Context: an optimization exercise on an open-source flow, tuned for small area, a short achievable clock period and few clock cycles. The choices shown serve that exercise and are no tape-out recipe. The RTL was checked by simulation tests, not by an equivalence proof against the original design. The series may have gaps, and a smaller design here may also do less where the tests do not look. Power and IR drop assume default switching activity.

Fig. 1: run 1, M3 wires
(1 px per um)
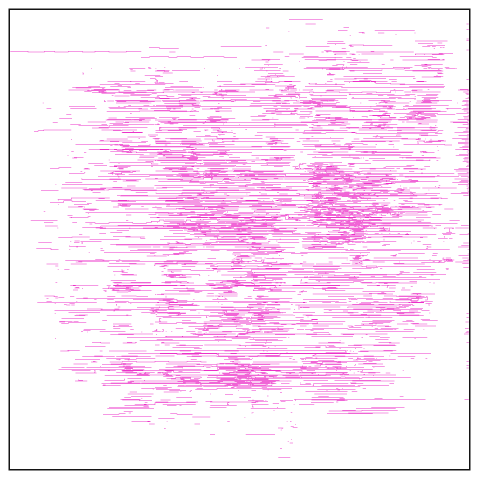
Fig. 2: run 1, clock wires, drivers and flops
(1 px per um)
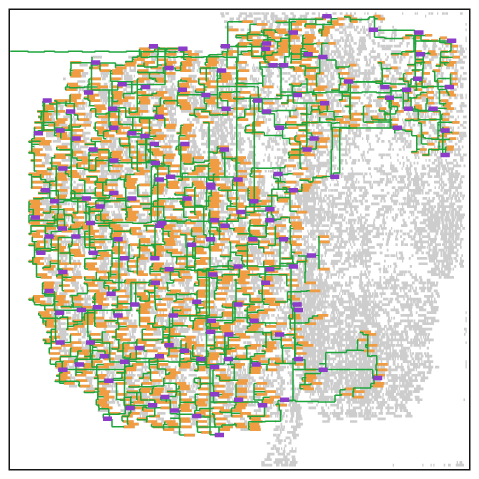
Fig. 3: run 1, PDN straps and rails
Pins as bars on the die edge.
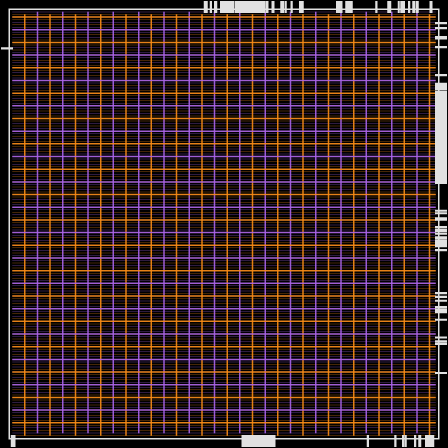
[config.mk]
export PLATFORM = sky130hd
export DESIGN_NAME = lm32_top
export DESIGN_NICKNAME = lm32_top
export VERILOG_FILES = /design/flow/design.v
export SDC_FILE = /design/flow/constraint.sdc
export NUM_CORES = 4
export LEC_CHECK = 0
export ABC_CLOCK_PERIOD_IN_PS = 5000
export CAP_MARGIN = 20
export CORE_MARGIN = 2
export CORE_UTILIZATION = 40
export SETUP_SLACK_MARGIN = 4.0
export SLEW_MARGIN = 20
[constraint.sdc]
create_clock -name core_clock -period 9.0 [get_ports {clk_i}]
set_input_delay 1.8000 -clock core_clock [delete_from_list [all_inputs] [get_ports {clk_i}]]
set_output_delay 1.8000 -clock core_clock [all_outputs]
set_load 0.01 [all_outputs]
[design.v]
module lm32_top (
    clk_i,
    rst_i,
    interrupt,
    I_DAT_I,
    I_ACK_I,
    I_ERR_I,
    I_RTY_I,
    D_DAT_I,
    D_ACK_I,
    D_ERR_I,
    D_RTY_I,
    I_DAT_O,
    I_ADR_O,
    I_CYC_O,
    I_SEL_O,
    I_STB_O,
    I_WE_O,
    I_CTI_O,
    I_LOCK_O,
    I_BTE_O,
    D_DAT_O,
    D_ADR_O,
    D_CYC_O,
    D_SEL_O,
    D_STB_O,
    D_WE_O,
    D_CTI_O,
    D_LOCK_O,
    D_BTE_O
    );
input clk_i;
input rst_i;
input [31:0] interrupt;
input [31:0] I_DAT_I;
input I_ACK_I;
input I_ERR_I;
input I_RTY_I;
input [31:0] D_DAT_I;
input D_ACK_I;
input D_ERR_I;
input D_RTY_I;
output [31:0] I_DAT_O;
output [31:0] I_ADR_O;
output I_CYC_O;
output [3:0] I_SEL_O;
output I_STB_O;
output I_WE_O;
output [2:0] I_CTI_O;
output I_LOCK_O;
output [1:0] I_BTE_O;
output [31:0] D_DAT_O;
output [31:0] D_ADR_O;
output D_CYC_O;
output [3:0] D_SEL_O;
output D_STB_O;
output D_WE_O;
output [2:0] D_CTI_O;
output D_LOCK_O;
output [1:0] D_BTE_O;
reg boot;                
reg ex;                  
reg [1:0] mc;            
reg i_pend;              
reg i_got;               
reg d_pend;              
reg [29:0] pc;           
reg [31:0] ir;
reg [31:0] opa;          
reg [31:0] opb;          
reg [31:0] sd;           
reg c_sub, c_load, c_store, c_mul, c_we, c_pcsel;
reg c_bcond, c_bimm, c_breg, c_eret, c_wcsr, c_scall;
reg s_csr, s_sext, s_logic, s_cmp, s_shift, s_link;
reg [4:0] c_wa;
reg [1:0] c_size;
reg c_sx;
reg [29:0] c_off;
reg [31:0] macc;
reg ie, eie;
reg [31:0] im, ip;
reg [23:0] eba;
reg irq_q;
reg [31:0] rf [0:31];
wire [31:0] bx = opb ^ {32{c_sub}};
wire [32:0] sum33 = {1'b0, opa} + {1'b0, bx} + {32'd0, c_sub};
wire [31:0] sum = sum33[31:0];
wire cmp_carry = sum33[32];
wire cmp_zero = opa == opb;
wire cmp_neg = sum[31];
wire cmp_ovf = (opa[31] == bx[31]) & (sum[31] != opa[31]);
wire i_ok = i_pend ? I_ACK_I : i_got;
wire d_ok = !d_pend | D_ACK_I;
wire ready = !ex & (mc == 2'd0) & !boot & i_ok & d_ok;
wire [31:0] inst = i_pend ? I_DAT_I : ir;
wire ld_ack = !ex & d_pend & D_ACK_I & c_load;
reg [31:0] ld_data;
always @(*)
begin
    casez ({c_size, sum[1:0]})
    4'b0011: ld_data = {{24{c_sx & D_DAT_I[7]}}, D_DAT_I[7:0]};
    4'b0010: ld_data = {{24{c_sx & D_DAT_I[15]}}, D_DAT_I[15:8]};
    4'b0001: ld_data = {{24{c_sx & D_DAT_I[23]}}, D_DAT_I[23:16]};
    4'b0000: ld_data = {{24{c_sx & D_DAT_I[31]}}, D_DAT_I[31:24]};
    4'b111?: ld_data = {{16{c_sx & D_DAT_I[15]}}, D_DAT_I[15:0]};
    4'b110?: ld_data = {{16{c_sx & D_DAT_I[31]}}, D_DAT_I[31:16]};
    default: ld_data = D_DAT_I;
    endcase
end
wire [4:0] ra = inst[25:21];
wire [4:0] rb = inst[20:16];
wire [31:0] va = (ld_ack && c_wa == ra) ? ld_data : rf[ra];
wire [31:0] vb = (ld_ack && c_wa == rb) ? ld_data : rf[rb];
wire [5:0] op = inst[31:26];
wire [4:0] op5 = inst[30:26];
wire d_and   = op5 == 5'h08;
wire d_nor   = op5 == 5'h01;
wire d_or    = op5 == 5'h0e;
wire d_xor   = op5 == 5'h06;
wire d_xnor  = op5 == 5'h09;
wire d_andhi = op == 6'h18;
wire d_orhi  = op == 6'h1e;
wire d_logic = d_and | d_nor | d_or | d_xor | d_xnor | d_andhi | d_orhi;
wire d_cmpu  = (op5 == 5'h1c) | (op5 == 5'h1d);
wire d_cmp   = (op5 == 5'h19) | (op5 == 5'h1a) | (op5 == 5'h1b) | d_cmpu | (op5 == 5'h1f);
wire d_bcond = (op == 6'h11) | (op == 6'h12) | (op == 6'h13) | (op == 6'h14) | (op == 6'h15) | (op == 6'h17);
wire d_bi    = op == 6'h38;
wire d_b     = op == 6'h30;
wire d_call  = op == 6'h36;
wire d_calli = op == 6'h3e;
wire d_bra   = d_b | d_bi | d_bcond;
wire d_shift = (op5 == 5'h0f) | (op5 == 5'h05) | (op5 == 5'h00);
wire d_mul   = op5 == 5'h02;
wire d_sext  = (op == 6'h2c) | (op == 6'h37);
wire d_load  = (op == 6'h04) | (op == 6'h10) | (op == 6'h07) | (op == 6'h0b) | (op == 6'h0a);
wire d_store = (op == 6'h0c) | (op == 6'h03) | (op == 6'h16);
wire d_sub   = op == 6'h32;
wire d_raise = op == 6'h2b;
wire d_scall = d_raise & inst[2];
wire d_rcsr  = op == 6'h24;
wire d_wcsr  = op == 6'h34;
wire d_use_imm = !inst[31] & !d_bra;
wire d_sx_imm = !(d_and | d_cmpu | d_nor | d_or | d_xnor | d_xor);
wire [31:0] d_imm = (d_andhi | d_orhi) ? {inst[15:0], 16'h0000}
                                       : {{16{d_sx_imm & inst[15]}}, inst[15:0]};
wire d_wen = !(d_bra | d_raise | d_store | d_wcsr);
wire [4:0] d_wa = (d_call | d_calli) ? 5'd29 : (!inst[31] ? inst[20:16] : inst[15:11]);
wire [29:0] d_off = (d_bi | d_calli) ? {{4{inst[25]}}, inst[25:0]} : {{14{inst[15]}}, inst[15:0]};
reg [31:0] d_sd;
always @(*)
begin
    case (inst[27:26])
    2'b00:   d_sd = {4{vb[7:0]}};
    2'b11:   d_sd = {2{vb[15:0]}};
    default: d_sd = vb;
    endcase
end
wire irq_take = ex & irq_q;
reg cond;
always @(*)
begin
    case (ir[28:26])
    3'b001:  cond = cmp_zero;
    3'b111:  cond = !cmp_zero;
    3'b010:  cond = !cmp_zero && (cmp_neg == cmp_ovf);
    3'b011:  cond = cmp_neg == cmp_ovf;
    3'b100:  cond = cmp_carry;
    3'b101:  cond = cmp_carry && !cmp_zero;
    default: cond = 1'b1;
    endcase
end
reg [31:0] logic_r;
integer li;
always @(*)
    for (li = 0; li < 32; li = li + 1)
        logic_r[li] = ir[26 + {opb[li], opa[li]}];
wire sh_left = ir[29];
wire sh_fill = ir[28] & !sh_left & opa[31];
reg [31:0] sh_in, sh_out;
integer si;
always @(*)
    for (si = 0; si < 32; si = si + 1)
        sh_in[si] = sh_left ? opa[31 - si] : opa[si];
wire [31:0] sh_1 = opb[0] ? {sh_fill, sh_in[31:1]} : sh_in;
wire [31:0] sh_2 = opb[1] ? {{2{sh_fill}}, sh_1[31:2]} : sh_1;
wire [31:0] sh_4 = opb[2] ? {{4{sh_fill}}, sh_2[31:4]} : sh_2;
wire [31:0] sh_8 = opb[3] ? {{8{sh_fill}}, sh_4[31:8]} : sh_4;
wire [31:0] sh_r = opb[4] ? {{16{sh_fill}}, sh_8[31:16]} : sh_8;
always @(*)
    for (si = 0; si < 32; si = si + 1)
        sh_out[si] = sh_left ? sh_r[31 - si] : sh_r[si];
wire [31:0] sext_r = (ir[27:26] == 2'b00) ? {{24{opa[7]}}, opa[7:0]} : {{16{opa[15]}}, opa[15:0]};
reg [31:0] csr_r;
always @(*)
begin
    case (ir[24:21])
    4'h0:    csr_r = {30'd0, eie, ie};
    4'h1:    csr_r = im;
    4'h2:    csr_r = ip;
    4'h6:    csr_r = 32'h0802000d;
    4'h7:    csr_r = {eba, 8'h00};
    default: csr_r = 32'd0;
    endcase
end
wire pcsel = irq_take | c_pcsel;
reg [31:0] e_res;
always @(*)
begin
    if (pcsel)        e_res = {pc, 2'b00};
    else if (s_link)  e_res = {pcn, 2'b00};
    else if (s_cmp)   e_res = {31'd0, cond};
    else if (s_logic) e_res = logic_r;
    else if (s_shift) e_res = sh_out;
    else if (s_sext)  e_res = sext_r;
    else if (s_csr)   e_res = csr_r;
    else              e_res = sum;
end
wire [29:0] pcn = pc + 30'd1;
wire [29:0] btgt = pc + c_off;
wire [29:0] next_pc = (irq_take | c_scall) ? {eba, 2'b11, !irq_take, 3'b000}
                    : (c_bimm | (c_bcond & cond)) ? btgt
                    : c_breg ? opa[31:2]
                    : pcn;
wire mem_go = ex & (c_load | c_store) & !irq_take;
reg [3:0] sel_c;
always @(*)
begin
    casez ({c_size, sum[1:0]})
    4'b0011: sel_c = 4'b0001;
    4'b0010: sel_c = 4'b0010;
    4'b0001: sel_c = 4'b0100;
    4'b0000: sel_c = 4'b1000;
    4'b111?: sel_c = 4'b0011;
    4'b110?: sel_c = 4'b1100;
    default: sel_c = 4'b1111;
    endcase
end
wire [31:0] mres = (ex ? 32'd0 : macc) + opa * opb[7:0];
wire m_last = mc == 2'd1;
wire rf_we = ld_ack | m_last | (ex & (irq_take | c_we));
wire [4:0] rf_wa = irq_take ? 5'd30 : c_wa;
wire [31:0] rf_wd = ld_ack ? ld_data : m_last ? mres : e_res;
always @(posedge clk_i)
    if (rf_we)
        rf[rf_wa] <= rf_wd;
always @(posedge clk_i)
begin
    if (rst_i) begin
        boot <= 1'b1;
        ex <= 1'b0;
        mc <= 2'd0;
        i_pend <= 1'b0;
        i_got <= 1'b0;
        d_pend <= 1'b0;
        pc <= 30'd0;
    end else begin
        boot <= 1'b0;
        if (mc != 2'd0)
            mc <= mc - 2'd1;
        if (boot)
            i_pend <= 1'b1;
        if (ex) begin
            ex <= 1'b0;
            pc <= next_pc;
            i_pend <= 1'b1;
            d_pend <= mem_go;
            if (c_mul & !irq_take)
                mc <= 2'd3;
        end else begin
            if (i_pend & I_ACK_I) begin
                i_pend <= 1'b0;
                i_got <= !ready;
            end else if (ready)
                i_got <= 1'b0;
            if (d_pend & D_ACK_I)
                d_pend <= 1'b0;
            if (ready)
                ex <= 1'b1;
        end
    end
end
always @(posedge clk_i)
begin
    if (!ex && I_ACK_I && i_pend)
        ir <= I_DAT_I;
    if (ready) begin
        opa <= va;
        opb <= d_use_imm ? d_imm : vb;
        sd <= d_sd;
        c_off <= d_off;
        c_size <= inst[27:26];
        c_sx <= inst[28];
        c_sub <= d_sub | d_cmp | d_bra;
        c_load <= d_load;
        c_store <= d_store;
        c_mul <= d_mul;
        c_we <= (d_wen & !d_load & !d_mul) | d_scall;
        c_pcsel <= d_scall;
        c_wa <= d_scall ? 5'd30 : d_wa;
        c_bcond <= d_bcond;
        c_bimm <= d_bi | d_calli;
        c_breg <= d_b | d_call;
        c_eret <= d_b & (inst[25:21] == 5'd30);
        c_wcsr <= d_wcsr;
        c_scall <= d_scall;
        s_csr <= d_rcsr;
        s_sext <= d_sext;
        s_logic <= d_logic;
        s_cmp <= d_cmp;
        s_shift <= d_shift;
        s_link <= d_call | d_calli;
    end
    if ((ex & c_mul) | (mc != 2'd0)) begin
        macc <= mres;
        opa <= {opa[23:0], 8'h00};
        opb <= {8'h00, opb[31:8]};
    end
end
always @(posedge clk_i)
begin
    if (rst_i) begin
        ie <= 1'b0;
        eie <= 1'b0;
        im <= 32'd0;
        ip <= 32'd0;
        eba <= 24'd0;
        irq_q <= 1'b0;
    end else begin
        ip <= ip | interrupt;
        irq_q <= ie & (|(ip & im));
        if (ex) begin
            if (irq_take | c_scall) begin
                eie <= ie;
                ie <= 1'b0;
            end else if (c_eret)
                ie <= eie;
            else if (c_wcsr) begin
                case (ir[24:21])
                4'h0: begin
                    ie <= opb[0];
                    eie <= opb[1];
                end
                4'h1: im <= opb;
                4'h2: ip <= (ip | interrupt) & ~opb;
                4'h7: eba <= opb[31:8];
                default: ;
                endcase
            end
        end
    end
end
assign I_ADR_O = {ex ? next_pc : pc, 2'b00};
assign I_CYC_O = ex | i_pend;
assign I_STB_O = ex | i_pend;
assign I_DAT_O = 32'd0;
assign I_SEL_O = 4'b1111;
assign I_WE_O = 1'b0;
assign I_CTI_O = 3'b111;
assign I_LOCK_O = 1'b0;
assign I_BTE_O = 2'b00;
assign D_ADR_O = sum;
assign D_SEL_O = sel_c;
assign D_WE_O = c_store;
assign D_CYC_O = mem_go | d_pend;
assign D_STB_O = mem_go | d_pend;
assign D_DAT_O = sd;
assign D_CTI_O = 3'b111;
assign D_LOCK_O = 1'b0;
assign D_BTE_O = 2'b00;
endmodule
[run.sh]
#!/bin/bash
# synth_recipe.tcl (not shown) runs the flow's synth.tcl, then flattens the netlist and writes it again
# the make line also repeats each setting of config.mk as NAME=value (left out here)
make -C /OpenROAD-flow-scripts/flow DESIGN_CONFIG=/design/flow/config.mk WORK_HOME=/design/flow/orfs CLKGATE_MAP_FILE= SYNTH_SCRIPT=/design/flow/synth_recipe.tcl finish
==> impl_metrics.tcl, run 1 <==
set metrics [dict create \
    largestPowerGroup "combinational logic" \
    place_area_um2 88700 \
    yosysWarningCount 1 \
    drive_gt1_share_pct 22.9 \
    place_inst 10200 \
    status "complete, but fails checks" \
    combPwrFrac_pct 60.6 \
    leakagePower_nw 36.3 \
    clockNetworkAreaShare_pct 4.95 \
    p_int_w 0.0208 \
    endpoint_kind "primary output" \
    antenna_found_initial 11 \
    maxCapViolations 4 \
    clock_sinks 1363 \
    cts_tree "yes" \
    yosysTopAreaCellShare_pct 44.2 \
    setup_viol 0 \
    taps 2704 \
    cts_inserted_buffers 151 \
    syn_to_final_growth_pct 23.0 \
    hold_viol_final 0 \
    hold_ws_ns 0.461 \
    crit_arrival_ns 4.99 \
    die_w_um 459 \
    dr.pass1.iters 9 \
    violatedChecks "capacitance limit, slew limit" \
    track_usage_pct 33.7 \
    synth_cell_types 92 \
    async_flop_share_pct 0 \
    buf_share_pct 8.39 \
    buffers 831 \
    cts-root-buf "clkbuf_16" \
    die_h_um 459 \
    pg_seq_w 0.00780 \
    grt_pass1_wl_um 507000 \
    ys.flop_type "edfxtp_1" \
    grt_max_degree 145 \
    syn_area_um2 82800 \
    critPathLaunchType "register" \
    grt_pass1_vias 66900 \
    seqPwrFrac_pct 21.6 \
    ant_nets 0 \
    hp-class "reg -> reg" \
    clkbuf_count 190 \
    slew_violations 20 \
    drtIter0Drc 11700 \
    period_share_pct 75.5 \
    fin_nets 8469 \
    relSlewSlack_pct -63.6 \
    instances_no_fill 10900 \
    synth_area_leader_cell "edfxtp_1" \
    final_util_pct 49.4 \
    hold_buffers 0 \
    wire_per_inst_um 34.6 \
    port_buffers 202 \
    min_path_cells 2 \
    powerComb_w 0.0219 \
    r2r_slack_ns 2.56 \
    gr-total-overflow 0 \
    rows 167 \
    worstHoldEndpoint "opb[28]" \
    viasPerCell 6.59 \
    reg2reg_depth 27 \
    netlist_top_cells_area "edfxtp_1 (44%), mux4_2 (9.1%), nand2_1 (6.4%), fa_1 (4.5%), dfxtp_1 (3.5%)" \
    min_period_ns 6.79 \
    critPathRequiredTime_ns 7.20 \
    seq_area_share_pct 38.8 \
    layout_setup_ws_ns 2.21 \
    rsz0062_at_grt "true" \
    seq_area_frac_synth_pct 47.7 \
]
Testbench counts for the RTL of run 1, summed over its fixed seeds: cycles 144,853.
Notes on Fig. 1 above:
1320 nets have wire on it. The wires run mostly horizontal.
Total Wirelength: 377000 um
vias: 71800

Notes on Fig. 2 above:
Key: clock wires = green [length 18000 um]; clock-net drivers = purple [count 151]; flip-flops = orange [count 1363]
There are 152 routed clock nets.
Power Clock: 0.00642 W
post-route clock skew: 0.0739 ns

Notes on Fig. 3 above:
Key: VDD = purple; VSS = orange
258 signal pins sit on the boundary. 33 straps on met5. The core has 167 rows.

==> run 1: worst max-delay path, stage by stage, from the launching register on <==
cell and delay (ns):
edfxtp_1 0.42, buf_12 0.17, clkbuf_16 0.18, xor2_1 0.17
ha_4 0.36, and4_1 0.26, nor4b_4 0.29, nand2_2 0.12
nor4b_4 0.22, buf_4 0.18, o31ai_4 0.07, buf_6 0.16
buf_6 0.12, buf_12 0.13, o311a_4 0.42, o31ai_4 0.21
nor2_2 0.08, o31ai_4 0.37, buf_2 0.22
==> run 1: placed cells by master (no fill, tap or decap), drive strengths merged, types with 22 or more instances in the layout <==
master,synthesis,final
o31ai,28,28
edfxtp,1219,1219
clkinv,3,56
a211oi,258,258
a222oi,22,22
o21a,26,26
o22ai,21,22
mux4,334,334
and2,323,323
nand2,1422,1425
dfxtp,144,144
a31oi,186,186
nor2b,48,48
nor3,59,59
and3,59,59
a22oi,22,22
buf,233,663
nand3,179,179
mux2,55,58
nor4,22,22
xnor2,101,101
conb,2,51
mux2i,136,136
inv,270,276
o221ai,22,33
a21o,44,44
clkbuf,470,211
o211ai,52,52
nor2,352,352
xor2,83,83
a221oi,41,41
nand4,29,29
a21oi,440,440
fa,188,188
o21ai,308,332
a311oi,127,127
o311ai,34,34
clkdlybuf4s50,0,135
ha,115,115
==> run 1: per-layer routing <==
metal | vias up | global-route usage (%) | wire length [um]
met5 | - | 0 | 23
met3 | 1262 | 10.4 | 51200
li1 | 29300 | - | -
met2 | 5416 | 50.4 | 162000
met4 | 4 | 23.6 | 31800
met1 | 35900 | 41.7 | 131000
==> run 1: kinds of logic (layout without fill, tap and decap cells) <==
group / after synthesis / after routing / synth area share, %
flops: 1363 / 1363 / 47.7
fa+ha+maj: 303 / 303 / 6.28
simple gates: 2559 / 2562 / 13.7
mux: 525 / 528 / 11.5
compound gates: 1760 / 1813 / 14.1
buf+inv: 976 / 1378 / 4.86
xor+xnor: 184 / 184 / 1.95
other cells: 2 / 57 / 0.00907
==> run 1: what timing repair did <==
| action | CTS | global route |
|---|---|---|
| pin swaps | 98 | 171 |
| setup endpoints to repair | 1226 | 1110 |
| gates cloned | 54 | 33 |
| gates resized for setup | 543 | 443 |
| setup buffers | 202 | 130 |
==> run 1: flip-flops by register name (all words and copies together) (netlist names), 30 cells and up <==
signal  cells
im         32
pc         30
ir         32
sd         32
macc       32
opb        32
ip         32
rf       1024
opa        32
--- run 2 (changed files replaced; the others as in run 1) ---
==> design.v <==
module lm32_top (
    clk_i,
    rst_i,
    interrupt,
    I_DAT_I,
    I_ACK_I,
    I_ERR_I,
    I_RTY_I,
    D_DAT_I,
    D_ACK_I,
    D_ERR_I,
    D_RTY_I,
    I_DAT_O,
    I_ADR_O,
    I_CYC_O,
    I_SEL_O,
    I_STB_O,
    I_WE_O,
    I_CTI_O,
    I_LOCK_O,
    I_BTE_O,
    D_DAT_O,
    D_ADR_O,
    D_CYC_O,
    D_SEL_O,
    D_STB_O,
    D_WE_O,
    D_CTI_O,
    D_LOCK_O,
    D_BTE_O
    );
input clk_i;
input rst_i;
input [31:0] interrupt;
input [31:0] I_DAT_I;
input I_ACK_I;
input I_ERR_I;
input I_RTY_I;
input [31:0] D_DAT_I;
input D_ACK_I;
input D_ERR_I;
input D_RTY_I;
output [31:0] I_DAT_O;
output [31:0] I_ADR_O;
output I_CYC_O;
output [3:0] I_SEL_O;
output I_STB_O;
output I_WE_O;
output [2:0] I_CTI_O;
output I_LOCK_O;
output [1:0] I_BTE_O;
output [31:0] D_DAT_O;
output [31:0] D_ADR_O;
output D_CYC_O;
output [3:0] D_SEL_O;
output D_STB_O;
output D_WE_O;
output [2:0] D_CTI_O;
output D_LOCK_O;
output [1:0] D_BTE_O;
reg boot;                
reg ex;                  
reg [2:0] mc;            
reg [29:0] fpc;          
reg i_req;               
reg i_got;               
reg kill;                
reg kill_irq;            
reg [29:0] epc;          
reg [31:0] ir;           
reg [31:0] opa;          
reg [31:0] opb;          
reg c_sub, c_load, c_store, c_mul, c_we, c_pcsel;
reg c_bcond, c_pred, c_eret, c_wcsr, c_scall;
reg s_csr, s_sext, s_logic, s_cmp, s_shift, s_link;
reg [4:0] c_wa;
reg [1:0] c_size;
reg c_sx;
reg [29:0] c_alt;        
reg [15:0] c_imm;
reg [8:0] c_fn;          
reg d_req;
reg d_ld;
reg [31:0] dadr;
reg [31:0] ddat;
reg [3:0] dsel;
reg dwe;
reg [31:0] p_s, p_c;
reg [31:0] macc;
reg ie, eie;
reg [31:0] im, ip;
reg [23:0] eba;
reg irq_q;
reg [31:0] rf [0:31];
wire i_ack = i_req & I_ACK_I;
wire ld_ack = d_req & D_ACK_I & d_ld;
wire ready = !ex & (mc == 3'd0) & !boot & ((i_ack & !kill) | i_got)
           & !(d_req & d_ld & !D_ACK_I);
wire [31:0] inst = i_got ? ir : I_DAT_I;
reg [31:0] ld_data;
always @(*)
begin
    casez ({c_size, dadr[1:0]})
    4'b0011: ld_data = {{24{c_sx & D_DAT_I[7]}}, D_DAT_I[7:0]};
    4'b0010: ld_data = {{24{c_sx & D_DAT_I[15]}}, D_DAT_I[15:8]};
    4'b0001: ld_data = {{24{c_sx & D_DAT_I[23]}}, D_DAT_I[23:16]};
    4'b0000: ld_data = {{24{c_sx & D_DAT_I[31]}}, D_DAT_I[31:24]};
    4'b111?: ld_data = {{16{c_sx & D_DAT_I[15]}}, D_DAT_I[15:0]};
    4'b110?: ld_data = {{16{c_sx & D_DAT_I[31]}}, D_DAT_I[31:16]};
    default: ld_data = D_DAT_I;
    endcase
end
wire [4:0] ra = inst[25:21];
wire [4:0] rb = inst[20:16];
wire [31:0] va = (ld_ack && c_wa == ra) ? ld_data : rf[ra];
wire [31:0] vb = (ld_ack && c_wa == rb) ? ld_data : rf[rb];
wire [5:0] op = inst[31:26];
wire [4:0] op5 = inst[30:26];
wire d_and   = op5 == 5'h08;
wire d_nor   = op5 == 5'h01;
wire d_or    = op5 == 5'h0e;
wire d_xor   = op5 == 5'h06;
wire d_xnor  = op5 == 5'h09;
wire d_andhi = op == 6'h18;
wire d_orhi  = op == 6'h1e;
wire d_logic = d_and | d_nor | d_or | d_xor | d_xnor | d_andhi | d_orhi;
wire d_cmpu  = (op5 == 5'h1c) | (op5 == 5'h1d);
wire d_cmp   = (op5 == 5'h19) | (op5 == 5'h1a) | (op5 == 5'h1b) | d_cmpu | (op5 == 5'h1f);
wire d_bcond = (op == 6'h11) | (op == 6'h12) | (op == 6'h13) | (op == 6'h14) | (op == 6'h15) | (op == 6'h17);
wire d_bi    = op == 6'h38;
wire d_b     = op == 6'h30;
wire d_call  = op == 6'h36;
wire d_calli = op == 6'h3e;
wire d_bra   = d_b | d_bi | d_bcond;
wire d_shift = (op5 == 5'h0f) | (op5 == 5'h05) | (op5 == 5'h00);
wire d_mul   = op5 == 5'h02;
wire d_sext  = (op == 6'h2c) | (op == 6'h37);
wire d_load  = (op == 6'h04) | (op == 6'h10) | (op == 6'h07) | (op == 6'h0b) | (op == 6'h0a);
wire d_store = (op == 6'h0c) | (op == 6'h03) | (op == 6'h16);
wire d_sub   = op == 6'h32;
wire d_raise = op == 6'h2b;
wire d_scall = d_raise & inst[2];
wire d_rcsr  = op == 6'h24;
wire d_wcsr  = op == 6'h34;
wire d_use_imm = !inst[31] & !d_bra & !d_store;
wire d_sx_imm = !(d_and | d_cmpu | d_nor | d_or | d_xnor | d_xor);
wire [31:0] d_imm = (d_andhi | d_orhi) ? {inst[15:0], 16'h0000}
                                       : {{16{d_sx_imm & inst[15]}}, inst[15:0]};
wire d_wen = !(d_bra | d_raise | d_store | d_wcsr);
wire [4:0] d_wa = (d_call | d_calli) ? 5'd29 : (!inst[31] ? inst[20:16] : inst[15:11]);
wire d_long = d_bi | d_calli;
wire [29:0] d_off = d_long ? {{4{inst[25]}}, inst[25:0]} : {{14{inst[15]}}, inst[15:0]};
wire d_pred = d_bcond & inst[15];
wire [29:0] f_inc = fpc + 30'd1;
wire [29:0] f_tgt = fpc + d_off;
wire [29:0] pred = d_scall ? {eba, 6'b111000}
                 : (d_b | d_call) ? va[31:2]
                 : (d_long | d_pred) ? f_tgt
                 : f_inc;
wire [29:0] d_alt = (d_bcond & !d_pred) ? f_tgt : f_inc;
wire irq_take = ex & irq_q;
wire e_go = ex & (irq_q | !((c_load | c_store) & d_req & !D_ACK_I));
wire [31:0] bx = opb ^ {32{c_sub}};
wire [32:0] sum33 = {opa, 1'b1} + {bx, c_sub};
wire [31:0] sum = sum33[32:1];
wire cmp_eq = opa == opb;
wire cmp_ltu = opa < opb;
wire cmp_lt = (opa[31] != opb[31]) ? opa[31] : cmp_ltu;
reg cond;
always @(*)
begin
    case (c_fn[7:5])
    3'b001:  cond = cmp_eq;
    3'b111:  cond = !cmp_eq;
    3'b010:  cond = !cmp_eq && !cmp_lt;
    3'b011:  cond = !cmp_lt;
    3'b100:  cond = !cmp_ltu;
    3'b101:  cond = !cmp_ltu && !cmp_eq;
    default: cond = 1'b1;
    endcase
end
reg [31:0] logic_r;
integer li;
always @(*)
    for (li = 0; li < 32; li = li + 1)
        logic_r[li] = c_fn[5 + {opb[li], opa[li]}];
wire sh_left = c_fn[8];
wire sh_fill = c_fn[7] & !sh_left & opa[31];
reg [31:0] sh_in, sh_out;
integer si;
always @(*)
    for (si = 0; si < 32; si = si + 1)
        sh_in[si] = sh_left ? opa[31 - si] : opa[si];
wire [31:0] sh_1 = opb[0] ? {sh_fill, sh_in[31:1]} : sh_in;
wire [31:0] sh_2 = opb[1] ? {{2{sh_fill}}, sh_1[31:2]} : sh_1;
wire [31:0] sh_4 = opb[2] ? {{4{sh_fill}}, sh_2[31:4]} : sh_2;
wire [31:0] sh_8 = opb[3] ? {{8{sh_fill}}, sh_4[31:8]} : sh_4;
wire [31:0] sh_r = opb[4] ? {{16{sh_fill}}, sh_8[31:16]} : sh_8;
always @(*)
    for (si = 0; si < 32; si = si + 1)
        sh_out[si] = sh_left ? sh_r[31 - si] : sh_r[si];
wire [31:0] sext_r = (c_size == 2'b00) ? {{24{opa[7]}}, opa[7:0]} : {{16{opa[15]}}, opa[15:0]};
reg [31:0] csr_r;
always @(*)
begin
    case (c_fn[3:0])
    4'h0:    csr_r = {30'd0, eie, ie};
    4'h1:    csr_r = im;
    4'h2:    csr_r = ip;
    4'h6:    csr_r = 32'h0802000d;
    4'h7:    csr_r = {eba, 8'h00};
    default: csr_r = 32'd0;
    endcase
end
wire pcsel = irq_take | c_pcsel;
reg [31:0] e_res;
always @(*)
begin
    if (pcsel)        e_res = {epc, 2'b00};
    else if (s_link)  e_res = {c_alt, 2'b00};
    else if (s_cmp)   e_res = {31'd0, cond};
    else if (s_logic) e_res = logic_r;
    else if (s_shift) e_res = sh_out;
    else if (s_sext)  e_res = sext_r;
    else if (s_csr)   e_res = csr_r;
    else              e_res = sum;
end
wire redirect = irq_take | (c_bcond & (cond != c_pred));
wire [29:0] target = irq_take ? {eba, 6'b110000} : c_alt;
wire mem_go = e_go & (c_load | c_store) & !irq_take;
wire [31:0] addr = opa + {{16{c_imm[15]}}, c_imm};
reg [3:0] sel_c;
always @(*)
begin
    casez ({c_size, addr[1:0]})
    4'b0011: sel_c = 4'b0001;
    4'b0010: sel_c = 4'b0010;
    4'b0001: sel_c = 4'b0100;
    4'b0000: sel_c = 4'b1000;
    4'b111?: sel_c = 4'b0011;
    4'b110?: sel_c = 4'b1100;
    default: sel_c = 4'b1111;
    endcase
end
reg [31:0] st_data;
always @(*)
begin
    case (c_size)
    2'b00:   st_data = {4{opb[7:0]}};
    2'b11:   st_data = {2{opb[15:0]}};
    default: st_data = opb;
    endcase
end
wire [31:0] pr0 = opb[0] ? opa : 32'd0;
wire [31:0] pr1 = opb[1] ? {opa[30:0], 1'b0} : 32'd0;
wire [31:0] pr2 = opb[2] ? {opa[29:0], 2'b0} : 32'd0;
wire [31:0] pr3 = opb[3] ? {opa[28:0], 3'b0} : 32'd0;
wire [31:0] pr4 = opb[4] ? {opa[27:0], 4'b0} : 32'd0;
wire [31:0] pr5 = opb[5] ? {opa[26:0], 5'b0} : 32'd0;
wire [31:0] pr6 = opb[6] ? {opa[25:0], 6'b0} : 32'd0;
wire [31:0] pr7 = opb[7] ? {opa[24:0], 7'b0} : 32'd0;
wire [31:0] sa = pr0 ^ pr1 ^ pr2;
wire [31:0] ca = {((pr0 & pr1) | (pr0 & pr2) | (pr1 & pr2)), 1'b0};
wire [31:0] sb = pr3 ^ pr4 ^ pr5;
wire [31:0] cb = {((pr3 & pr4) | (pr3 & pr5) | (pr4 & pr5)), 1'b0};
wire [31:0] sc = sa ^ ca ^ sb;
wire [31:0] cc = {((sa & ca) | (sa & sb) | (ca & sb)), 1'b0};
wire [31:0] sd = cb ^ pr6 ^ pr7;
wire [31:0] cd = {((cb & pr6) | (cb & pr7) | (pr6 & pr7)), 1'b0};
wire [31:0] se = sc ^ cc ^ sd;
wire [31:0] ce = {((sc & cc) | (sc & sd) | (cc & sd)), 1'b0};
wire [31:0] sf = se ^ ce ^ cd;
wire [31:0] cf = {((se & ce) | (se & cd) | (ce & cd)), 1'b0};
wire [31:0] sg = macc ^ p_s ^ p_c;
wire [31:0] cg = {((macc & p_s) | (macc & p_c) | (p_s & p_c)), 1'b0};
wire [31:0] mres = sg + cg;
wire m_last = mc == 3'd1;
wire rf_we = ld_ack | m_last | (e_go & (irq_take | c_we));
wire [4:0] rf_wa = irq_take ? 5'd30 : c_wa;
wire [31:0] rf_wd = ld_ack ? ld_data : m_last ? mres : e_res;
always @(posedge clk_i)
    if (rf_we)
        rf[rf_wa] <= rf_wd;
always @(posedge clk_i)
begin
    if (rst_i) begin
        boot <= 1'b1;
        ex <= 1'b0;
        mc <= 3'd0;
        fpc <= 30'd0;
        i_req <= 1'b0;
        i_got <= 1'b0;
        kill <= 1'b0;
        d_req <= 1'b0;
    end else begin
        boot <= 1'b0;
        if (boot)
            i_req <= 1'b1;
        if (mc != 3'd0)
            mc <= mc - 3'd1;
        if (i_ack) begin
            i_req <= 1'b0;
            if (kill) begin
                kill <= 1'b0;
                fpc <= kill_irq ? {eba, 6'b110000} : c_alt;
                i_req <= 1'b1;
            end else if (!ready)
                i_got <= 1'b1;
        end
        if (ready) begin
            i_got <= 1'b0;
            fpc <= pred;
            i_req <= 1'b1;
            ex <= 1'b1;
        end
        if (e_go) begin
            ex <= 1'b0;
            if (c_mul & !irq_take)
                mc <= 3'd4;
            if (redirect) begin
                if (i_req & !I_ACK_I) begin
                    kill <= 1'b1;
                    kill_irq <= irq_take;
                end else begin
                    fpc <= target;
                    i_req <= 1'b1;
                    i_got <= 1'b0;
                end
            end
        end
        if (d_req & D_ACK_I)
            d_req <= 1'b0;
        if (mem_go)
            d_req <= 1'b1;
    end
end
always @(posedge clk_i)
begin
    if (i_ack & !kill)
        ir <= I_DAT_I;
    if (ready) begin
        epc <= fpc;
        opa <= va;
        opb <= d_use_imm ? d_imm : vb;
        c_alt <= d_alt;
        c_imm <= inst[15:0];
        c_fn <= inst[29:21];
        c_size <= inst[27:26];
        c_sx <= inst[28];
        c_sub <= d_sub;
        c_load <= d_load;
        c_store <= d_store;
        c_mul <= d_mul;
        c_we <= (d_wen & !d_load & !d_mul) | d_scall;
        c_pcsel <= d_scall;
        c_wa <= d_scall ? 5'd30 : d_wa;
        c_bcond <= d_bcond;
        c_pred <= d_pred;
        c_eret <= d_b & (inst[25:21] == 5'd30);
        c_wcsr <= d_wcsr;
        c_scall <= d_scall;
        s_csr <= d_rcsr;
        s_sext <= d_sext;
        s_logic <= d_logic;
        s_cmp <= d_cmp;
        s_shift <= d_shift;
        s_link <= d_call | d_calli;
    end
    p_s <= sf;
    p_c <= cf;
    if ((ex & c_mul) | (mc != 3'd0)) begin
        macc <= ex ? 32'd0 : mres;
        opa <= {opa[23:0], 8'h00};
        opb <= {8'h00, opb[31:8]};
    end
    if (mem_go) begin
        dadr <= addr;
        dsel <= sel_c;
        dwe <= c_store;
        d_ld <= c_load;
        ddat <= st_data;
    end
end
always @(posedge clk_i)
begin
    if (rst_i) begin
        ie <= 1'b0;
        eie <= 1'b0;
        im <= 32'd0;
        ip <= 32'd0;
        eba <= 24'd0;
        irq_q <= 1'b0;
    end else begin
        ip <= ip | interrupt;
        irq_q <= ie & (|(ip & im));
        if (e_go) begin
            if (irq_take | c_scall) begin
                eie <= ie;
                ie <= 1'b0;
            end else if (c_eret)
                ie <= eie;
            else if (c_wcsr) begin
                case (c_fn[3:0])
                4'h0: begin
                    ie <= opb[0];
                    eie <= opb[1];
                end
                4'h1: im <= opb;
                4'h2: ip <= (ip | interrupt) & ~opb;
                4'h7: eba <= opb[31:8];
                default: ;
                endcase
            end
        end
    end
end
assign I_ADR_O = {fpc, 2'b00};
assign I_CYC_O = i_req;
assign I_STB_O = i_req;
assign I_DAT_O = 32'd0;
assign I_SEL_O = 4'b1111;
assign I_WE_O = 1'b0;
assign I_CTI_O = 3'b111;
assign I_LOCK_O = 1'b0;
assign I_BTE_O = 2'b00;
assign D_ADR_O = dadr;
assign D_SEL_O = dsel;
assign D_WE_O = dwe;
assign D_CYC_O = d_req;
assign D_STB_O = d_req;
assign D_DAT_O = ddat;
assign D_CTI_O = 3'b111;
assign D_LOCK_O = 1'b0;
assign D_BTE_O = 2'b00;
endmodule
==> config.mk <==
export PLATFORM = sky130hd
export DESIGN_NAME = lm32_top
export DESIGN_NICKNAME = lm32_top
export VERILOG_FILES = /design/flow/design.v
export SDC_FILE = /design/flow/constraint.sdc
export NUM_CORES = 4
export LEC_CHECK = 0
export ABC_CLOCK_PERIOD_IN_PS = 4000
export CAP_MARGIN = 20
export CORE_MARGIN = 2
export CORE_UTILIZATION = 40
export SETUP_SLACK_MARGIN = 5.0
export SLEW_MARGIN = 20
Fig. 4: run 2, cell area per tile
The die is cut into 24 by 24 equal tiles; dark purple is low, yellow is high, 0 to 100% covered.
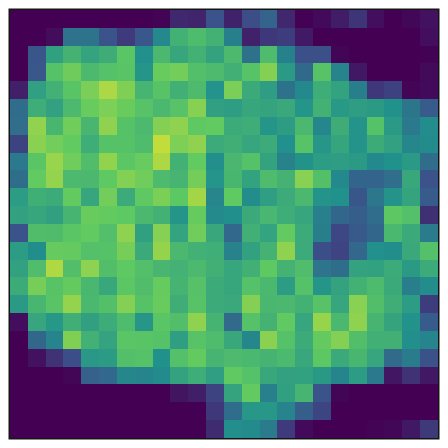
15% of the tiles are nearly empty. The mean over all tiles is 48%. 13% of the tiles are over 75% full. The fullest tile reaches 91%.

Fig. 5: run 2, M3 wires
(1 px per um)
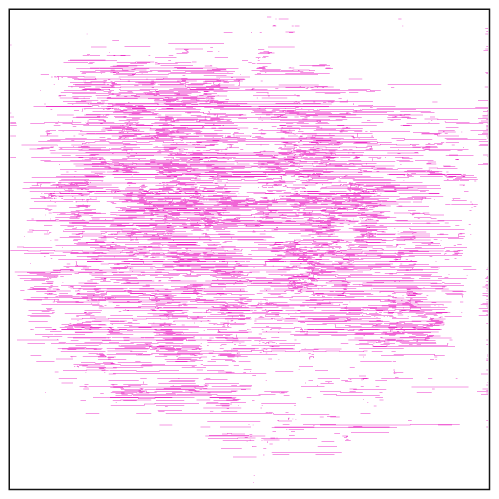
The wires run mostly horizontal. The layer carries 66.4 mm of wire. The layer holds 15% of the routed length. The longest straight run is 241 um.

Fig. 6: run 2, clock wires, drivers and flops
(1 px per um)
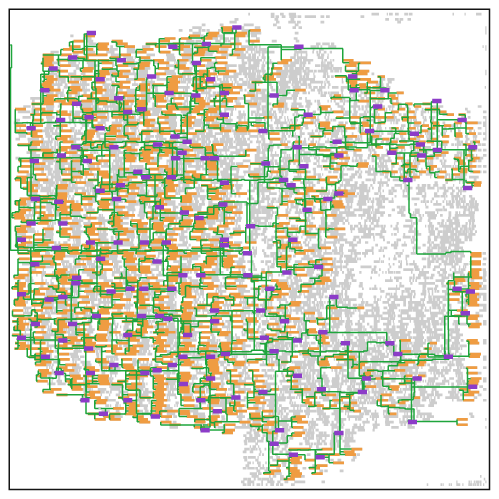
Key: clock wires = green [length 20.5 mm]; clock-net drivers = purple [count 169]; flip-flops = orange [count 1517]
There are 170 routed clock nets. Position of the flops: all over the die.
later-pin clock latency in the skew report: 0.86 ns
Power Clock: 0.00725 W

==> run 2 against run 1 <==
Critical endpoint is now fpc[26]. Largest cell class unchanged. Die area up 8.7%. Via count is 10% higher. Highest routed layer unchanged. Maximum frequency increased by 51%. The run now finishes clean. Clock-buffer cell count rose by 15. Combinational power barely moved. Routed wire length is 15% higher. Synthesized area increased by 8.8%. Clock power increased by 13%. Final cell count up 9.3%. Worst hold slack better by 0.012 ns.
==> impl_metrics.tcl, run 2 <==
set metrics [dict create \
    largest-register "rf" \
    ant_nets 0 \
    rows 174 \
    dr.pass1.iters 7 \
    fin_area_um2 114000 \
    initial_utilization_pct 40.1 \
    synth_seq_cells 1517 \
    cts_tree "yes" \
    hp-class "reg -> reg" \
    die_w_um 479 \
    wire_per_inst_um 36.2 \
    ys.flop_type "edfxtp_1" \
    track_usage_pct 35.6 \
    leakagePower_nw 41.4 \
    gr-total-overflow 0 \
    layout_setup_ws_ns 4.49 \
    syn_avg_cell_area_um2 11.0 \
    regArea_um2 43500 \
    finalClockSkew_ns 0.0599 \
    setup_viol 0 \
    antenna_found_initial 31 \
    grt_pass1_wl_um 574000 \
    synth_edf_count 1312 \
    crit_arrival_ns 5.24 \
    vias 79300 \
    largest_register_ffs 1024 \
    gp_congestion 0.996 \
    fin_nets 9235 \
    slew_violations 0 \
    h-tree-depth 4 \
    r2r_slack_ns 4.74 \
    path_max_fanout 5 \
    tns_ns 0 \
    synth_cells 8197 \
    final_common_cell "nand2_1" \
    die_area_um2 229000 \
    die_h_um 479 \
    status "timing/DRC/antenna clean" \
    min_period_ns 4.51 \
    power.density_nw_per_um2 344 \
    place_area_um2 96400 \
    async_flop_share_pct 0 \
    critPathLaunchType "primary input" \
    hold_viol_final 0 \
    tightest_slew_ns 1.26 \
    synth_area_leader_cell "edfxtp_1" \
    drive_gt1_share_pct 24.3 \
    grt_pass1_vias 73400 \
    p_total_w 0.0391 \
    port_buffers 202 \
    multi_input_area_um2 47500 \
    synthTopCellsByCount "nand2_1 (1441), edfxtp_1 (1312), a21oi_1 (479)" \
    maxCapViolations 0 \
    fmax_mhz 222 \
    period_share_pct 50.1 \
    endpoint_kind "register" \
    drtIter0Drc 14000 \
    syn_to_final_growth_pct 26.3 \
    viasPerCell 6.66 \
    relSlewSlack_pct 15.2 \
    wl_um 431000 \
    grt_max_degree 95 \
    dpl.hpwl_um 243000 \
    path_clk_slew_ns 0.06 \
    peakVddDrop_mv 0.535 \
    core_area_um2 224000 \
    hold_buffers 0 \
    dp_slack_ns 2.34 \
    netlist_top_cells_area "edfxtp_1 (44%), mux4_2 (9.9%), nand2_1 (6.0%), dfxtp_1 (4.6%), fa_1 (4.1%)" \
    yosysMostFrequentCell "nand2_1" \
    hold_ws_ns 0.473 \
    yosysTopAreaCellShare_pct 43.7 \
    final_cell_mix "nand2_1 (1419), edfxtp_1 (1312), buf_4 (482)" \
    seq_area_frac_synth_pct 48.3 \
    crit_type "in -> reg" \
    cts_inserted_buffers 169 \
    synth_cell_types 92 \
    clk_path_buf_depth 3 \
    yosysWarningCount 1 \
    io_pins 258 \
    clock_sinks 1517 \
    cts-root-buf "clkbuf_16" \
    critPathRequiredTime_ns 9.73 \
    rsz0062_at_grt "true" \
    drc 0 \
    fill_cells 19300 \
    syn_area_um2 90100 \
]
Testbench counts for the RTL of run 2, summed over its fixed seeds: cycles 159,743.
[run 2: power by group]
group,switching [W],internal (W),total [W]
combinational,0.0136,0.00821,0.0218
sequential,0.000447,0.00957,0.0100
clock,0.00314,0.00411,0.00725
total,0.0172,0.0219,0.0391
[run 2: critical path, cell delays in order]
cell and delay [ns]:
clkdlybuf4s50_1 0.43, mux2_4 0.32, ha_2 0.32, a2111oi_2 0.43, o21ai_1 0.14, a32o_2 0.28
buf_4 0.14, buf_4 0.12, buf_6 0.13, a41oi_4 0.17, o21a_1 0.20, o21ai_1 0.08
xnor2_1 0.13, buf_4 0.15, o21a_1 0.19, o32ai_2 0.20
[run 2: layout make-up]
type | count | area share, %
Multi-Input combinational cell | 5789 | 41.8
Timing Repair inverter | 9 | 0.0803
Timing Repair Buffer | 995 | 10.5
Clock inverter | 108 | 1.03
Tap cell | 2992 | 3.29
Sequential cell | 1517 | 38.3
Inverter | 280 | 1.04
Antenna cell | 14 | 0.0308
Clock buffer | 205 | 4.02
[run 2: final timing paths]
path | cells after the start | start | end
max | 16 | I_DAT_I[13] | fpc[26]
max reg2reg | 11 | c_size[0] | rf[16][29]
min reg2reg | 2 | im[24] | im[24]
min | 2 | im[24] | im[24]
[run 2: timing repair]
action / in CTS / in global routing
buffers inserted: 303 / 166
endpoints found under the setup margin: 2291 / 1451
resized for setup: 768 / 329
gates cloned: 76 / 30
pin swaps: 152 / 130
[run 2: per-layer routing]
metal	track usage, %	vias up	share of wire [%]
li1	-	31600	-
met1	43.5	39200	34
met2	51.2	6743	42
met3	13.5	1708	15
met4	26.2	26	9.2
met5	0	-	0.065
[run 2: cell families (layout without fill, tap and decap cells)]
| logic type | count (synthesis) | after routing | share of synthesized area [%] |
|---|---|---|---|
| other | 2 | 65 | 0.00833 |
| AO/OA/AOI/OAI | 1623 | 1639 | 11.8 |
| buffers and inverters | 961 | 1597 | 4.38 |
| adder cells (fa/ha/maj) | 370 | 370 | 6.69 |
| AND/OR/NAND/NOR | 2879 | 2881 | 14.2 |
| multiplexers | 644 | 647 | 12.7 |
| flip-flops | 1517 | 1517 | 48.3 |
| XOR/XNOR | 201 | 201 | 1.95 |
[run 2: per-stage QoR]
stage | instances | util [%]
after CTS | 11700 | 49.1
after detailed placement | 11000 | 42.9
after global placement | 11000 | 42.9
final | 11900 | 50.7
after global routing | 11900 | 50.7
after floorplan | 8246 | -
==> run 3, diff against run 2 <==
--- a/design.v
+++ b/design.v
@@ -87,2 +87,7 @@
 reg dwe;
+reg [4:0] lrd;           
+reg [1:0] lsz;
+reg lsx;
+reg [31:0] lbuf;         
+reg lbuf_v;
 reg [31:0] p_s, p_c;
@@ -96,4 +101,2 @@
 wire ld_ack = d_req & D_ACK_I & d_ld;
-wire ready = !ex & (mc == 3'd0) & !boot & ((i_ack & !kill) | i_got)
-           & !(d_req & d_ld & !D_ACK_I);
 wire [31:0] inst = i_got ? ir : I_DAT_I;
@@ -102,9 +105,9 @@
 begin
-    casez ({c_size, dadr[1:0]})
-    4'b0011: ld_data = {{24{c_sx & D_DAT_I[7]}}, D_DAT_I[7:0]};
-    4'b0010: ld_data = {{24{c_sx & D_DAT_I[15]}}, D_DAT_I[15:8]};
-    4'b0001: ld_data = {{24{c_sx & D_DAT_I[23]}}, D_DAT_I[23:16]};
-    4'b0000: ld_data = {{24{c_sx & D_DAT_I[31]}}, D_DAT_I[31:24]};
-    4'b111?: ld_data = {{16{c_sx & D_DAT_I[15]}}, D_DAT_I[15:0]};
-    4'b110?: ld_data = {{16{c_sx & D_DAT_I[31]}}, D_DAT_I[31:16]};
+    casez ({lsz, dadr[1:0]})
+    4'b0011: ld_data = {{24{lsx & D_DAT_I[7]}}, D_DAT_I[7:0]};
+    4'b0010: ld_data = {{24{lsx & D_DAT_I[15]}}, D_DAT_I[15:8]};
+    4'b0001: ld_data = {{24{lsx & D_DAT_I[23]}}, D_DAT_I[23:16]};
+    4'b0000: ld_data = {{24{lsx & D_DAT_I[31]}}, D_DAT_I[31:24]};
+    4'b111?: ld_data = {{16{lsx & D_DAT_I[15]}}, D_DAT_I[15:0]};
+    4'b110?: ld_data = {{16{lsx & D_DAT_I[31]}}, D_DAT_I[31:16]};
     default: ld_data = D_DAT_I;
@@ -114,4 +117,4 @@
 wire [4:0] rb = inst[20:16];
-wire [31:0] va = (ld_ack && c_wa == ra) ? ld_data : rf[ra];
-wire [31:0] vb = (ld_ack && c_wa == rb) ? ld_data : rf[rb];
+wire [31:0] va = (ld_ack && lrd == ra) ? ld_data : rf[ra];
+wire [31:0] vb = (ld_ack && lrd == rb) ? ld_data : rf[rb];
 wire [5:0] op = inst[31:26];
@@ -150,7 +153,20 @@
 wire [4:0] d_wa = (d_call | d_calli) ? 5'd29 : (!inst[31] ? inst[20:16] : inst[15:11]);
+wire ld_busy = (d_req & d_ld & !D_ACK_I) | lbuf_v;
+wire ld_dep = (inst[25:21] == lrd) | (inst[20:16] == lrd) | (d_wa == lrd);
+wire ready = !ex & (mc == 3'd0) & !boot & ((i_ack & !kill) | i_got)
+           & !(ld_busy & ld_dep);
 wire d_long = d_bi | d_calli;
-wire [29:0] d_off = d_long ? {{4{inst[25]}}, inst[25:0]} : {{14{inst[15]}}, inst[15:0]};
 wire d_pred = d_bcond & inst[15];
 wire [29:0] f_inc = fpc + 30'd1;
-wire [29:0] f_tgt = fpc + d_off;
+wire [16:0] t_lo = {1'b0, fpc[15:0]} + {1'b0, inst[15:0]};
+wire [10:0] t_mid0 = {1'b0, fpc[25:16]} + {1'b0, inst[25:16]};
+wire [10:0] t_mid1 = {1'b0, fpc[25:16]} + {1'b0, inst[25:16]} + 11'd1;
+wire [10:0] t_mid = t_lo[16] ? t_mid1 : t_mid0;
+wire [13:0] h16_p = fpc[29:16] + 14'd1;
+wire [13:0] h16_m = fpc[29:16] - 14'd1;
+wire [13:0] t_h16 = inst[15] ? (t_lo[16] ? fpc[29:16] : h16_m) : (t_lo[16] ? h16_p : fpc[29:16]);
+wire [3:0] h26_p = fpc[29:26] + 4'd1;
+wire [3:0] h26_m = fpc[29:26] - 4'd1;
+wire [3:0] t_h26 = inst[25] ? (t_mid[10] ? fpc[29:26] : h26_m) : (t_mid[10] ? h26_p : fpc[29:26]);
+wire [29:0] f_tgt = d_long ? {t_h26, t_mid[9:0], t_lo[15:0]} : {t_h16, t_lo[15:0]};
 wire [29:0] pred = d_scall ? {eba, 6'b111000}
@@ -160,4 +176,4 @@
 wire [29:0] d_alt = (d_bcond & !d_pred) ? f_tgt : f_inc;
-wire irq_take = ex & irq_q;
-wire e_go = ex & (irq_q | !((c_load | c_store) & d_req & !D_ACK_I));
+wire irq_take = ex & irq_q & !(d_req & d_ld) & !lbuf_v;
+wire e_go = ex & (irq_take | !((c_load | c_store) & d_req & !D_ACK_I));
 wire [31:0] bx = opb ^ {32{c_sub}};
@@ -277,5 +293,7 @@
 wire m_last = mc == 3'd1;
-wire rf_we = ld_ack | m_last | (e_go & (irq_take | c_we));
-wire [4:0] rf_wa = irq_take ? 5'd30 : c_wa;
-wire [31:0] rf_wd = ld_ack ? ld_data : m_last ? mres : e_res;
+wire e_wr = e_go & (irq_take | c_we);
+wire ld_now = ld_ack & !e_wr & !m_last;
+wire rf_we = lbuf_v | ld_now | m_last | e_wr;
+wire [4:0] rf_wa = (lbuf_v | ld_now) ? lrd : irq_take ? 5'd30 : c_wa;
+wire [31:0] rf_wd = lbuf_v ? lbuf : ld_now ? ld_data : m_last ? mres : e_res;
 always @(posedge clk_i)
@@ -294,3 +312,5 @@
         d_req <= 1'b0;
+        lbuf_v <= 1'b0;
     end else begin
+        lbuf_v <= ld_ack & !ld_now;
         boot <= 1'b0;
@@ -368,2 +388,4 @@
     end
+    if (ld_ack)
+        lbuf <= ld_data;
     p_s <= sf;
@@ -381,2 +403,5 @@
         ddat <= st_data;
+        lrd <= c_wa;
+        lsz <= c_size;
+        lsx <= c_sx;
     end
--- a/config.mk
+++ b/config.mk
@@ -13 +13,2 @@
 export SLEW_MARGIN = 20
+export TNS_END_PERCENT = 10
Fig. 7: run 3, PDN straps and rails
Pins as bars on the die edge.
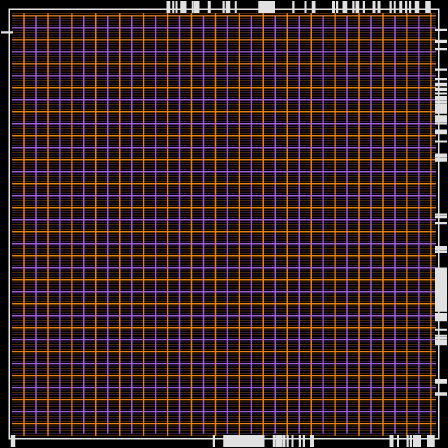
Key: VDD = purple; VSS = orange
The core has 176 rows. 258 signal pins sit on the boundary. 35 straps on met4. 177 met1 rails follow the rows. 35 straps on met5.

Fig. 8: run 3, cell area per tile
The die is cut into 24 by 24 equal tiles; dark purple is low, yellow is high, 0 to 100% covered.
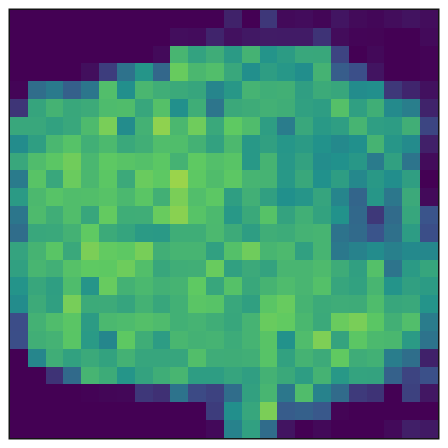
The mean over all tiles is 46%. 16% of the tiles are nearly empty. 5.0% of the tiles are over 75% full. The fullest tile reaches 84%.

Fig. 9: run 3, clock nets
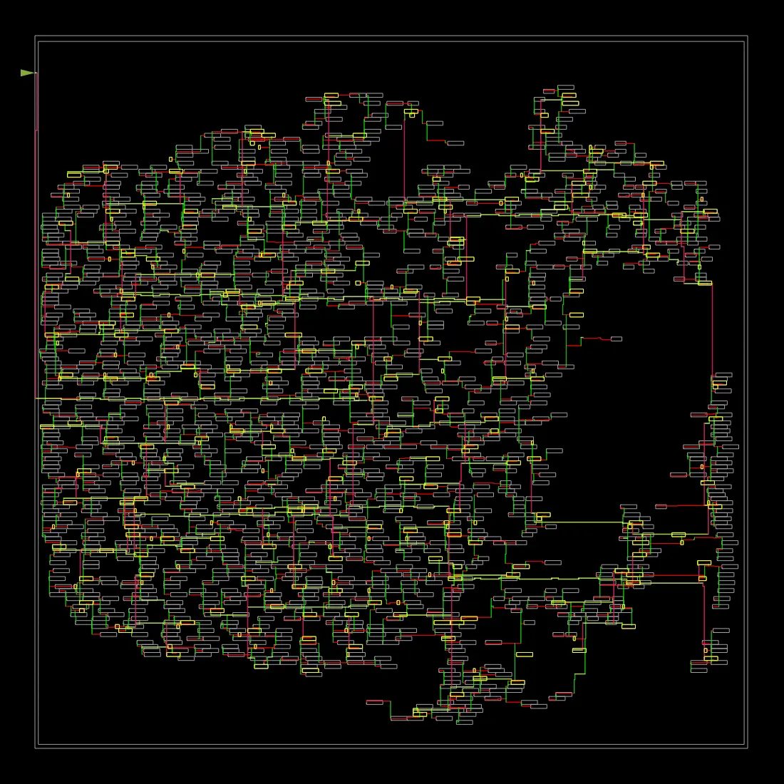
clk sink count: 1558
cts bufs inserted: 172

==> run 3 against run 2 <==
Sequential share of layout area grew 2.1 points. Worst setup slack got worse by 0.31 ns. Routed wire length shrank 6.3%. Clock power down 2%.
==> impl_metrics.tcl, run 3 <==
set metrics [dict create \
    track_usage_pct 32.8 \
    yosysWarningCount 1 \
    clk_path_buf_depth 3 \
    syn_area_um2 92700 \
    antenna_found_initial 23 \
    synth_area_leader_cell "edfxtp_1" \
    pg_seq_w 0.0102 \
    yosys.area_share.simple_pct 15.5 \
    drc 0 \
    largest-register "rf" \
    netlist_top_cells_area "edfxtp_1 (44%), mux4_2 (7.8%), nand2_1 (7.4%), dfxtp_1 (4.4%), fa_1 (4.0%)" \
    tns_ns 0 \
    largestPowerGroup "combinational logic" \
    yosysTopAreaCellShare_pct 43.8 \
    critPathLaunchType "primary input" \
    period_share_pct 53.6 \
    power.switching_w 0.0154 \
    syn_avg_cell_area_um2 10.7 \
    synthMuxAreaShare_pct 9.88 \
    largest_register_ffs 1024 \
    port_buffers 202 \
    ant_nets 0 \
    synth_seq_cells 1558 \
    path_clk_slew_ns 0.06 \
    vias 79300 \
    gp_congestion 1.03 \
    setup_viol 0 \
    synth_cell_types 102 \
    fill_cells 20400 \
    crit_slowest_cell "o311ai_0" \
    gr-total-overflow 0 \
    synth_compound_area_share_pct 12.9 \
    grt_pass1_vias 74700 \
    seq_area_frac_synth_pct 48.2 \
    clkPwrFrac_pct 19.7 \
    dpl.hpwl_um 242000 \
    synth_edf_count 1352 \
    seqPwrFrac_pct 28.4 \
    ys.flop_type "edfxtp_1" \
    finalClockSkew_ns 0.0499 \
    yosysMostFrequentCell "nand2_1" \
    max_stage_delay_ns 0.79 \
    instances_no_fill 12100 \
    crit_type "in -> reg" \
    h-tree-depth 4 \
    viasPerCell 6.54 \
    syn_to_final_growth_pct 19.7 \
    critPathRequiredTime_ns 9.55 \
    hold_viol_final 0 \
    final_util_pct 48.2 \
    tightest_slew_ns 1.28 \
    path_max_fanout 109 \
    cts-root-buf "clkbuf_16" \
    final_common_cell "nand2_1" \
    synth_top_family_by_area "simple AND/OR/NAND/NOR gates" \
    core_area_um2 230000 \
    die_w_um 485 \
    synth_xor_area_share_pct 2.08 \
    critPathMostFrequentCell "a311oi_1" \
    die_h_um 485 \
    wl_um 404000 \
    peakVddDrop_mv 0.506 \
    grt_max_degree 142 \
    initial_utilization_pct 40.3 \
    fmax_mhz 207 \
    maxCapViolations 0 \
    cts_tree "yes" \
    hold_buffers 0 \
    min_period_ns 4.82 \
    cp_cell_sequence "buf_2, mux2i_4, buf_12, buf_4, buf_12, and3_1, a311oi_1, o311ai_0, a311oi_1, a311oi_1, a21oi_1" \
    powerComb_w 0.0187 \
    place_inst 11500 \
    synthAdderAreaFrac_pct 6.56 \
    p_int_w 0.0206 \
    status "timing/DRC/antenna clean" \
]
Testbench counts for the RTL of run 3, summed over its fixed seeds: cycles 153,383.
-- run 3: cell types whose count changed after synthesis, moves of 32 or more --
cell      previous run  this run
nand2_1           1441      1837
a311oi_1            87       276
and3_1             101       223
edfxtp_1          1312      1352
mux4_2             395       323
a22oi_1             65        28
clkbuf_1           431       475
o311ai_0             4        36
nand3_1            472       333
a211oi_1           129        81
a21oi_1            479       427
mux2i_1            199       105
-- run 3: kinds of logic after synthesis --
logic type | Yosys count
XOR/XNOR | 220
adder cells (fa/ha/maj) | 374
multiplexers | 486
AO/OA/AOI/OAI | 1732
buffers and inverters | 1031
AND/OR/NAND/NOR | 3244
other | 2
flip-flops | 1558
-- run 3: per-layer routing --
metal | vias to the layer above | global-route usage [%] | share of wire [%]
met5 | - | 0 | 0.022
met4 | 14 | 23.0 | 8.7
met3 | 1449 | 10.0 | 14
met2 | 6081 | 49.1 | 43
met1 | 39200 | 40.4 | 35
li1 | 32500 | - | -
-- run 3: layout make-up --
type                       count  area (um2)  share of cell area (%)
multi-input combinational   6120       46400                    41.8
sequential                  1558       44700                    40.3
timing repair buffer         789        8930                    8.05
clock buffer                 225        4710                    4.25
tap                         3026        3790                    3.41
inverter                     300        1280                    1.15
clock inverter                86         877                   0.790
timing repair inverter        12         191                   0.173
antenna                        7        17.5                  0.0158
-- run 3: through the flow --
step | power [W] | area [um2] | hold slack, ns | setup WS, ns
after global placement | 0.0252 | 98300 | 0.436 | 2.23
after floorplan | 0.0195 | 93200 | 0.419 | 3.30
after CTS | 0.0337 | 109000 | 0.461 | 4.43
after detailed placement | 0.0253 | 98300 | 0.446 | 2.01
after global routing | 0.0374 | 111000 | 0.475 | 4.28
final | 0.0361 | 111000 | 0.463 | 4.18
-- run 3: final timing paths --
check | start | end | slack, ns | cells past startpoint
min | opa[5] | opa[5] | 0.46 | 2
max reg2reg | i_got | opb[12] | 4.26 | 11
min reg2reg | opa[5] | opa[5] | 0.46 | 2
max | I_DAT_I[17] | opb[12] | 4.18 | 11
-- run 3: what timing repair did --
action / CTS / global route
setup endpoints to repair: 2420 / 2338
cloned: 46 / 24
gates resized for setup: 439 / 172
pin swaps: 102 / 69
buffers inserted: 199 / 77
-- run 3: worst max-delay path: cells and delay by family --
family	cells	cell delay (ns)
AND/OR/NAND/NOR	1	0.27
AO/OA/AOI/OAI	5	1.98
multiplexers	1	0.19
buffers and inverters	4	0.92
==> run 4, diff against run 3 <==
--- a/design.v
+++ b/design.v
@@ -90,4 +90,3 @@
 reg lsx;
-reg [31:0] lbuf;         
-reg lbuf_v;
+reg lbuf_v;              
 reg [31:0] p_s, p_c;
@@ -155,4 +154,4 @@
 wire ld_dep = (inst[25:21] == lrd) | (inst[20:16] == lrd) | (d_wa == lrd);
-wire ready = !ex & (mc == 3'd0) & !boot & ((i_ack & !kill) | i_got)
-           & !(ld_busy & ld_dep);
+wire ready_b = !ex & (mc == 3'd0) & !boot & ((i_ack & !kill) | i_got);
+wire ready = ready_b & !(ld_busy & ld_dep);
 wire d_long = d_bi | d_calli;
@@ -293,3 +292,3 @@
 wire m_last = mc == 3'd1;
-wire e_wr = e_go & (irq_take | c_we);
+wire e_wr = ex & (irq_take | c_we);
 wire ld_now = ld_ack & !e_wr & !m_last;
@@ -297,3 +296,3 @@
 wire [4:0] rf_wa = (lbuf_v | ld_now) ? lrd : irq_take ? 5'd30 : c_wa;
-wire [31:0] rf_wd = lbuf_v ? lbuf : ld_now ? ld_data : m_last ? mres : e_res;
+wire [31:0] rf_wd = lbuf_v ? ddat : ld_now ? ld_data : m_last ? macc : e_res;
 always @(posedge clk_i)
@@ -335,6 +334,7 @@
         end
-        if (e_go) begin
+        if (e_go)
             ex <= 1'b0;
+        if (ex) begin
             if (c_mul & !irq_take)
-                mc <= 3'd4;
+                mc <= 3'd5;
             if (redirect) begin
@@ -360,3 +360,3 @@
         ir <= I_DAT_I;
-    if (ready) begin
+    if (ready_b) begin
         epc <= fpc;
@@ -388,4 +388,4 @@
     end
-    if (ld_ack)
-        lbuf <= ld_data;
+    if (ld_ack & !ld_now)
+        ddat <= ld_data;
     p_s <= sf;
@@ -420,3 +420,3 @@
         irq_q <= ie & (|(ip & im));
-        if (e_go) begin
+        if (ex) begin
             if (irq_take | c_scall) begin
Fig. 10: run 4, clock wires, drivers and flops
(1 px per um)
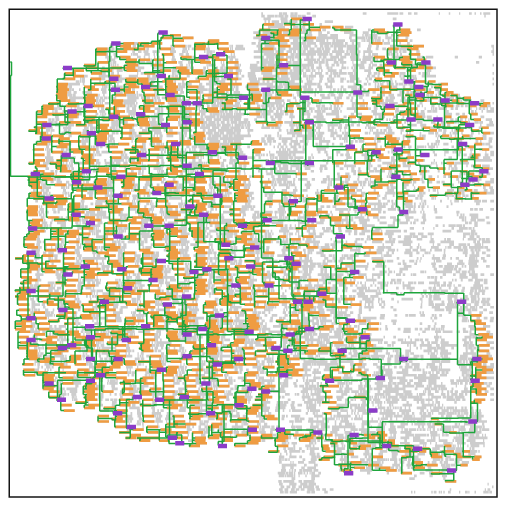
Key: flip-flops = orange [count 1526]; clock wires = green [length 21.0 mm]; clock-net drivers = purple [count 174]
Position of the flops: all over the die.

Fig. 11: run 4, PDN straps and rails
Pins as bars on the die edge.
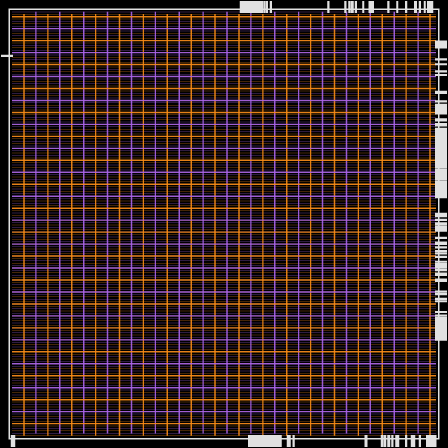
Key: VDD = purple; VSS = orange
178 met1 rails follow the rows. The core has 177 rows. 258 signal pins sit on the boundary. 35 straps on met5. 35 straps on met4.
Core Area: 232000 um2
Worst VDD drop: 0.183 mV
DIE WIDTH: 486 um
Vert. Die Dim: 486 um

Fig. 12: run 4, M3 wires
(1 px per um)
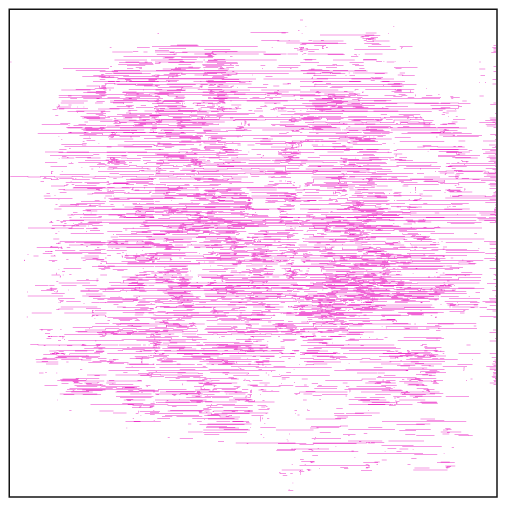
1628 nets have wire on it. The layer carries 67.4 mm of wire. The layer holds 15% of the routed length.
Total Wirelength: 462000 um
met3 global-route usage: 13.1%
vias: 88400

==> run 4 against run 3 <==
Global-route usage increased by 4.9 points. Combinational power decreased by 9%. Sequential cell count decreased by 32. Non-clock buffer count increased by 109. Routed wire length increased by 14%. Worst hold slack improved by 0.0040 ns. Critical path type is now reg -> reg. Critical endpoint is now rf[6][23]. Largest cell class unchanged.
==> impl_metrics.tcl, run 4 <==
set metrics [dict create \
    dpl.hpwl_um 270000 \
    hold_viol_final 0 \
    crit_arrival_ns 5.20 \
    critical_path_depth 14 \
    fin_area_um2 114000 \
    wire_per_inst_um 34.9 \
    yosysTopAreaCellShare_pct 42.6 \
    die_area_um2 236000 \
    syn_avg_cell_area_um2 9.58 \
    crit_slowest_cell "o21ai_0" \
    grt_max_degree 119 \
    cp_cell_sequence "clkinv_1, buf_4, nand4_1, buf_4, inv_1, nor2_4, buf_4, nor2_1, o21ai_0, nor2_1, o311a_1, a211oi_4, buf_12, buf_16" \
    fmax_mhz 223 \
    power.density_nw_per_um2 300 \
    cpLargestDelayFamily "buffers and inverters" \
    rows 177 \
    clk_path_buf_depth 3 \
    crit_type "reg -> reg" \
    synth_edf_count 1320 \
    yosysWarningCount 1 \
    period_share_pct 49.9 \
    rsz0062_at_grt "true" \
    reg2reg_depth 14 \
    place_area_um2 99100 \
    synth_area_leader_cell "edfxtp_1" \
    tns_ns 0 \
    finalClockSkew_ns 0.0651 \
    netlist_top_cells_area "edfxtp_1 (43%), nand2_1 (9.6%), nand3_1 (4.6%), dfxtp_1 (4.4%), fa_1 (4.0%)" \
    max_stage_delay_ns 0.90 \
    min_period_ns 4.49 \
    port_buffers 202 \
    drive_gt1_share_pct 15.4 \
    status "timing/DRC/antenna clean" \
    cts_tree "yes" \
    fin_nets 10500 \
    tightest_slew_ns 1.32 \
    track_usage_pct 37.7 \
    synth_seq_cells 1526 \
    io_pins 258 \
    viasPerCell 6.67 \
    ant_nets 0 \
    leakagePower_nw 42.6 \
    ys.flop_type "edfxtp_1" \
    async_flop_share_pct 0 \
    synthTopCellsByCount "nand2_1 (2374), edfxtp_1 (1320), nand3_1 (856)" \
    critPathMostFrequentCell "buf_4" \
    setup_viol 0 \
    hp-class "reg -> reg" \
    final_util_pct 49.0 \
    gr-total-overflow 0 \
    gp_congestion 1.04 \
    crit_buf_inv 7 \
    h-tree-depth 4 \
    critPathLaunchType "register" \
    path_clk_slew_ns 0.07 \
    cts-root-buf "clkbuf_16" \
    path_max_fanout 45 \
    critPathRequiredTime_ns 9.71 \
    drc 0 \
    yosysMostFrequentCell "nand2_1" \
    grt_pass1_wl_um 633000 \
    largest_register_ffs 1024 \
    synth_cells 9713 \
    maxCapViolations 0 \
    clock_sinks 1526 \
    clock_latency_ns 0.89 \
    final_cell_mix "nand2_1 (2364), edfxtp_1 (1320), nand3_1 (845)" \
    relSlewSlack_pct 11.2 \
    endpoint_kind "register" \
    cts_inserted_buffers 174 \
    final_common_cell "nand2_1" \
    seq_area_frac_synth_pct 47.0 \
    dr.pass1.iters 8 \
    largest-register "rf" \
    initial_utilization_pct 40.1 \
    drtIter0Drc 14700 \
    synth_cell_types 107 \
    min_path_cells 0 \
    grt_pass1_vias 81800 \
    syn_area_um2 93000 \
    syn_to_final_growth_pct 22.0 \
    antenna_found_initial 34 \
    slew_violations 0 \
]
Testbench counts for the RTL of run 4, summed over its fixed seeds: cycles 154,606.
## run 4: cell types whose count changed after synthesis, moves of 33 or more
cell      previous run  this run
a311oi_1           276       320
nand2_1           1837      2374
nand3_1            333       856
clkbuf_1           475       508
mux2i_1            105       223
mux4_2             323       102
buf_2               80       130
## run 4: what timing repair did
action | CTS | global route
setup endpoints to repair | 2357 | 1982
pin swaps | 163 | 54
hold buffers | 0 | 0
resized for setup | 737 | 129
setup buffers | 282 | 35
cloned | 69 | 14
## run 4: area by class of cell
class                      instances  area (um2)
antenna                           23        57.6
clock buffer                     222        4680
clock inverter                    91         960
fill                           20700      118000
inverter                         305        1320
multi-input combinational       7127       47900
sequential                      1526       43800
tap                             3043        3810
timing repair buffer             898       10900
timing repair inverter            16         143
## run 4: per-layer routing
layer  track usage (%)  part of all wire, %
met5                 0                0.084
met4              29.7                   10
met3              13.1                   15
met2              53.7                   41
met1              46.5                   34
## run 4: power by group
group	switching, W	total (W)	internal (W)
logic	0.0108	0.0171	0.00628
registers	0.000543	0.00979	0.00924
clock network	0.00316	0.00720	0.00404
## run 4: path summary, 6_finish.rpt
kind	from	end	slack, ns
max reg2reg	lbuf_v	rf[6][23]	4.51
max	lbuf_v	rf[6][23]	4.51
min reg2reg	c_wa[1]	lrd[1]	0.47
min	c_wa[1]	lrd[1]	0.47
## run 4: worst reg2reg max path, stage by stage (launching register included)
cell and delay (ns):
dfxtp_1 0.34, clkinv_1 0.06, buf_4 0.35, nand4_1 0.24
buf_4 0.27, inv_1 0.13, nor2_4 0.10, buf_4 0.54
nor2_1 0.32, o21ai_0 0.90, nor2_1 0.10, o311a_1 0.22
a211oi_4 0.32, buf_12 0.21, buf_16 0.17
## run 4: kinds of logic after synthesis
kind of cell / count (synthesis) / synth area share, %
muxes: 370 / 5.44
buffers and inverters: 1117 / 5.06
DFF: 1526 / 47.0
adders and majority gates: 374 / 6.54
xor gates and xnor gates: 201 / 1.91
and+or+nand+nor: 4301 / 20.3
other: 2 / 0.00807
AOI/OAI and AO/OA: 1822 / 13.7
## run 4: through the flow
stage	setup slack, ns	total power [W]	instances	hold WS [ns]
2_1_floorplan	3.88	0.0188	9762	0.421
3_5_place_dp	2.36	0.0240	12500	0.450
4_1_cts	4.69	0.0330	13200	0.467
6_report	4.51	0.0341	13300	0.467
3_3_place_gp	2.38	0.0239	12500	0.441
5_1_grt	4.46	0.0354	13200	0.481
==> run 5, diff against run 4 <==
--- a/design.v
+++ b/design.v
@@ -74,2 +74,3 @@
 reg c_bcond, c_pred, c_eret, c_wcsr, c_scall;
+reg c_breg;              
 reg s_csr, s_sext, s_logic, s_cmp, s_shift, s_link;
@@ -91,4 +92,3 @@
 reg lbuf_v;              
-reg [31:0] p_s, p_c;
-reg [31:0] macc;
+reg [31:0] ms, mcy;
 reg ie, eie;
@@ -116,4 +116,4 @@
 wire [4:0] rb = inst[20:16];
-wire [31:0] va = (ld_ack && lrd == ra) ? ld_data : rf[ra];
-wire [31:0] vb = (ld_ack && lrd == rb) ? ld_data : rf[rb];
+wire [31:0] va = rf[ra];
+wire [31:0] vb = rf[rb];
 wire [5:0] op = inst[31:26];
@@ -152,3 +152,3 @@
 wire [4:0] d_wa = (d_call | d_calli) ? 5'd29 : (!inst[31] ? inst[20:16] : inst[15:11]);
-wire ld_busy = (d_req & d_ld & !D_ACK_I) | lbuf_v;
+wire ld_busy = (d_req & d_ld) | lbuf_v;
 wire ld_dep = (inst[25:21] == lrd) | (inst[20:16] == lrd) | (d_wa == lrd);
@@ -171,3 +171,2 @@
 wire [29:0] pred = d_scall ? {eba, 6'b111000}
-                 : (d_b | d_call) ? va[31:2]
                  : (d_long | d_pred) ? f_tgt
@@ -276,17 +275,21 @@
 wire [31:0] pr7 = opb[7] ? {opa[24:0], 7'b0} : 32'd0;
-wire [31:0] sa = pr0 ^ pr1 ^ pr2;
-wire [31:0] ca = {((pr0 & pr1) | (pr0 & pr2) | (pr1 & pr2)), 1'b0};
-wire [31:0] sb = pr3 ^ pr4 ^ pr5;
-wire [31:0] cb = {((pr3 & pr4) | (pr3 & pr5) | (pr4 & pr5)), 1'b0};
-wire [31:0] sc = sa ^ ca ^ sb;
-wire [31:0] cc = {((sa & ca) | (sa & sb) | (ca & sb)), 1'b0};
-wire [31:0] sd = cb ^ pr6 ^ pr7;
-wire [31:0] cd = {((cb & pr6) | (cb & pr7) | (pr6 & pr7)), 1'b0};
-wire [31:0] se = sc ^ cc ^ sd;
-wire [31:0] ce = {((sc & cc) | (sc & sd) | (cc & sd)), 1'b0};
-wire [31:0] sf = se ^ ce ^ cd;
-wire [31:0] cf = {((se & ce) | (se & cd) | (ce & cd)), 1'b0};
-wire [31:0] sg = macc ^ p_s ^ p_c;
-wire [31:0] cg = {((macc & p_s) | (macc & p_c) | (p_s & p_c)), 1'b0};
-wire [31:0] mres = sg + cg;
+wire [31:0] as = ex ? 32'd0 : ms;
+wire [31:0] ac = ex ? 32'd0 : mcy;
+wire [31:0] l1a_s = pr0 ^ pr1 ^ pr2;
+wire [31:0] l1a_c = {((pr0 & pr1) | (pr0 & pr2) | (pr1 & pr2)), 1'b0};
+wire [31:0] l1b_s = pr3 ^ pr4 ^ pr5;
+wire [31:0] l1b_c = {((pr3 & pr4) | (pr3 & pr5) | (pr4 & pr5)), 1'b0};
+wire [31:0] l1c_s = pr6 ^ pr7 ^ as;
+wire [31:0] l1c_c = {((pr6 & pr7) | (pr6 & as) | (pr7 & as)), 1'b0};
+wire [31:0] l2a_s = l1a_s ^ l1a_c ^ l1b_s;
+wire [31:0] l2a_c = {((l1a_s & l1a_c) | (l1a_s & l1b_s) | (l1a_c & l1b_s)), 1'b0};
+wire [31:0] l2b_s = l1b_c ^ l1c_s ^ l1c_c;
+wire [31:0] l2b_c = {((l1b_c & l1c_s) | (l1b_c & l1c_c) | (l1c_s & l1c_c)), 1'b0};
+wire [31:0] l3_s = l2a_s ^ l2a_c ^ l2b_s;
+wire [31:0] l3_c = {((l2a_s & l2a_c) | (l2a_s & l2b_s) | (l2a_c & l2b_s)), 1'b0};
+wire [31:0] l4_s = l3_s ^ l3_c ^ l2b_c;
+wire [31:0] l4_c = {((l3_s & l3_c) | (l3_s & l2b_c) | (l3_c & l2b_c)), 1'b0};
+wire [31:0] l5_s = l4_s ^ l4_c ^ ac;
+wire [31:0] l5_c = {((l4_s & l4_c) | (l4_s & ac) | (l4_c & ac)), 1'b0};
+wire [31:0] mres = ms + mcy;
 wire m_last = mc == 3'd1;
@@ -296,3 +299,3 @@
 wire [4:0] rf_wa = (lbuf_v | ld_now) ? lrd : irq_take ? 5'd30 : c_wa;
-wire [31:0] rf_wd = lbuf_v ? ddat : ld_now ? ld_data : m_last ? macc : e_res;
+wire [31:0] rf_wd = lbuf_v ? ddat : ld_now ? ld_data : m_last ? mres : e_res;
 always @(posedge clk_i)
@@ -336,5 +339,7 @@
             ex <= 1'b0;
+        if (ex & c_breg)
+            fpc <= opa[31:2];
         if (ex) begin
             if (c_mul & !irq_take)
-                mc <= 3'd5;
+                mc <= 3'd4;
             if (redirect) begin
@@ -377,2 +382,3 @@
         c_bcond <= d_bcond;
+        c_breg <= d_b | d_call;
         c_pred <= d_pred;
@@ -390,6 +396,5 @@
         ddat <= ld_data;
-    p_s <= sf;
-    p_c <= cf;
     if ((ex & c_mul) | (mc != 3'd0)) begin
-        macc <= ex ? 32'd0 : mres;
+        ms <= l5_s;
+        mcy <= l5_c;
         opa <= {opa[23:0], 8'h00};
@@ -441,3 +446,3 @@
 end
-assign I_ADR_O = {fpc, 2'b00};
+assign I_ADR_O = {(ex & c_breg) ? opa[31:2] : fpc, 2'b00};
 assign I_CYC_O = i_req;
--- a/config.mk
+++ b/config.mk
@@ -7,2 +7,3 @@
 export LEC_CHECK = 0
+export ABC_AREA = 1
 export ABC_CLOCK_PERIOD_IN_PS = 4000
Fig. 13: run 5, M3 wires
(1 px per um)
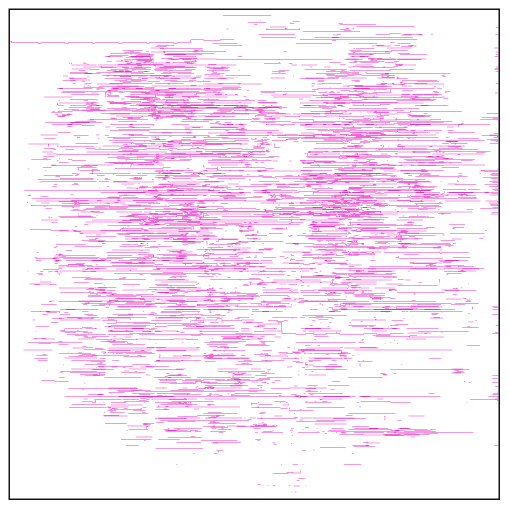
1476 nets have wire on it. The layer carries 55.5 mm of wire. The wires run mostly horizontal. The longest straight run is 242 um. The layer holds 13% of the routed length.
Total Wirelength: 436000 um
met3 global-route usage: 9.01%

Fig. 14: run 5, cell area per tile
The die is cut into 24 by 24 equal tiles; dark purple is low, yellow is high, 0 to 100% covered.
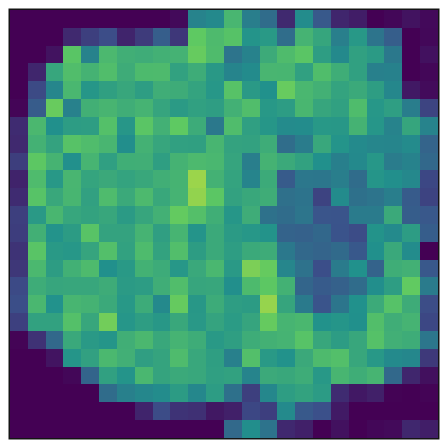
12% of the tiles are nearly empty. The fullest tile reaches 85%. 2.3% of the tiles are over 75% full. The mean over all tiles is 45%. The emptiest ninth of the die: lower left.

Fig. 15: run 5, clock wires, drivers and flops
(1 px per um)
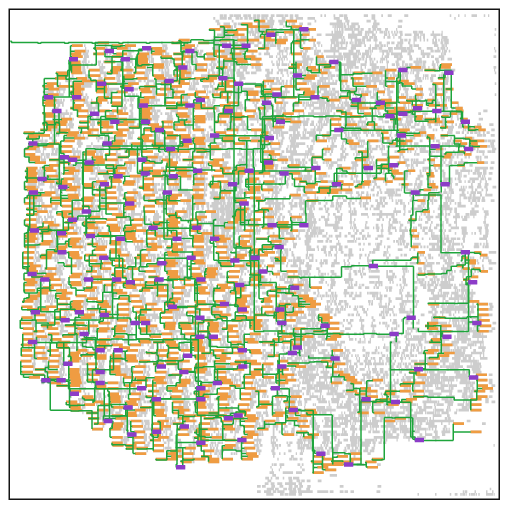
Key: clock wires = green [length 21.1 mm]; flip-flops = orange [count 1497]; clock-net drivers = purple [count 170]
Position of the flops: all over the die.

==> run 5 against run 4 <==
Sequential cell count shrank 29. Synthesized cell count grew 14%. Worst setup slack gained 0.17 ns. Register-to-register slack gained 0.25 ns. Clock-buffer cell count shrank 1. Die area grew 0.91%. Routed wire length shrank 5.8%. Worst hold slack lost 0.017 ns. Cell area shrank 2.9%. Non-clock buffer count shrank 205. Critical path depth shrank 5. Critical path type is now in -> reg.
==> impl_metrics.tcl, run 5 <==
set metrics [dict create \
    grt.met2_usage_pct 52.6 \
    p_int_w 0.0205 \
    peakVddDrop_mv 0.335 \
    track_usage_pct 35.0 \
    power.switching_w 0.0170 \
    clock_latency_ns 0.86 \
    r2r_slack_ns 4.76 \
    leakagePower_nw 42.5 \
    dp_slack_ns 2.13 \
    h-tree-depth 4 \
    core_area_um2 233000 \
    synth_area_leader_cell "edfxtp_1" \
    relSlewSlack_pct 7.94 \
    period_share_pct 48.0 \
    fin_nets 11700 \
    final_common_cell "nand2_1" \
    cts_tree "yes" \
    synthMuxAreaShare_pct 0.0213 \
    seqPwrFrac_pct 27.4 \
    drc 0 \
    synth_cell_types 67 \
    seq_area_frac_synth_pct 46.3 \
    crit_arrival_ns 4.83 \
    rsz0062_at_grt "true" \
    async_flop_share_pct 0 \
    busiest_layer "met2" \
    yosys.area_share.simple_pct 16.8 \
    vias 90100 \
    synthAdderAreaFrac_pct 7.08 \
    min_period_ns 4.32 \
    syn_area_um2 93900 \
    p_sw_share_pct 45.3 \
    gr-usage-met1_pct 43.2 \
    combPwrFrac_pct 53.8 \
    drtIter0Drc 13700 \
    wire_per_inst_um 30.2 \
    dpl.hpwl_um 266000 \
    crit_type "in -> reg" \
    initial_utilization_pct 40.3 \
    tns_ns 0 \
    path_max_fanout 16 \
    final_cell_mix "nand2_1 (2135), edfxtp_1 (1350), o21ai_0 (1251)" \
    fmax_mhz 231 \
    setup_viol 0 \
    yosysMostFrequentCell "nand2_1" \
    synth_xor_area_share_pct 1.61 \
    critPathRequiredTime_ns 9.50 \
    ant_nets 0 \
    rows 177 \
    cts-root-buf "clkbuf_16" \
    clock_sinks 1497 \
    place_area_um2 98700 \
    path_clk_slew_ns 0.06 \
    maxCapViolations 0 \
    status "timing/DRC/antenna clean" \
    power.density_nw_per_um2 340 \
    yosysTopAreaCellShare_pct 43.2 \
    gp_congestion 1.03 \
    die_w_um 489 \
    syn_to_final_growth_pct 17.4 \
    cpLargestDelayFamily "compound AO/OA/AOI/OAI gates" \
    hp-class "reg -> reg" \
    synth_compound_area_share_pct 20.2 \
]
Testbench counts for the RTL of run 5, summed over its fixed seeds: cycles 153,737.
==> run 5: cell types whose count changed after synthesis, moves of 102 or more <==
cell      delta
nor2_1     +489
o211ai_1   +205
a311oi_1   -320
a21oi_1    +510
o21ai_0   +1034
o221ai_1   +137
and2_1     -154
and3_1     -219
nand3_1    -279
mux2i_1    -221
nand2_1    -136
mux4_2     -102
inv_1      +703
a211oi_1   -106
==> run 5: metal layers <==
layer / vias to the layer above / part of all wire [%]
met5: - / 0.035
met4: 8 / 8.8
met3: 1555 / 13
met2: 6469 / 43
met1: 43400 / 35
li1: 38600 / -
==> run 5: cell families (layout without fill, tap and decap cells) <==
logic type,after synthesis,count (layout)
buffers and inverters,1868,2049
and+or+nand+nor,3878,3897
xor gates and xnor gates,173,173
DFF,1497,1497
adders and majority gates,402,402
AOI/OAI and AO/OA,3236,3237
other,2,61
muxes,2,2
==> run 5: final cells by class <==
type,instances,area [um2]
Tap cell,3132,3920
Clock buffer,221,4590
Timing Repair inverter,10,82.6
Sequential cell,1497,43500
Fill cell,22000,123000
Clock inverter,92,931
Multi-Input combinational cell,7762,45500
Timing Repair Buffer,693,7470
Antenna cell,10,25.0
Inverter,1033,4210
==> run 5: power by group through the flow <==
stage               registers, W  clock network [W]  logic [W]
floorplan                 0.0103                  0     0.0114
global placement          0.0105                  0     0.0174
detailed placement        0.0105                  0     0.0178
CTS                       0.0103            0.00708     0.0191
global route              0.0103            0.00734     0.0219
finish                    0.0103            0.00706     0.0202
==> run 5: through the flow <==
stage / cells / util [%] / power (W)
2_1_floorplan: 11100 / - / 0.0217
3_3_place_gp: 13800 / 42.4 / 0.0279
3_5_place_dp: 13800 / 42.4 / 0.0283
4_1_cts: 14400 / 46.7 / 0.0364
5_1_grt: 14400 / 47.3 / 0.0395
6_report: 14500 / 47.3 / 0.0375
==> run 5: timing repair <==
action	4_1_cts	5_1_grt
setup endpoints to repair	2397	2254
pin swaps	89	30
hold endpoints to repair	0	0
gates cloned	32	18
hold buffers	0	0
resized for setup	668	189
setup buffers	214	40
==> run 5: final timing paths <==
| path | startpoint | to | cells after the start |
|---|---|---|---|
| max | D_DAT_I[23] | rf[9][19] | 9 |
| min | c_load | d_ld | 0 |
| max reg2reg | c_sub | rf[15][10] | 20 |
| min reg2reg | c_load | d_ld | 0 |
==> run 6, diff against run 5 <==
--- a/config.mk
+++ b/config.mk
@@ -11,3 +11,3 @@
 export CORE_MARGIN = 2
-export CORE_UTILIZATION = 40
+export CORE_UTILIZATION = 55
 export SETUP_SLACK_MARGIN = 5.0
Fig. 16: run 6, clock nets
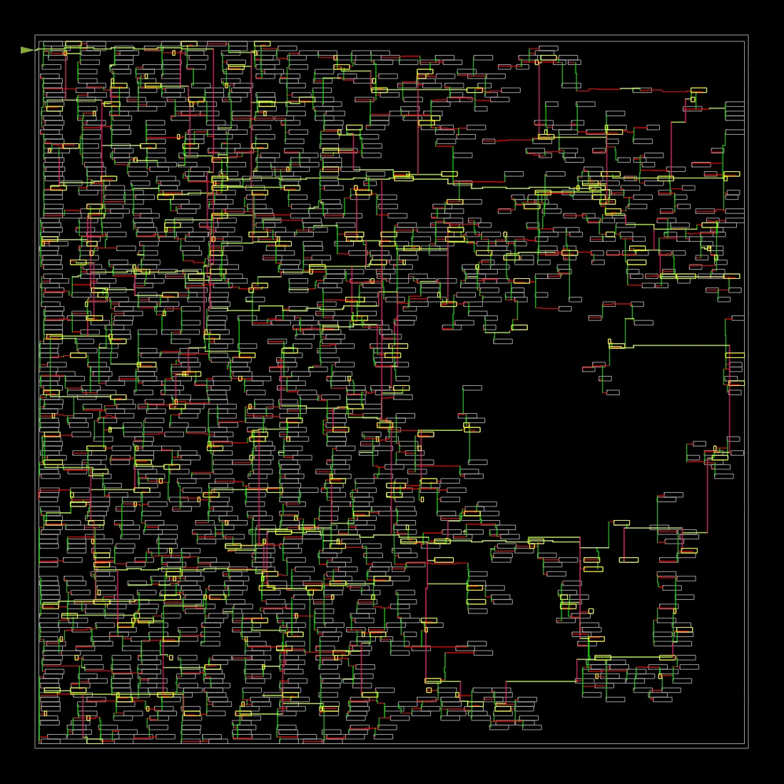
Power Clock: 0.00686 W
cts bufs inserted: 165
Layout clock buffers: 207
post-route clock skew: 0.0650 ns

Fig. 17: run 6, clock wires, drivers and flops
(1 px per um)
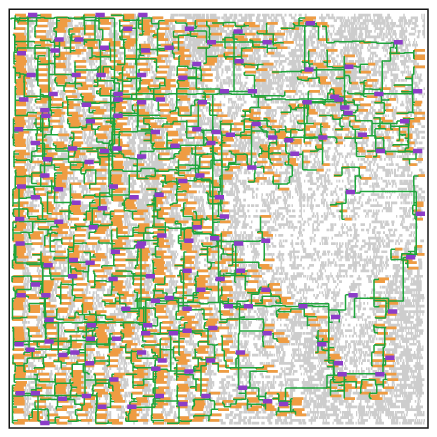
Key: clock-net drivers = purple [count 165]; clock wires = green [length 19200 um]; flip-flops = orange [count 1497]
Position of the flops: all over the die. There are 166 routed clock nets.

Fig. 18: run 6, M3 wires
(1 px per um)
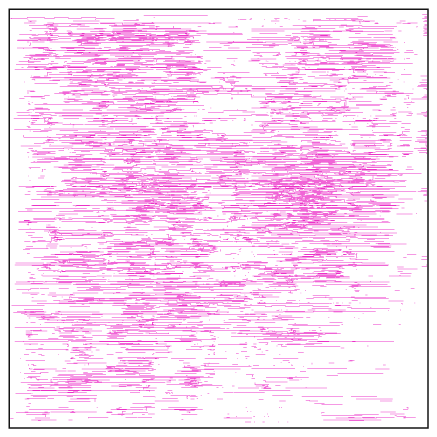
The layer carries 58.8 mm of wire. 1522 nets have wire on it.

==> run 6 against run 5 <==
Clock power down 2.8%. Clock-buffer cell count fell by 14. First-iteration DRC count up 14%. Die area is 27% lower. Clock skew rose by 0.013 ns. Cell area decreased by 1.7%. Largest power group unchanged. Combinational power fell by 2%. Highest routed layer unchanged. Synthesized cell count did not move.
==> impl_metrics.tcl, run 6 <==
set metrics [dict create \
    grt_pass1_wl_um 589000 \
    wire_per_inst_um 31.3 \
    yosysTopAreaCellShare_pct 43.2 \
    drtIter0Drc 15600 \
    drc 0 \
    path_clk_slew_ns 0.06 \
    drive_gt1_share_pct 10.4 \
    cp_cell_sequence "xor2_1, ha_1, a21oi_1, o21ai_0, a21oi_1, or2_2, nand3_1, nand2_1, nand3_1, nand2_1, nand2_1, nand2_1, nand2_1, nand2_1, nand2_1, nand2_1, nand2_1, nand2_1, nand2_1, nand2_4" \
    gr-total-overflow 0 \
    synth_area_leader_cell "edfxtp_1" \
    netlist_top_cells_area "edfxtp_1 (43%), nand2_1 (8.9%), o21ai_0 (7.0%), a21oi_1 (4.9%), fa_1 (4.6%)" \
    rsz0062_at_grt "true" \
    synth_top_family_by_area "compound AO/OA/AOI/OAI gates" \
    yosysMostFrequentCell "nand2_1" \
    critPathLaunchType "register" \
    antenna_found_initial 29 \
    hp-class "reg -> reg" \
    synth_cell_types 67 \
    relSlewSlack_pct 6.80 \
    r2r_slack_ns 4.62 \
    die_w_um 417 \
    synth_cells 11100 \
    dr.pass1.iters 11 \
    grt_pass1_vias 83600 \
    max_stage_delay_ns 0.92 \
    ys.flop_type "edfxtp_1" \
    final_cell_mix "nand2_1 (2153), edfxtp_1 (1350), o21ai_0 (1239)" \
    gp_congestion 1.06 \
    tns_ns 0 \
    power.density_nw_per_um2 340 \
    fmax_mhz 228 \
    peakVddDrop_mv 0.287 \
    io_pins 258 \
    cpLargestDelayFamily "simple AND/OR/NAND/NOR gates" \
    crit_type "reg -> reg" \
    yosys.area_share.simple_pct 16.8 \
    synth_xor_area_share_pct 1.61 \
    rows 151 \
    syn_area_um2 93900 \
    cts_tree "yes" \
    synthAdderAreaFrac_pct 7.08 \
    syn_to_final_growth_pct 15.4 \
    fin_area_um2 108000 \
    port_buffers 202 \
    synthTopCellsByCount "nand2_1 (2238), edfxtp_1 (1350), o21ai_0 (1304)" \
    period_share_pct 48.7 \
    initial_utilization_pct 55.4 \
    crit_buf_inv 0 \
    ant_nets 0 \
    largest-register "rf" \
    seq_area_frac_synth_pct 46.3 \
    endpoint_kind "register" \
    place_area_um2 97500 \
    final_common_cell "nand2_1" \
    core_area_um2 169000 \
    wl_um 423000 \
    die_area_um2 174000 \
    cts-root-buf "clkbuf_16" \
    die_h_um 417 \
    crit_arrival_ns 4.89 \
    dpl.hpwl_um 252000 \
    grt_max_degree 202 \
    clock_latency_ns 0.86 \
    fill_cells 14000 \
    viasPerCell 6.73 \
    critPathMostFrequentCell "nand2_1" \
    vias 90800 \
    min_period_ns 4.38 \
    maxCapViolations 0 \
    largest_register_ffs 1024 \
    synth_compound_area_share_pct 20.2 \
    fin_nets 11600 \
    synth_edf_count 1350 \
    track_usage_pct 47.2 \
    yosysWarningCount 1 \
    crit_slowest_cell "edfxtp_1" \
    status "timing/DRC/antenna clean" \
    critPathRequiredTime_ns 9.50 \
    async_flop_share_pct 0 \
    synth_seq_cells 1497 \
    path_max_fanout 32 \
    syn_avg_cell_area_um2 8.49 \
    clock_sinks 1497 \
    h-tree-depth 4 \
    tightest_slew_ns 1.38 \
    setup_viol 0 \
    hold_viol_final 0 \
    clk_path_buf_depth 3 \
    synthMuxAreaShare_pct 0.0213 \
    leakagePower_nw 42.3 \
    slew_violations 0 \
]
-- run 6: changes by cell type in the layout (fill, tap and decap cells not counted), sizes merged --
cell	change
inv	+7
nor2	-3
nand2	-7
clkinvlp	-2
clkdlybuf4s50	-3
bufinv	-1
dlygate4sd2	+8
buf	-47
diode	+12
o21ai	-1
clkbuf	-9
clkinv	+3
clkdlybuf4s15	+8
bufbuf	+6
-- run 6: cells by family after synthesis --
kind of cell / count (synthesis)
AO/OA/AOI/OAI: 3236
other: 2
multiplexers: 2
buffers and inverters: 1868
adder cells (fa/ha/maj): 402
AND/OR/NAND/NOR: 3878
flip-flops: 1497
XOR/XNOR: 173
-- run 6: layer usage --
| layer | vias up | track usage (%) | wire, um |
|---|---|---|---|
| li1 | 38500 | - | - |
| met1 | 42900 | 56.6 | 141000 |
| met2 | 7336 | 69.5 | 179000 |
| met3 | 2021 | 14.0 | 58800 |
| met4 | 6 | 40.5 | 45100 |
| met5 | - | 0 | 46 |
-- run 6: per-stage QoR --
step                      worst slack [ns]  hold WS (ns)  std cells  power (W)  util (%)
after floorplan                       4.10         0.403      11100     0.0217         -
after global placement                2.43         0.432      12900     0.0276      57.4
after detailed placement              2.41         0.436      12900     0.0280      57.5
after CTS                             4.75         0.433      13400     0.0358      63.1
after global routing                  4.63         0.461      13500     0.0387      63.9
final                                 4.62         0.441      13500     0.0369      64.0
-- run 6: power breakdown --
part / total, W / switching, W / internal, W
logic: 0.0197 / 0.0133 / 0.00646
registers: 0.0103 / 0.000436 / 0.00985
clock network: 0.00686 / 0.00301 / 0.00386
-- run 6: final timing paths --
| check | startpoint | to | cells after the start |
|---|---|---|---|
| min | c_load | d_ld | 0 |
| max | opb[14] | rf[31][25] | 20 |
| min reg2reg | c_load | d_ld | 0 |
| max reg2reg | opb[14] | rf[31][25] | 20 |
-- run 6: repair_timing --
item	in CTS	in global routing
setup endpoints to repair	2304	2343
pin swaps	97	34
gates resized for setup	537	224
cloned	37	10
hold buffers	0	0
setup buffers	200	39
-- run 6: layout make-up --
type,instances,area (um2),share of cell area (%)
inverters,1033,4190,3.86
repair buffers,670,7140,6.58
well taps,2218,2780,2.56
multi-input cells,7751,45200,41.7
clock buffers,207,4470,4.12
repair inverters,15,129,0.119
clock inverters,94,937,0.865
diodes,22,55.1,0.0508
flip-flops and latches,1497,43500,40.1
==> run 7, diff against run 6 <==
--- a/design.v
+++ b/design.v
@@ -75,3 +75,3 @@
 reg c_breg;              
-reg s_csr, s_sext, s_logic, s_cmp, s_shift, s_link;
+reg s_csr, s_sext, s_logic, s_cmp, s_shift, s_link, s_add;
 reg [4:0] c_wa;
@@ -229,14 +229,10 @@
 wire pcsel = irq_take | c_pcsel;
-reg [31:0] e_res;
-always @(*)
-begin
-    if (pcsel)        e_res = {epc, 2'b00};
-    else if (s_link)  e_res = {c_alt, 2'b00};
-    else if (s_cmp)   e_res = {31'd0, cond};
-    else if (s_logic) e_res = logic_r;
-    else if (s_shift) e_res = sh_out;
-    else if (s_sext)  e_res = sext_r;
-    else if (s_csr)   e_res = csr_r;
-    else              e_res = sum;
-end
+wire [31:0] e_res = ({32{pcsel}} & {epc, 2'b00})
+                  | ({32{s_link & !irq_take}} & {c_alt, 2'b00})
+                  | ({32{s_cmp & !irq_take}} & {31'd0, cond})
+                  | ({32{s_logic & !irq_take}} & logic_r)
+                  | ({32{s_shift & !irq_take}} & sh_out)
+                  | ({32{s_sext & !irq_take}} & sext_r)
+                  | ({32{s_csr & !irq_take}} & csr_r)
+                  | ({32{s_add & !irq_take}} & sum);
 wire redirect = irq_take | (c_bcond & (cond != c_pred));
@@ -299,3 +295,3 @@
 wire [4:0] rf_wa = (lbuf_v | ld_now) ? lrd : irq_take ? 5'd30 : c_wa;
-wire [31:0] rf_wd = lbuf_v ? ddat : ld_now ? ld_data : m_last ? mres : e_res;
+wire [31:0] rf_wd = e_wr ? e_res : lbuf_v ? ddat : ld_now ? ld_data : mres;
 always @(posedge clk_i)
@@ -393,2 +389,3 @@
         s_link <= d_call | d_calli;
+        s_add <= !(d_scall | d_call | d_calli | d_cmp | d_logic | d_shift | d_sext | d_rcsr);
     end
--- a/config.mk
+++ b/config.mk
@@ -11,3 +11,3 @@
 export CORE_MARGIN = 2
-export CORE_UTILIZATION = 55
+export CORE_UTILIZATION = 40
 export SETUP_SLACK_MARGIN = 5.0
Fig. 19: run 7, clock nets
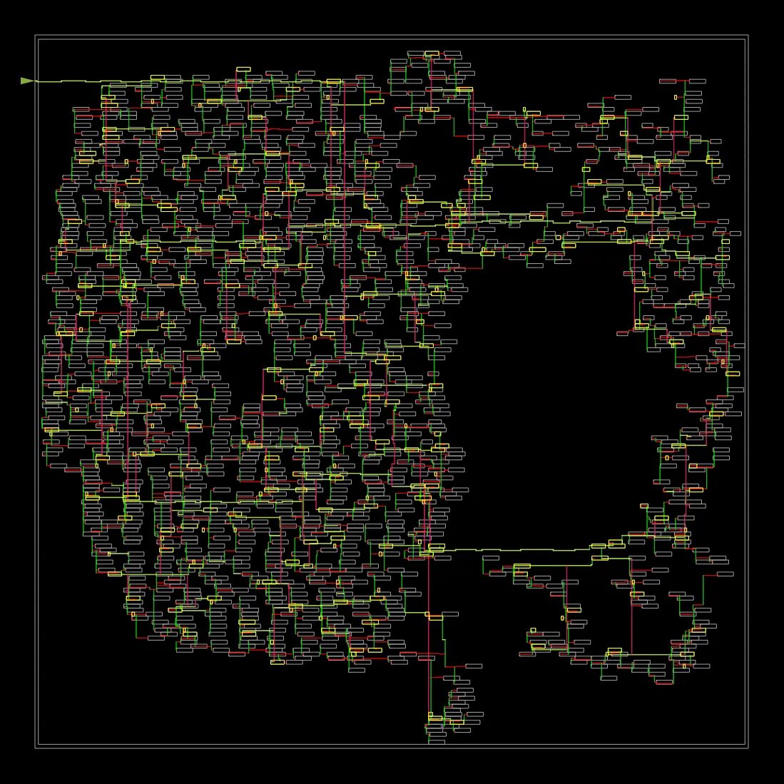
post-route clock skew: 0.124 ns
FFs & Latches: 1498
cts bufs inserted: 169
Layout clock buffers: 220
Power Clock: 0.00700 W

Fig. 20: run 7, PDN straps and rails
Pins as bars on the die edge.
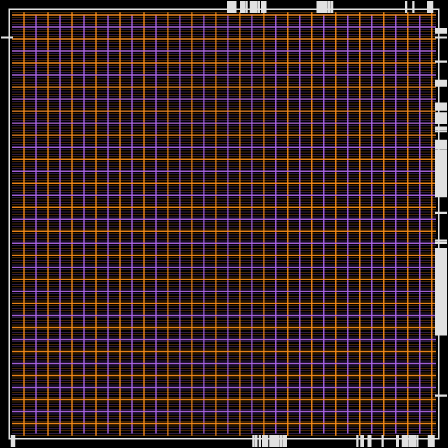
Key: VDD = purple; VSS = orange
177 met1 rails follow the rows. 258 signal pins sit on the boundary. 35 straps on met5. The core has 176 rows. 35 straps on met4.

Fig. 21: run 7, cell area per tile
The die is cut into 24 by 24 equal tiles; dark purple is low, yellow is high, 0 to 100% covered.
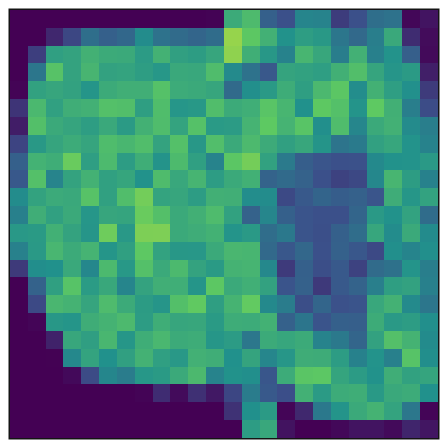
The emptiest ninth of the die: lower left. The mean over all tiles is 45%. 1.9% of the tiles are over 75% full. 12% of the tiles are nearly empty.

==> run 7 against run 6 <==
Worst hold slack gained 0.035 ns. Combinational power rose by 13%. Critical endpoint is now opb[31]. Global-route usage down 12 points. Register-to-register slack better by 0.12 ns. Largest cell class unchanged. Via count decreased by 2.8%. Synthesized area shrank 1.7%.
==> impl_metrics.tcl, run 7 <==
set metrics [dict create \
    hold_viol_final 0 \
    fmax_mhz 234 \
    crit_arrival_ns 5.03 \
    min_period_ns 4.28 \
    synth_edf_count 1351 \
    ys.flop_type "edfxtp_1" \
    drtIter0Drc 14100 \
    die_h_um 484 \
    leakagePower_nw 41.9 \
    cp_cell_sequence "clkdlybuf4s50_1, nand2_1, nand2_4, nand2_2, nor2_4, inv_1, nand2_1, nor3_4, nor4_1, nand2_2, inv_2, o2111ai_1, nand3_1, o211ai_1, inv_1" \
    gp_congestion 1.04 \
    critPathLaunchType "primary input" \
    final_common_cell "nand2_1" \
    wl_um 431000 \
    cts-root-buf "clkbuf_16" \
    h-tree-depth 4 \
    dpl.hpwl_um 267000 \
    path_clk_slew_ns 0.05 \
    port_buffers 202 \
    die_area_um2 235000 \
    fin_area_um2 109000 \
    initial_utilization_pct 40.2 \
    endpoint_kind "register" \
    core_area_um2 230000 \
    clock_latency_ns 0.91 \
    viasPerCell 6.31 \
    final_cell_mix "nand2_1 (2012), edfxtp_1 (1351), o21ai_0 (1269)" \
    setup_viol 0 \
    crit_buf_inv 4 \
    ant_nets 0 \
    largest_register_ffs 1024 \
    synthAdderAreaFrac_pct 7.19 \
    seq_area_frac_synth_pct 47.1 \
    drc 0 \
    grt_max_degree 186 \
    maxCapViolations 0 \
    synth_cell_types 71 \
    drive_gt1_share_pct 11.1 \
    path_max_fanout 18 \
    track_usage_pct 35.1 \
    wire_per_inst_um 30.8 \
    rows 176 \
    grt_pass1_wl_um 596000 \
    status "timing/DRC/antenna clean" \
    critPathRequiredTime_ns 9.75 \
    yosysTopAreaCellShare_pct 44.0 \
    place_inst 13400 \
    yosysMostFrequentCell "nand2_1" \
    synth_compound_area_share_pct 20.2 \
    dr.pass1.iters 7 \
    clock_sinks 1498 \
    synth_xor_area_share_pct 1.51 \
    tns_ns 0 \
    crit_slowest_cell "o2111ai_1" \
    period_share_pct 47.5 \
    largest-register "rf" \
    async_flop_share_pct 0 \
    relSlewSlack_pct 15.0 \
]
Testbench counts for the RTL of run 7, summed over its fixed seeds: cycles 153,737.
-- run 7: cell families after synthesis --
group / count (synthesis)
AO/OA/AOI/OAI: 3175
other: 2
XOR/XNOR: 159
flip-flops: 1498
buffers and inverters: 1773
AND/OR/NAND/NOR: 3660
multiplexers: 8
adder cells (fa/ha/maj): 401
-- run 7: worst paths after layout --
kind	start	end	slack, ns	depth (start not counted)
worst max-delay path	I_DAT_I[27]	opb[31]	4.72	15
worst min-delay path	c_wa[3]	lrd[3]	0.48	0
worst max register to register	c_sub	rf[2][30]	4.74	14
worst min register to register	c_wa[3]	lrd[3]	0.48	0
-- run 7: cell type report --
type                    count  area, um2
flip-flops and latches   1498      43500
repair inverters           13        111
multi-input cells        7464      44100
inverters                 980       4050
diodes                     23       57.6
well taps                3026       3790
repair buffers            685       7590
fillers                 21400     121000
clock inverters            90       1050
clock buffers             220       4530
-- run 7: what timing repair did --
action,4_1_cts,5_1_grt
endpoints found under the setup margin,2461,2312
pin swaps,51,47
gates resized for setup,636,193
setup buffers,133,53
hold buffers,0,0
gates cloned,39,9
-- run 7: power by group --
group	internal [W]	switching [W]	total, W
Combinational	0.00663	0.0156	0.0223
Clock	0.00394	0.00307	0.00700
Sequential	0.0114	0.000396	0.0118
-- run 7: per-stage QoR --
stage	hold WS [ns]	total power, W	setup WS (ns)
4_1_cts	0.475	0.0401	4.77
3_5_place_dp	0.450	0.0321	2.52
2_1_floorplan	0.403	0.0238	4.00
5_1_grt	0.498	0.0432	4.70
3_3_place_gp	0.439	0.0316	2.52
6_report	0.476	0.0411	4.72
-- run 7: worst register-to-register path, delay by kind of cell (launching register included) --
kind                     cells  cell delay [ns]
AND/OR/NAND/NOR              3             0.40
XOR/XNOR                     1             0.61
flip-flops                   1             0.52
AO/OA/AOI/OAI                6             1.39
adder cells (fa/ha/maj)      1             0.40
buffers and inverters        3             0.51
-- run 7: layer usage --
layer	global-route usage, %	up-vias	part of all wire (%)
met2	51.6	6616	42
met1	46.2	42700	37
li1	-	37600	-
met5	0	-	0.12
met4	21.5	28	7.2
met3	9.10	1362	13
==> run 8, diff against run 7 <==
--- a/config.mk
+++ b/config.mk
@@ -11,3 +11,3 @@
 export CORE_MARGIN = 2
-export CORE_UTILIZATION = 40
+export CORE_UTILIZATION = 55
 export SETUP_SLACK_MARGIN = 5.0
Fig. 22: run 8, clock wires, drivers and flops
(1 px per um)
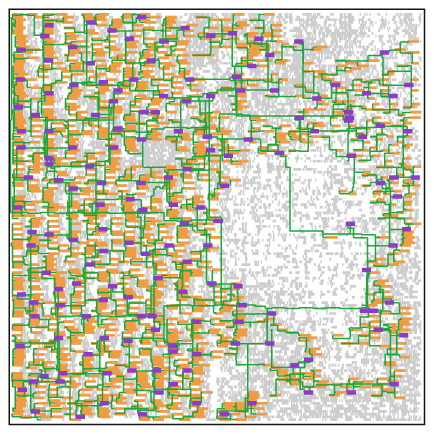
Key: clock-net drivers = purple [count 165]; flip-flops = orange [count 1498]; clock wires = green [length 18900 um]
Position of the flops: all over the die.
post-route clock skew: 0.0775 ns
Power Clock: 0.00682 W
later-pin clock latency in the skew report: 0.88 ns

Fig. 23: run 8, M3 wires
(1 px per um)
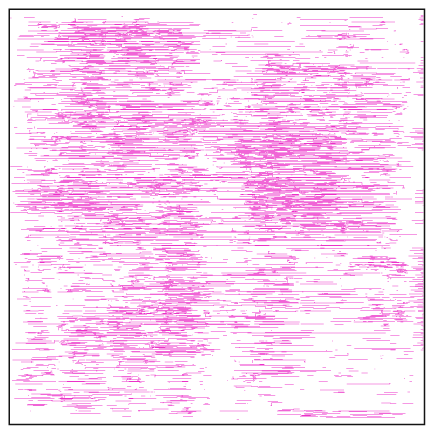
1641 nets have wire on it. The longest straight run is 243 um. The layer holds 15% of the routed length. The wires run mostly horizontal.
met3 global-route usage: 15.6%
Total Wirelength: 413000 um
vias: 89400

Fig. 24: run 8, PDN straps and rails
(1 px per um) Pins as bars on the die edge.
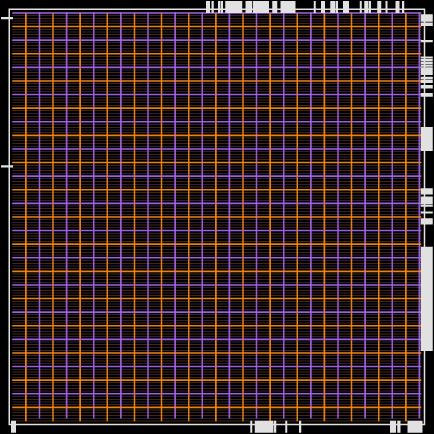
Key: VSS = orange; VDD = purple
151 met1 rails follow the rows. 258 signal pins sit on the boundary. 30 straps on met4. 30 straps on met5. The core has 150 rows.
Vert. Die Dim: 414 um
Worst VDD drop: 0.361 mV
Core Area: 167000 um2
DIE WIDTH: 414 um

==> run 8 against run 7 <==
The layout now fails its checks (capacitance limit, slew limit). Maximum frequency is 1.4% lower. Highest routed layer unchanged. Die area down 27%. Largest cell class unchanged. Power barely moved. Combinational power about the same. Via count rose by 1.2%. Synthesized cell count unchanged.
==> impl_metrics.tcl, run 8 <==
set metrics [dict create \
    status "complete, but fails checks" \
    violatedChecks "capacitance limit, slew limit" \
    path_max_fanout 10 \
    dpl.hpwl_um 249000 \
    grt_pass1_vias 81800 \
    drive_gt1_share_pct 11.0 \
    combPwrFrac_pct 54.6 \
    fmax_mhz 231 \
    gr-total-overflow 0 \
    hold_ws_ns 0.431 \
    ys.flop_type "edfxtp_1" \
    hold_viol_final 0 \
    hold_buffers 0 \
    io_pins 258 \
    seq_area_frac_synth_pct 47.1 \
    worstHoldEndpoint "lrd[2]" \
    min_path_cells 0 \
    async_flop_share_pct 0 \
    fin_nets 11300 \
    die_area_um2 171000 \
    netlist_top_cells_area "edfxtp_1 (44%), nand2_1 (8.4%), o21ai_0 (7.2%), fa_1 (4.7%), a21oi_1 (4.6%)" \
    relSlewSlack_pct -80.3 \
    final_util_pct 64.3 \
    fill_cells 13600 \
    ant_nets 0 \
    yosysWarningCount 1 \
    yosysTopAreaCellShare_pct 44.0 \
    p_int_w 0.0220 \
    drtIter0Drc 15300 \
    grt_max_degree 184 \
    min-delay-start "c_wa[2]" \
    p_sw_share_pct 46.3 \
    clock_sinks 1498 \
    port_buffers 202 \
    antenna_found_initial 30 \
    min_period_ns 4.34 \
    r2r_slack_ns 4.66 \
    maxCapViolations 1 \
    rr_endpoint "dadr[23]" \
    crit_arrival_ns 4.80 \
    initial_utilization_pct 55.3 \
    clkPwrFrac_pct 16.6 \
    drc 0 \
    h-tree-depth 4 \
    cts_tree "yes" \
    synth_cells 10700 \
    setup_viol 0 \
    syn_to_final_growth_pct 16.2 \
    final_common_cell "nand2_1" \
    endpoint "dadr[23]" \
    cts-root-buf "clkbuf_16" \
    gp_congestion 1.10 \
    fin_area_um2 107000 \
    path_clk_slew_ns 0.07 \
    critPathLaunchType "register" \
    viasPerCell 6.79 \
    synth_seq_cells 1498 \
    clk_path_buf_depth 3 \
    syn_avg_cell_area_um2 8.65 \
    critPathRequiredTime_ns 9.46 \
    syn_area_um2 92300 \
    rows 150 \
    synthTopCellsByCount "nand2_1 (2057), edfxtp_1 (1351), o21ai_0 (1327)" \
    cts_inserted_buffers 165 \
    synth_cell_types 71 \
    largest-register "rf" \
    yosysMostFrequentCell "nand2_1" \
    largest_register_ffs 1024 \
    wire_per_inst_um 31.4 \
    dr.pass1.iters 10 \
    crit_start "opa[11]" \
    leakagePower_nw 41.7 \
    place_inst 12600 \
    seqPwrFrac_pct 28.8 \
    endpoint_kind "register" \
    grt_pass1_wl_um 570000 \
    synth_edf_count 1351 \
    power.density_nw_per_um2 382 \
    place_area_um2 96700 \
    period_share_pct 48.2 \
    synth_area_leader_cell "edfxtp_1" \
    final_cell_mix "nand2_1 (1997), edfxtp_1 (1351), o21ai_0 (1262)" \
    power.switching_w 0.0190 \
    instances_no_fill 13200 \
    rr_startpoint "opa[11]" \
    slew_violations 3 \
    reg2reg_depth 10 \
    tns_ns 0 \
    track_usage_pct 46.5 \
]
==> run 8: cell types whose count changed in the layout (fill, tap and decap cells not counted), moves of 13 or more <==
cell,delta
nand2_1,-15
nand2_2,+17
buf_12,+25
buf_6,-50
buf_4,+27
inv_6,+13
==> run 8: metal layers <==
layer  track usage (%)  part of all wire [%]  wire (um)  up-vias
li1                  -                     -          -    37600
met1              57.8                    34     141000    42400
met2              67.9                    42     174000     7489
met3              15.6                    15      61900     1852
met4              32.8                   8.7      35800       28
met5                 0                 0.071        292        -
==> run 8: area by class of cell <==
type | count | area [um2] | share of cell area, %
diodes | 14 | 35.0 | 0.0327
clock buffers | 209 | 4420 | 4.12
clock inverters | 99 | 981 | 0.914
repair buffers | 679 | 7430 | 6.93
flip-flops and latches | 1498 | 43500 | 40.6
well taps | 2204 | 2760 | 2.57
inverters | 980 | 4060 | 3.78
repair inverters | 15 | 129 | 0.120
multi-input cells | 7465 | 43900 | 41.0
==> run 8: repair_timing <==
action                     in CTS  in global routing
pin swaps                      72                 65
resized for setup             470                249
setup endpoints to repair    2386               2342
gates cloned                   38                  9
setup buffers                 166                 55
==> run 8: logic make-up (layout without fill, tap and decap cells) <==
group,after synthesis,count (layout),share of synthesized area [%]
AOI/OAI and AO/OA,3175,3177,20.2
adders and majority gates,401,401,7.19
and+or+nand+nor,3660,3669,16.1
muxes,8,8,0.0868
buffers and inverters,1773,1982,7.68
other,2,65,0.00814
xor gates and xnor gates,159,159,1.51
DFF,1498,1498,47.1
==> run 8: power groups by stage <==
stage | Sequential, W | Combinational, W | Clock (W)
finish | 0.0118 | 0.0224 | 0.00682
detailed placement | 0.0120 | 0.0196 | 0
floorplan | 0.0119 | 0.0119 | 0
global placement | 0.0120 | 0.0190 | 0
global route | 0.0118 | 0.0240 | 0.00709
CTS | 0.0118 | 0.0209 | 0.00681
==> run 8: worst max-delay path, cell delays in order, from the launching register on <==
cell and delay, ns:
edfxtp_1 0.52, buf_4 0.26, buf_4 0.23, ha_1 0.42
nand4_1 0.17, nor3_1 0.23, nand3_1 0.11, nand3_1 0.15
nand3_1 0.60, nand2_1 0.33, xor2_1 0.94
==> run 8: metrics by stage <==
stage | setup slack [ns] | total power (W)
floorplan | 4.00 | 0.0238
global placement | 2.46 | 0.0310
detailed placement | 2.38 | 0.0316
CTS | 4.72 | 0.0395
global route | 4.70 | 0.0429
finish | 4.66 | 0.0410
==> run 9, diff against run 8 <==
--- a/config.mk
+++ b/config.mk
@@ -11,5 +11,5 @@
 export CORE_MARGIN = 2
-export CORE_UTILIZATION = 55
+export CORE_UTILIZATION = 40
 export SETUP_SLACK_MARGIN = 5.0
 export SLEW_MARGIN = 20
-export TNS_END_PERCENT = 10
+export TNS_END_PERCENT = 30
Fig. 25: run 9, M3 wires
(1 px per um)
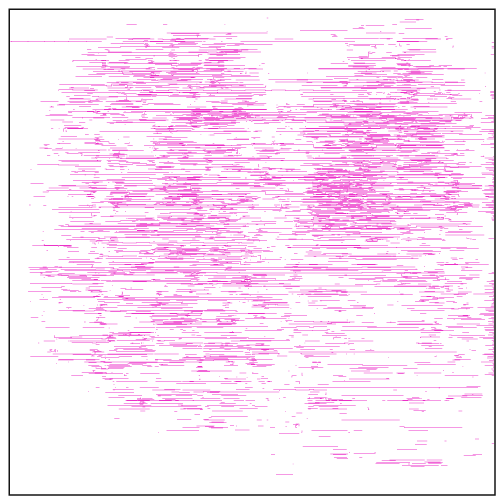
1494 nets have wire on it. The wires run mostly horizontal. The layer carries 57.0 mm of wire. The longest straight run is 300 um.
Total Wirelength: 431000 um
vias: 88500
met3 global-route usage: 9.57%

Fig. 26: run 9, clock nets
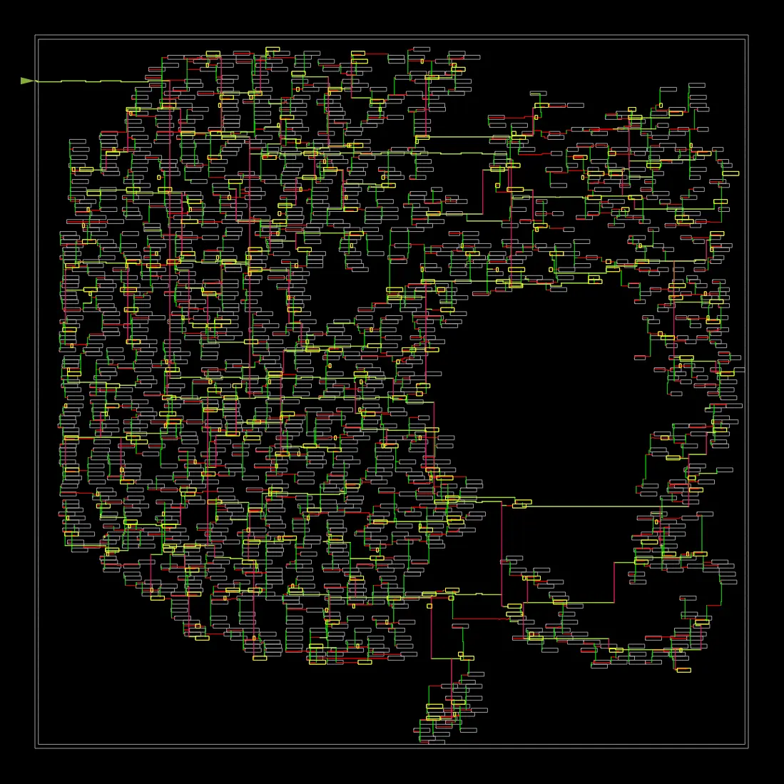
clk sink count: 1498
Power Clock: 0.00719 W
post-route clock skew: 0.0745 ns
Layout clock buffers: 219
cts bufs inserted: 172

Fig. 27: run 9, clock wires, drivers and flops
(1 px per um)
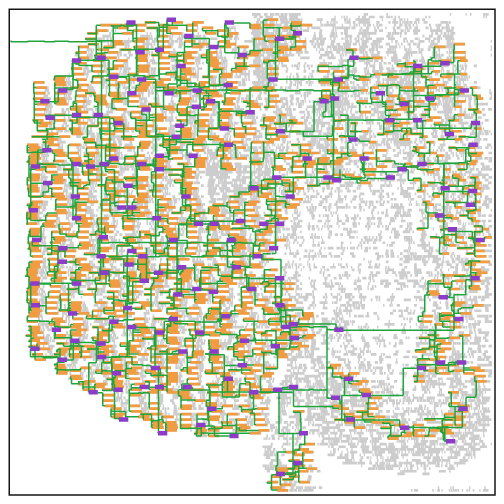
Key: clock-net drivers = purple [count 172]; clock wires = green [length 20.4 mm]; flip-flops = orange [count 1498]
Position of the flops: all over the die.
later-pin clock latency in the skew report: 0.89 ns
Clock power frac: 17.4%

==> run 9 against run 8 <==
The run now finishes clean. Sequential share of layout area is 0.84 points lower. Worst hold slack better by 0.027 ns. Clock power is 5.4% higher. Largest cell class unchanged.
==> impl_metrics.tcl, run 9 <==
set metrics [dict create \
    status "timing/DRC/antenna clean" \
    track_usage_pct 35.1 \
    wire_per_inst_um 30.7 \
    fmax_mhz 234 \
    rows 176 \
    syn_to_final_growth_pct 18.7 \
    max_stage_delay_ns 0.67 \
    grt_pass1_vias 81500 \
    relSlewSlack_pct 11.7 \
    antenna_found_initial 26 \
    yosysTopAreaCellShare_pct 44.0 \
    tns_ns 0 \
    h-tree-depth 4 \
    fin_nets 11300 \
    endpoint_kind "register" \
    ys.flop_type "edfxtp_1" \
    cpLargestDelayFamily "buffers and inverters" \
    critPathLaunchType "register" \
    seqPwrFrac_pct 28.5 \
    synth_area_leader_cell "edfxtp_1" \
    min_period_ns 4.28 \
    leakagePower_nw 42.3 \
    synth_seq_cells 1498 \
    cp_cell_sequence "buf_4, inv_2, buf_6, nand4_1, inv_2, buf_4, nor2_2, inv_2, buf_4, nand2_1, nand3_1, a211oi_1, nand3_1, nand2_1, o21ai_2, buf_4" \
    dpl.hpwl_um 264000 \
    critPathMostFrequentCell "buf_4" \
    p_int_w 0.0222 \
    die_w_um 484 \
    grt_pass1_wl_um 596000 \
    peakVddDrop_mv 0.344 \
    yosysWarningCount 1 \
    port_buffers 202 \
    syn_avg_cell_area_um2 8.65 \
    gr-total-overflow 0 \
    gp_congestion 1.05 \
    maxCapViolations 0 \
    largest_register_ffs 1024 \
    yosysMostFrequentCell "nand2_1" \
    crit_arrival_ns 4.80 \
    dp_slack_ns 2.26 \
    final_common_cell "nand2_1" \
    path_max_fanout 32 \
    power.switching_w 0.0191 \
    drc 0 \
    initial_utilization_pct 40.2 \
    seq_area_frac_synth_pct 47.1 \
]
## run 9: power groups by stage
stage	registers (W)	clock network, W	logic (W)
2_1_floorplan	0.0119	0	0.0120
3_3_place_gp	0.0119	0	0.0196
3_5_place_dp	0.0119	0	0.0202
4_1_cts	0.0118	0.00722	0.0211
5_1_grt	0.0118	0.00750	0.0242
6_report	0.0118	0.00719	0.0224
## run 9: routing by layer
| metal | GRT usage, % | vias up | wire length, um |
|---|---|---|---|
| li1 | - | 37600 | - |
| met2 | 51.9 | 6523 | 183000 |
| met4 | 22.1 | 18 | 32400 |
| met1 | 45.5 | 42900 | 159000 |
| met5 | 0 | - | 116 |
| met3 | 9.57 | 1481 | 57000 |
## run 9: worst paths after layout
path	from	to	slack, ns	cells past startpoint
max	lbuf_v	rf[6][19]	4.72	16
min	c_wa[0]	lrd[0]	0.46	0
max reg2reg	lbuf_v	rf[6][19]	4.72	16
min reg2reg	c_wa[0]	lrd[0]	0.46	0
## run 9: cells by family after synthesis
group	after synthesis	synth area share, %
AOI/OAI and AO/OA	3175	20.2
xor gates and xnor gates	159	1.51
adders and majority gates	401	7.19
buffers and inverters	1773	7.68
DFF	1498	47.1
muxes	8	0.0868
other	2	0.00814
and+or+nand+nor	3660	16.1
## run 9: area by class of cell
type	instances	area [um2]
timing repair inverter	11	95.1
clock buffer	219	4540
antenna	10	25.0
tap	3026	3790
inverter	980	4040
fill	21400	120000
multi-input combinational	7463	44400
clock inverter	100	1160
sequential	1498	43500
timing repair buffer	718	7970
## run 9: stage by stage
stage          total power (W)  area (um2)  utilization (%)  hold WS [ns]  std cells
3_5_place_dp            0.0321       97700             42.5         0.443      13400
6_report                0.0413      110000             47.7         0.458      14000
4_1_cts                 0.0401      108000             46.9         0.460      13900
2_1_floorplan           0.0238       92700                -         0.403      10700
3_3_place_gp            0.0315       97700             42.5         0.455      13400
5_1_grt                 0.0435      110000             47.7         0.481      14000
## run 9: what timing repair did
action / CTS / global route
buffers inserted: 169 / 67
resized for setup: 672 / 287
endpoints found under the setup margin: 2402 / 2249
cloned: 37 / 7
pin swaps: 79 / 77
hold buffers: 0 / 0

-- re-timing with driven ports --
In the flow no input, the clock included, has a driving cell. The finished layouts below were timed again as built, in two steps. Step 1, drivers: a clkbuf_16 drives clk_i and a buf_2 each remaining input, both assumed. Step 2, shift: input delay + t, output delay - t, t = (earliest + latest rising clock arrival at the registers) / 2. This alone moves slack from input paths to output paths. a / b / c = ideal / step 1 / step 2; a / b = the first two.
run	t, ns	setup slack, ns	latest minus earliest clock arrival (ns)	worst data-port slew with drivers (ns)
run 1	0.885	2.205 / 2.121 / 2.517	0.074 / 0.074	0.10
run 2	0.925	4.489 / 4.551 / 3.626	0.060 / 0.060	0.13
run 3	0.921	4.180 / 4.238 / 3.317	0.050 / 0.050	0.09
run 4	0.947	4.510 / 4.510 / 3.679	0.073 / 0.074	0.12
run 5	0.933	4.677 / 4.687 / 3.818	0.053 / 0.053	0.07
run 6	0.934	4.617 / 4.579 / 3.822	0.066 / 0.066	0.07
run 7	0.950	4.721 / 4.650 / 3.843	0.124 / 0.124	0.08
run 8	0.928	4.662 / 4.620 / 3.828	0.080 / 0.080	0.06
run 9	0.955	4.723 / 4.688 / 3.888	0.075 / 0.075	0.08
The setup slack of run 7, which loses most, moves by -0.071 ns with the drivers and by -0.878 ns with both steps.
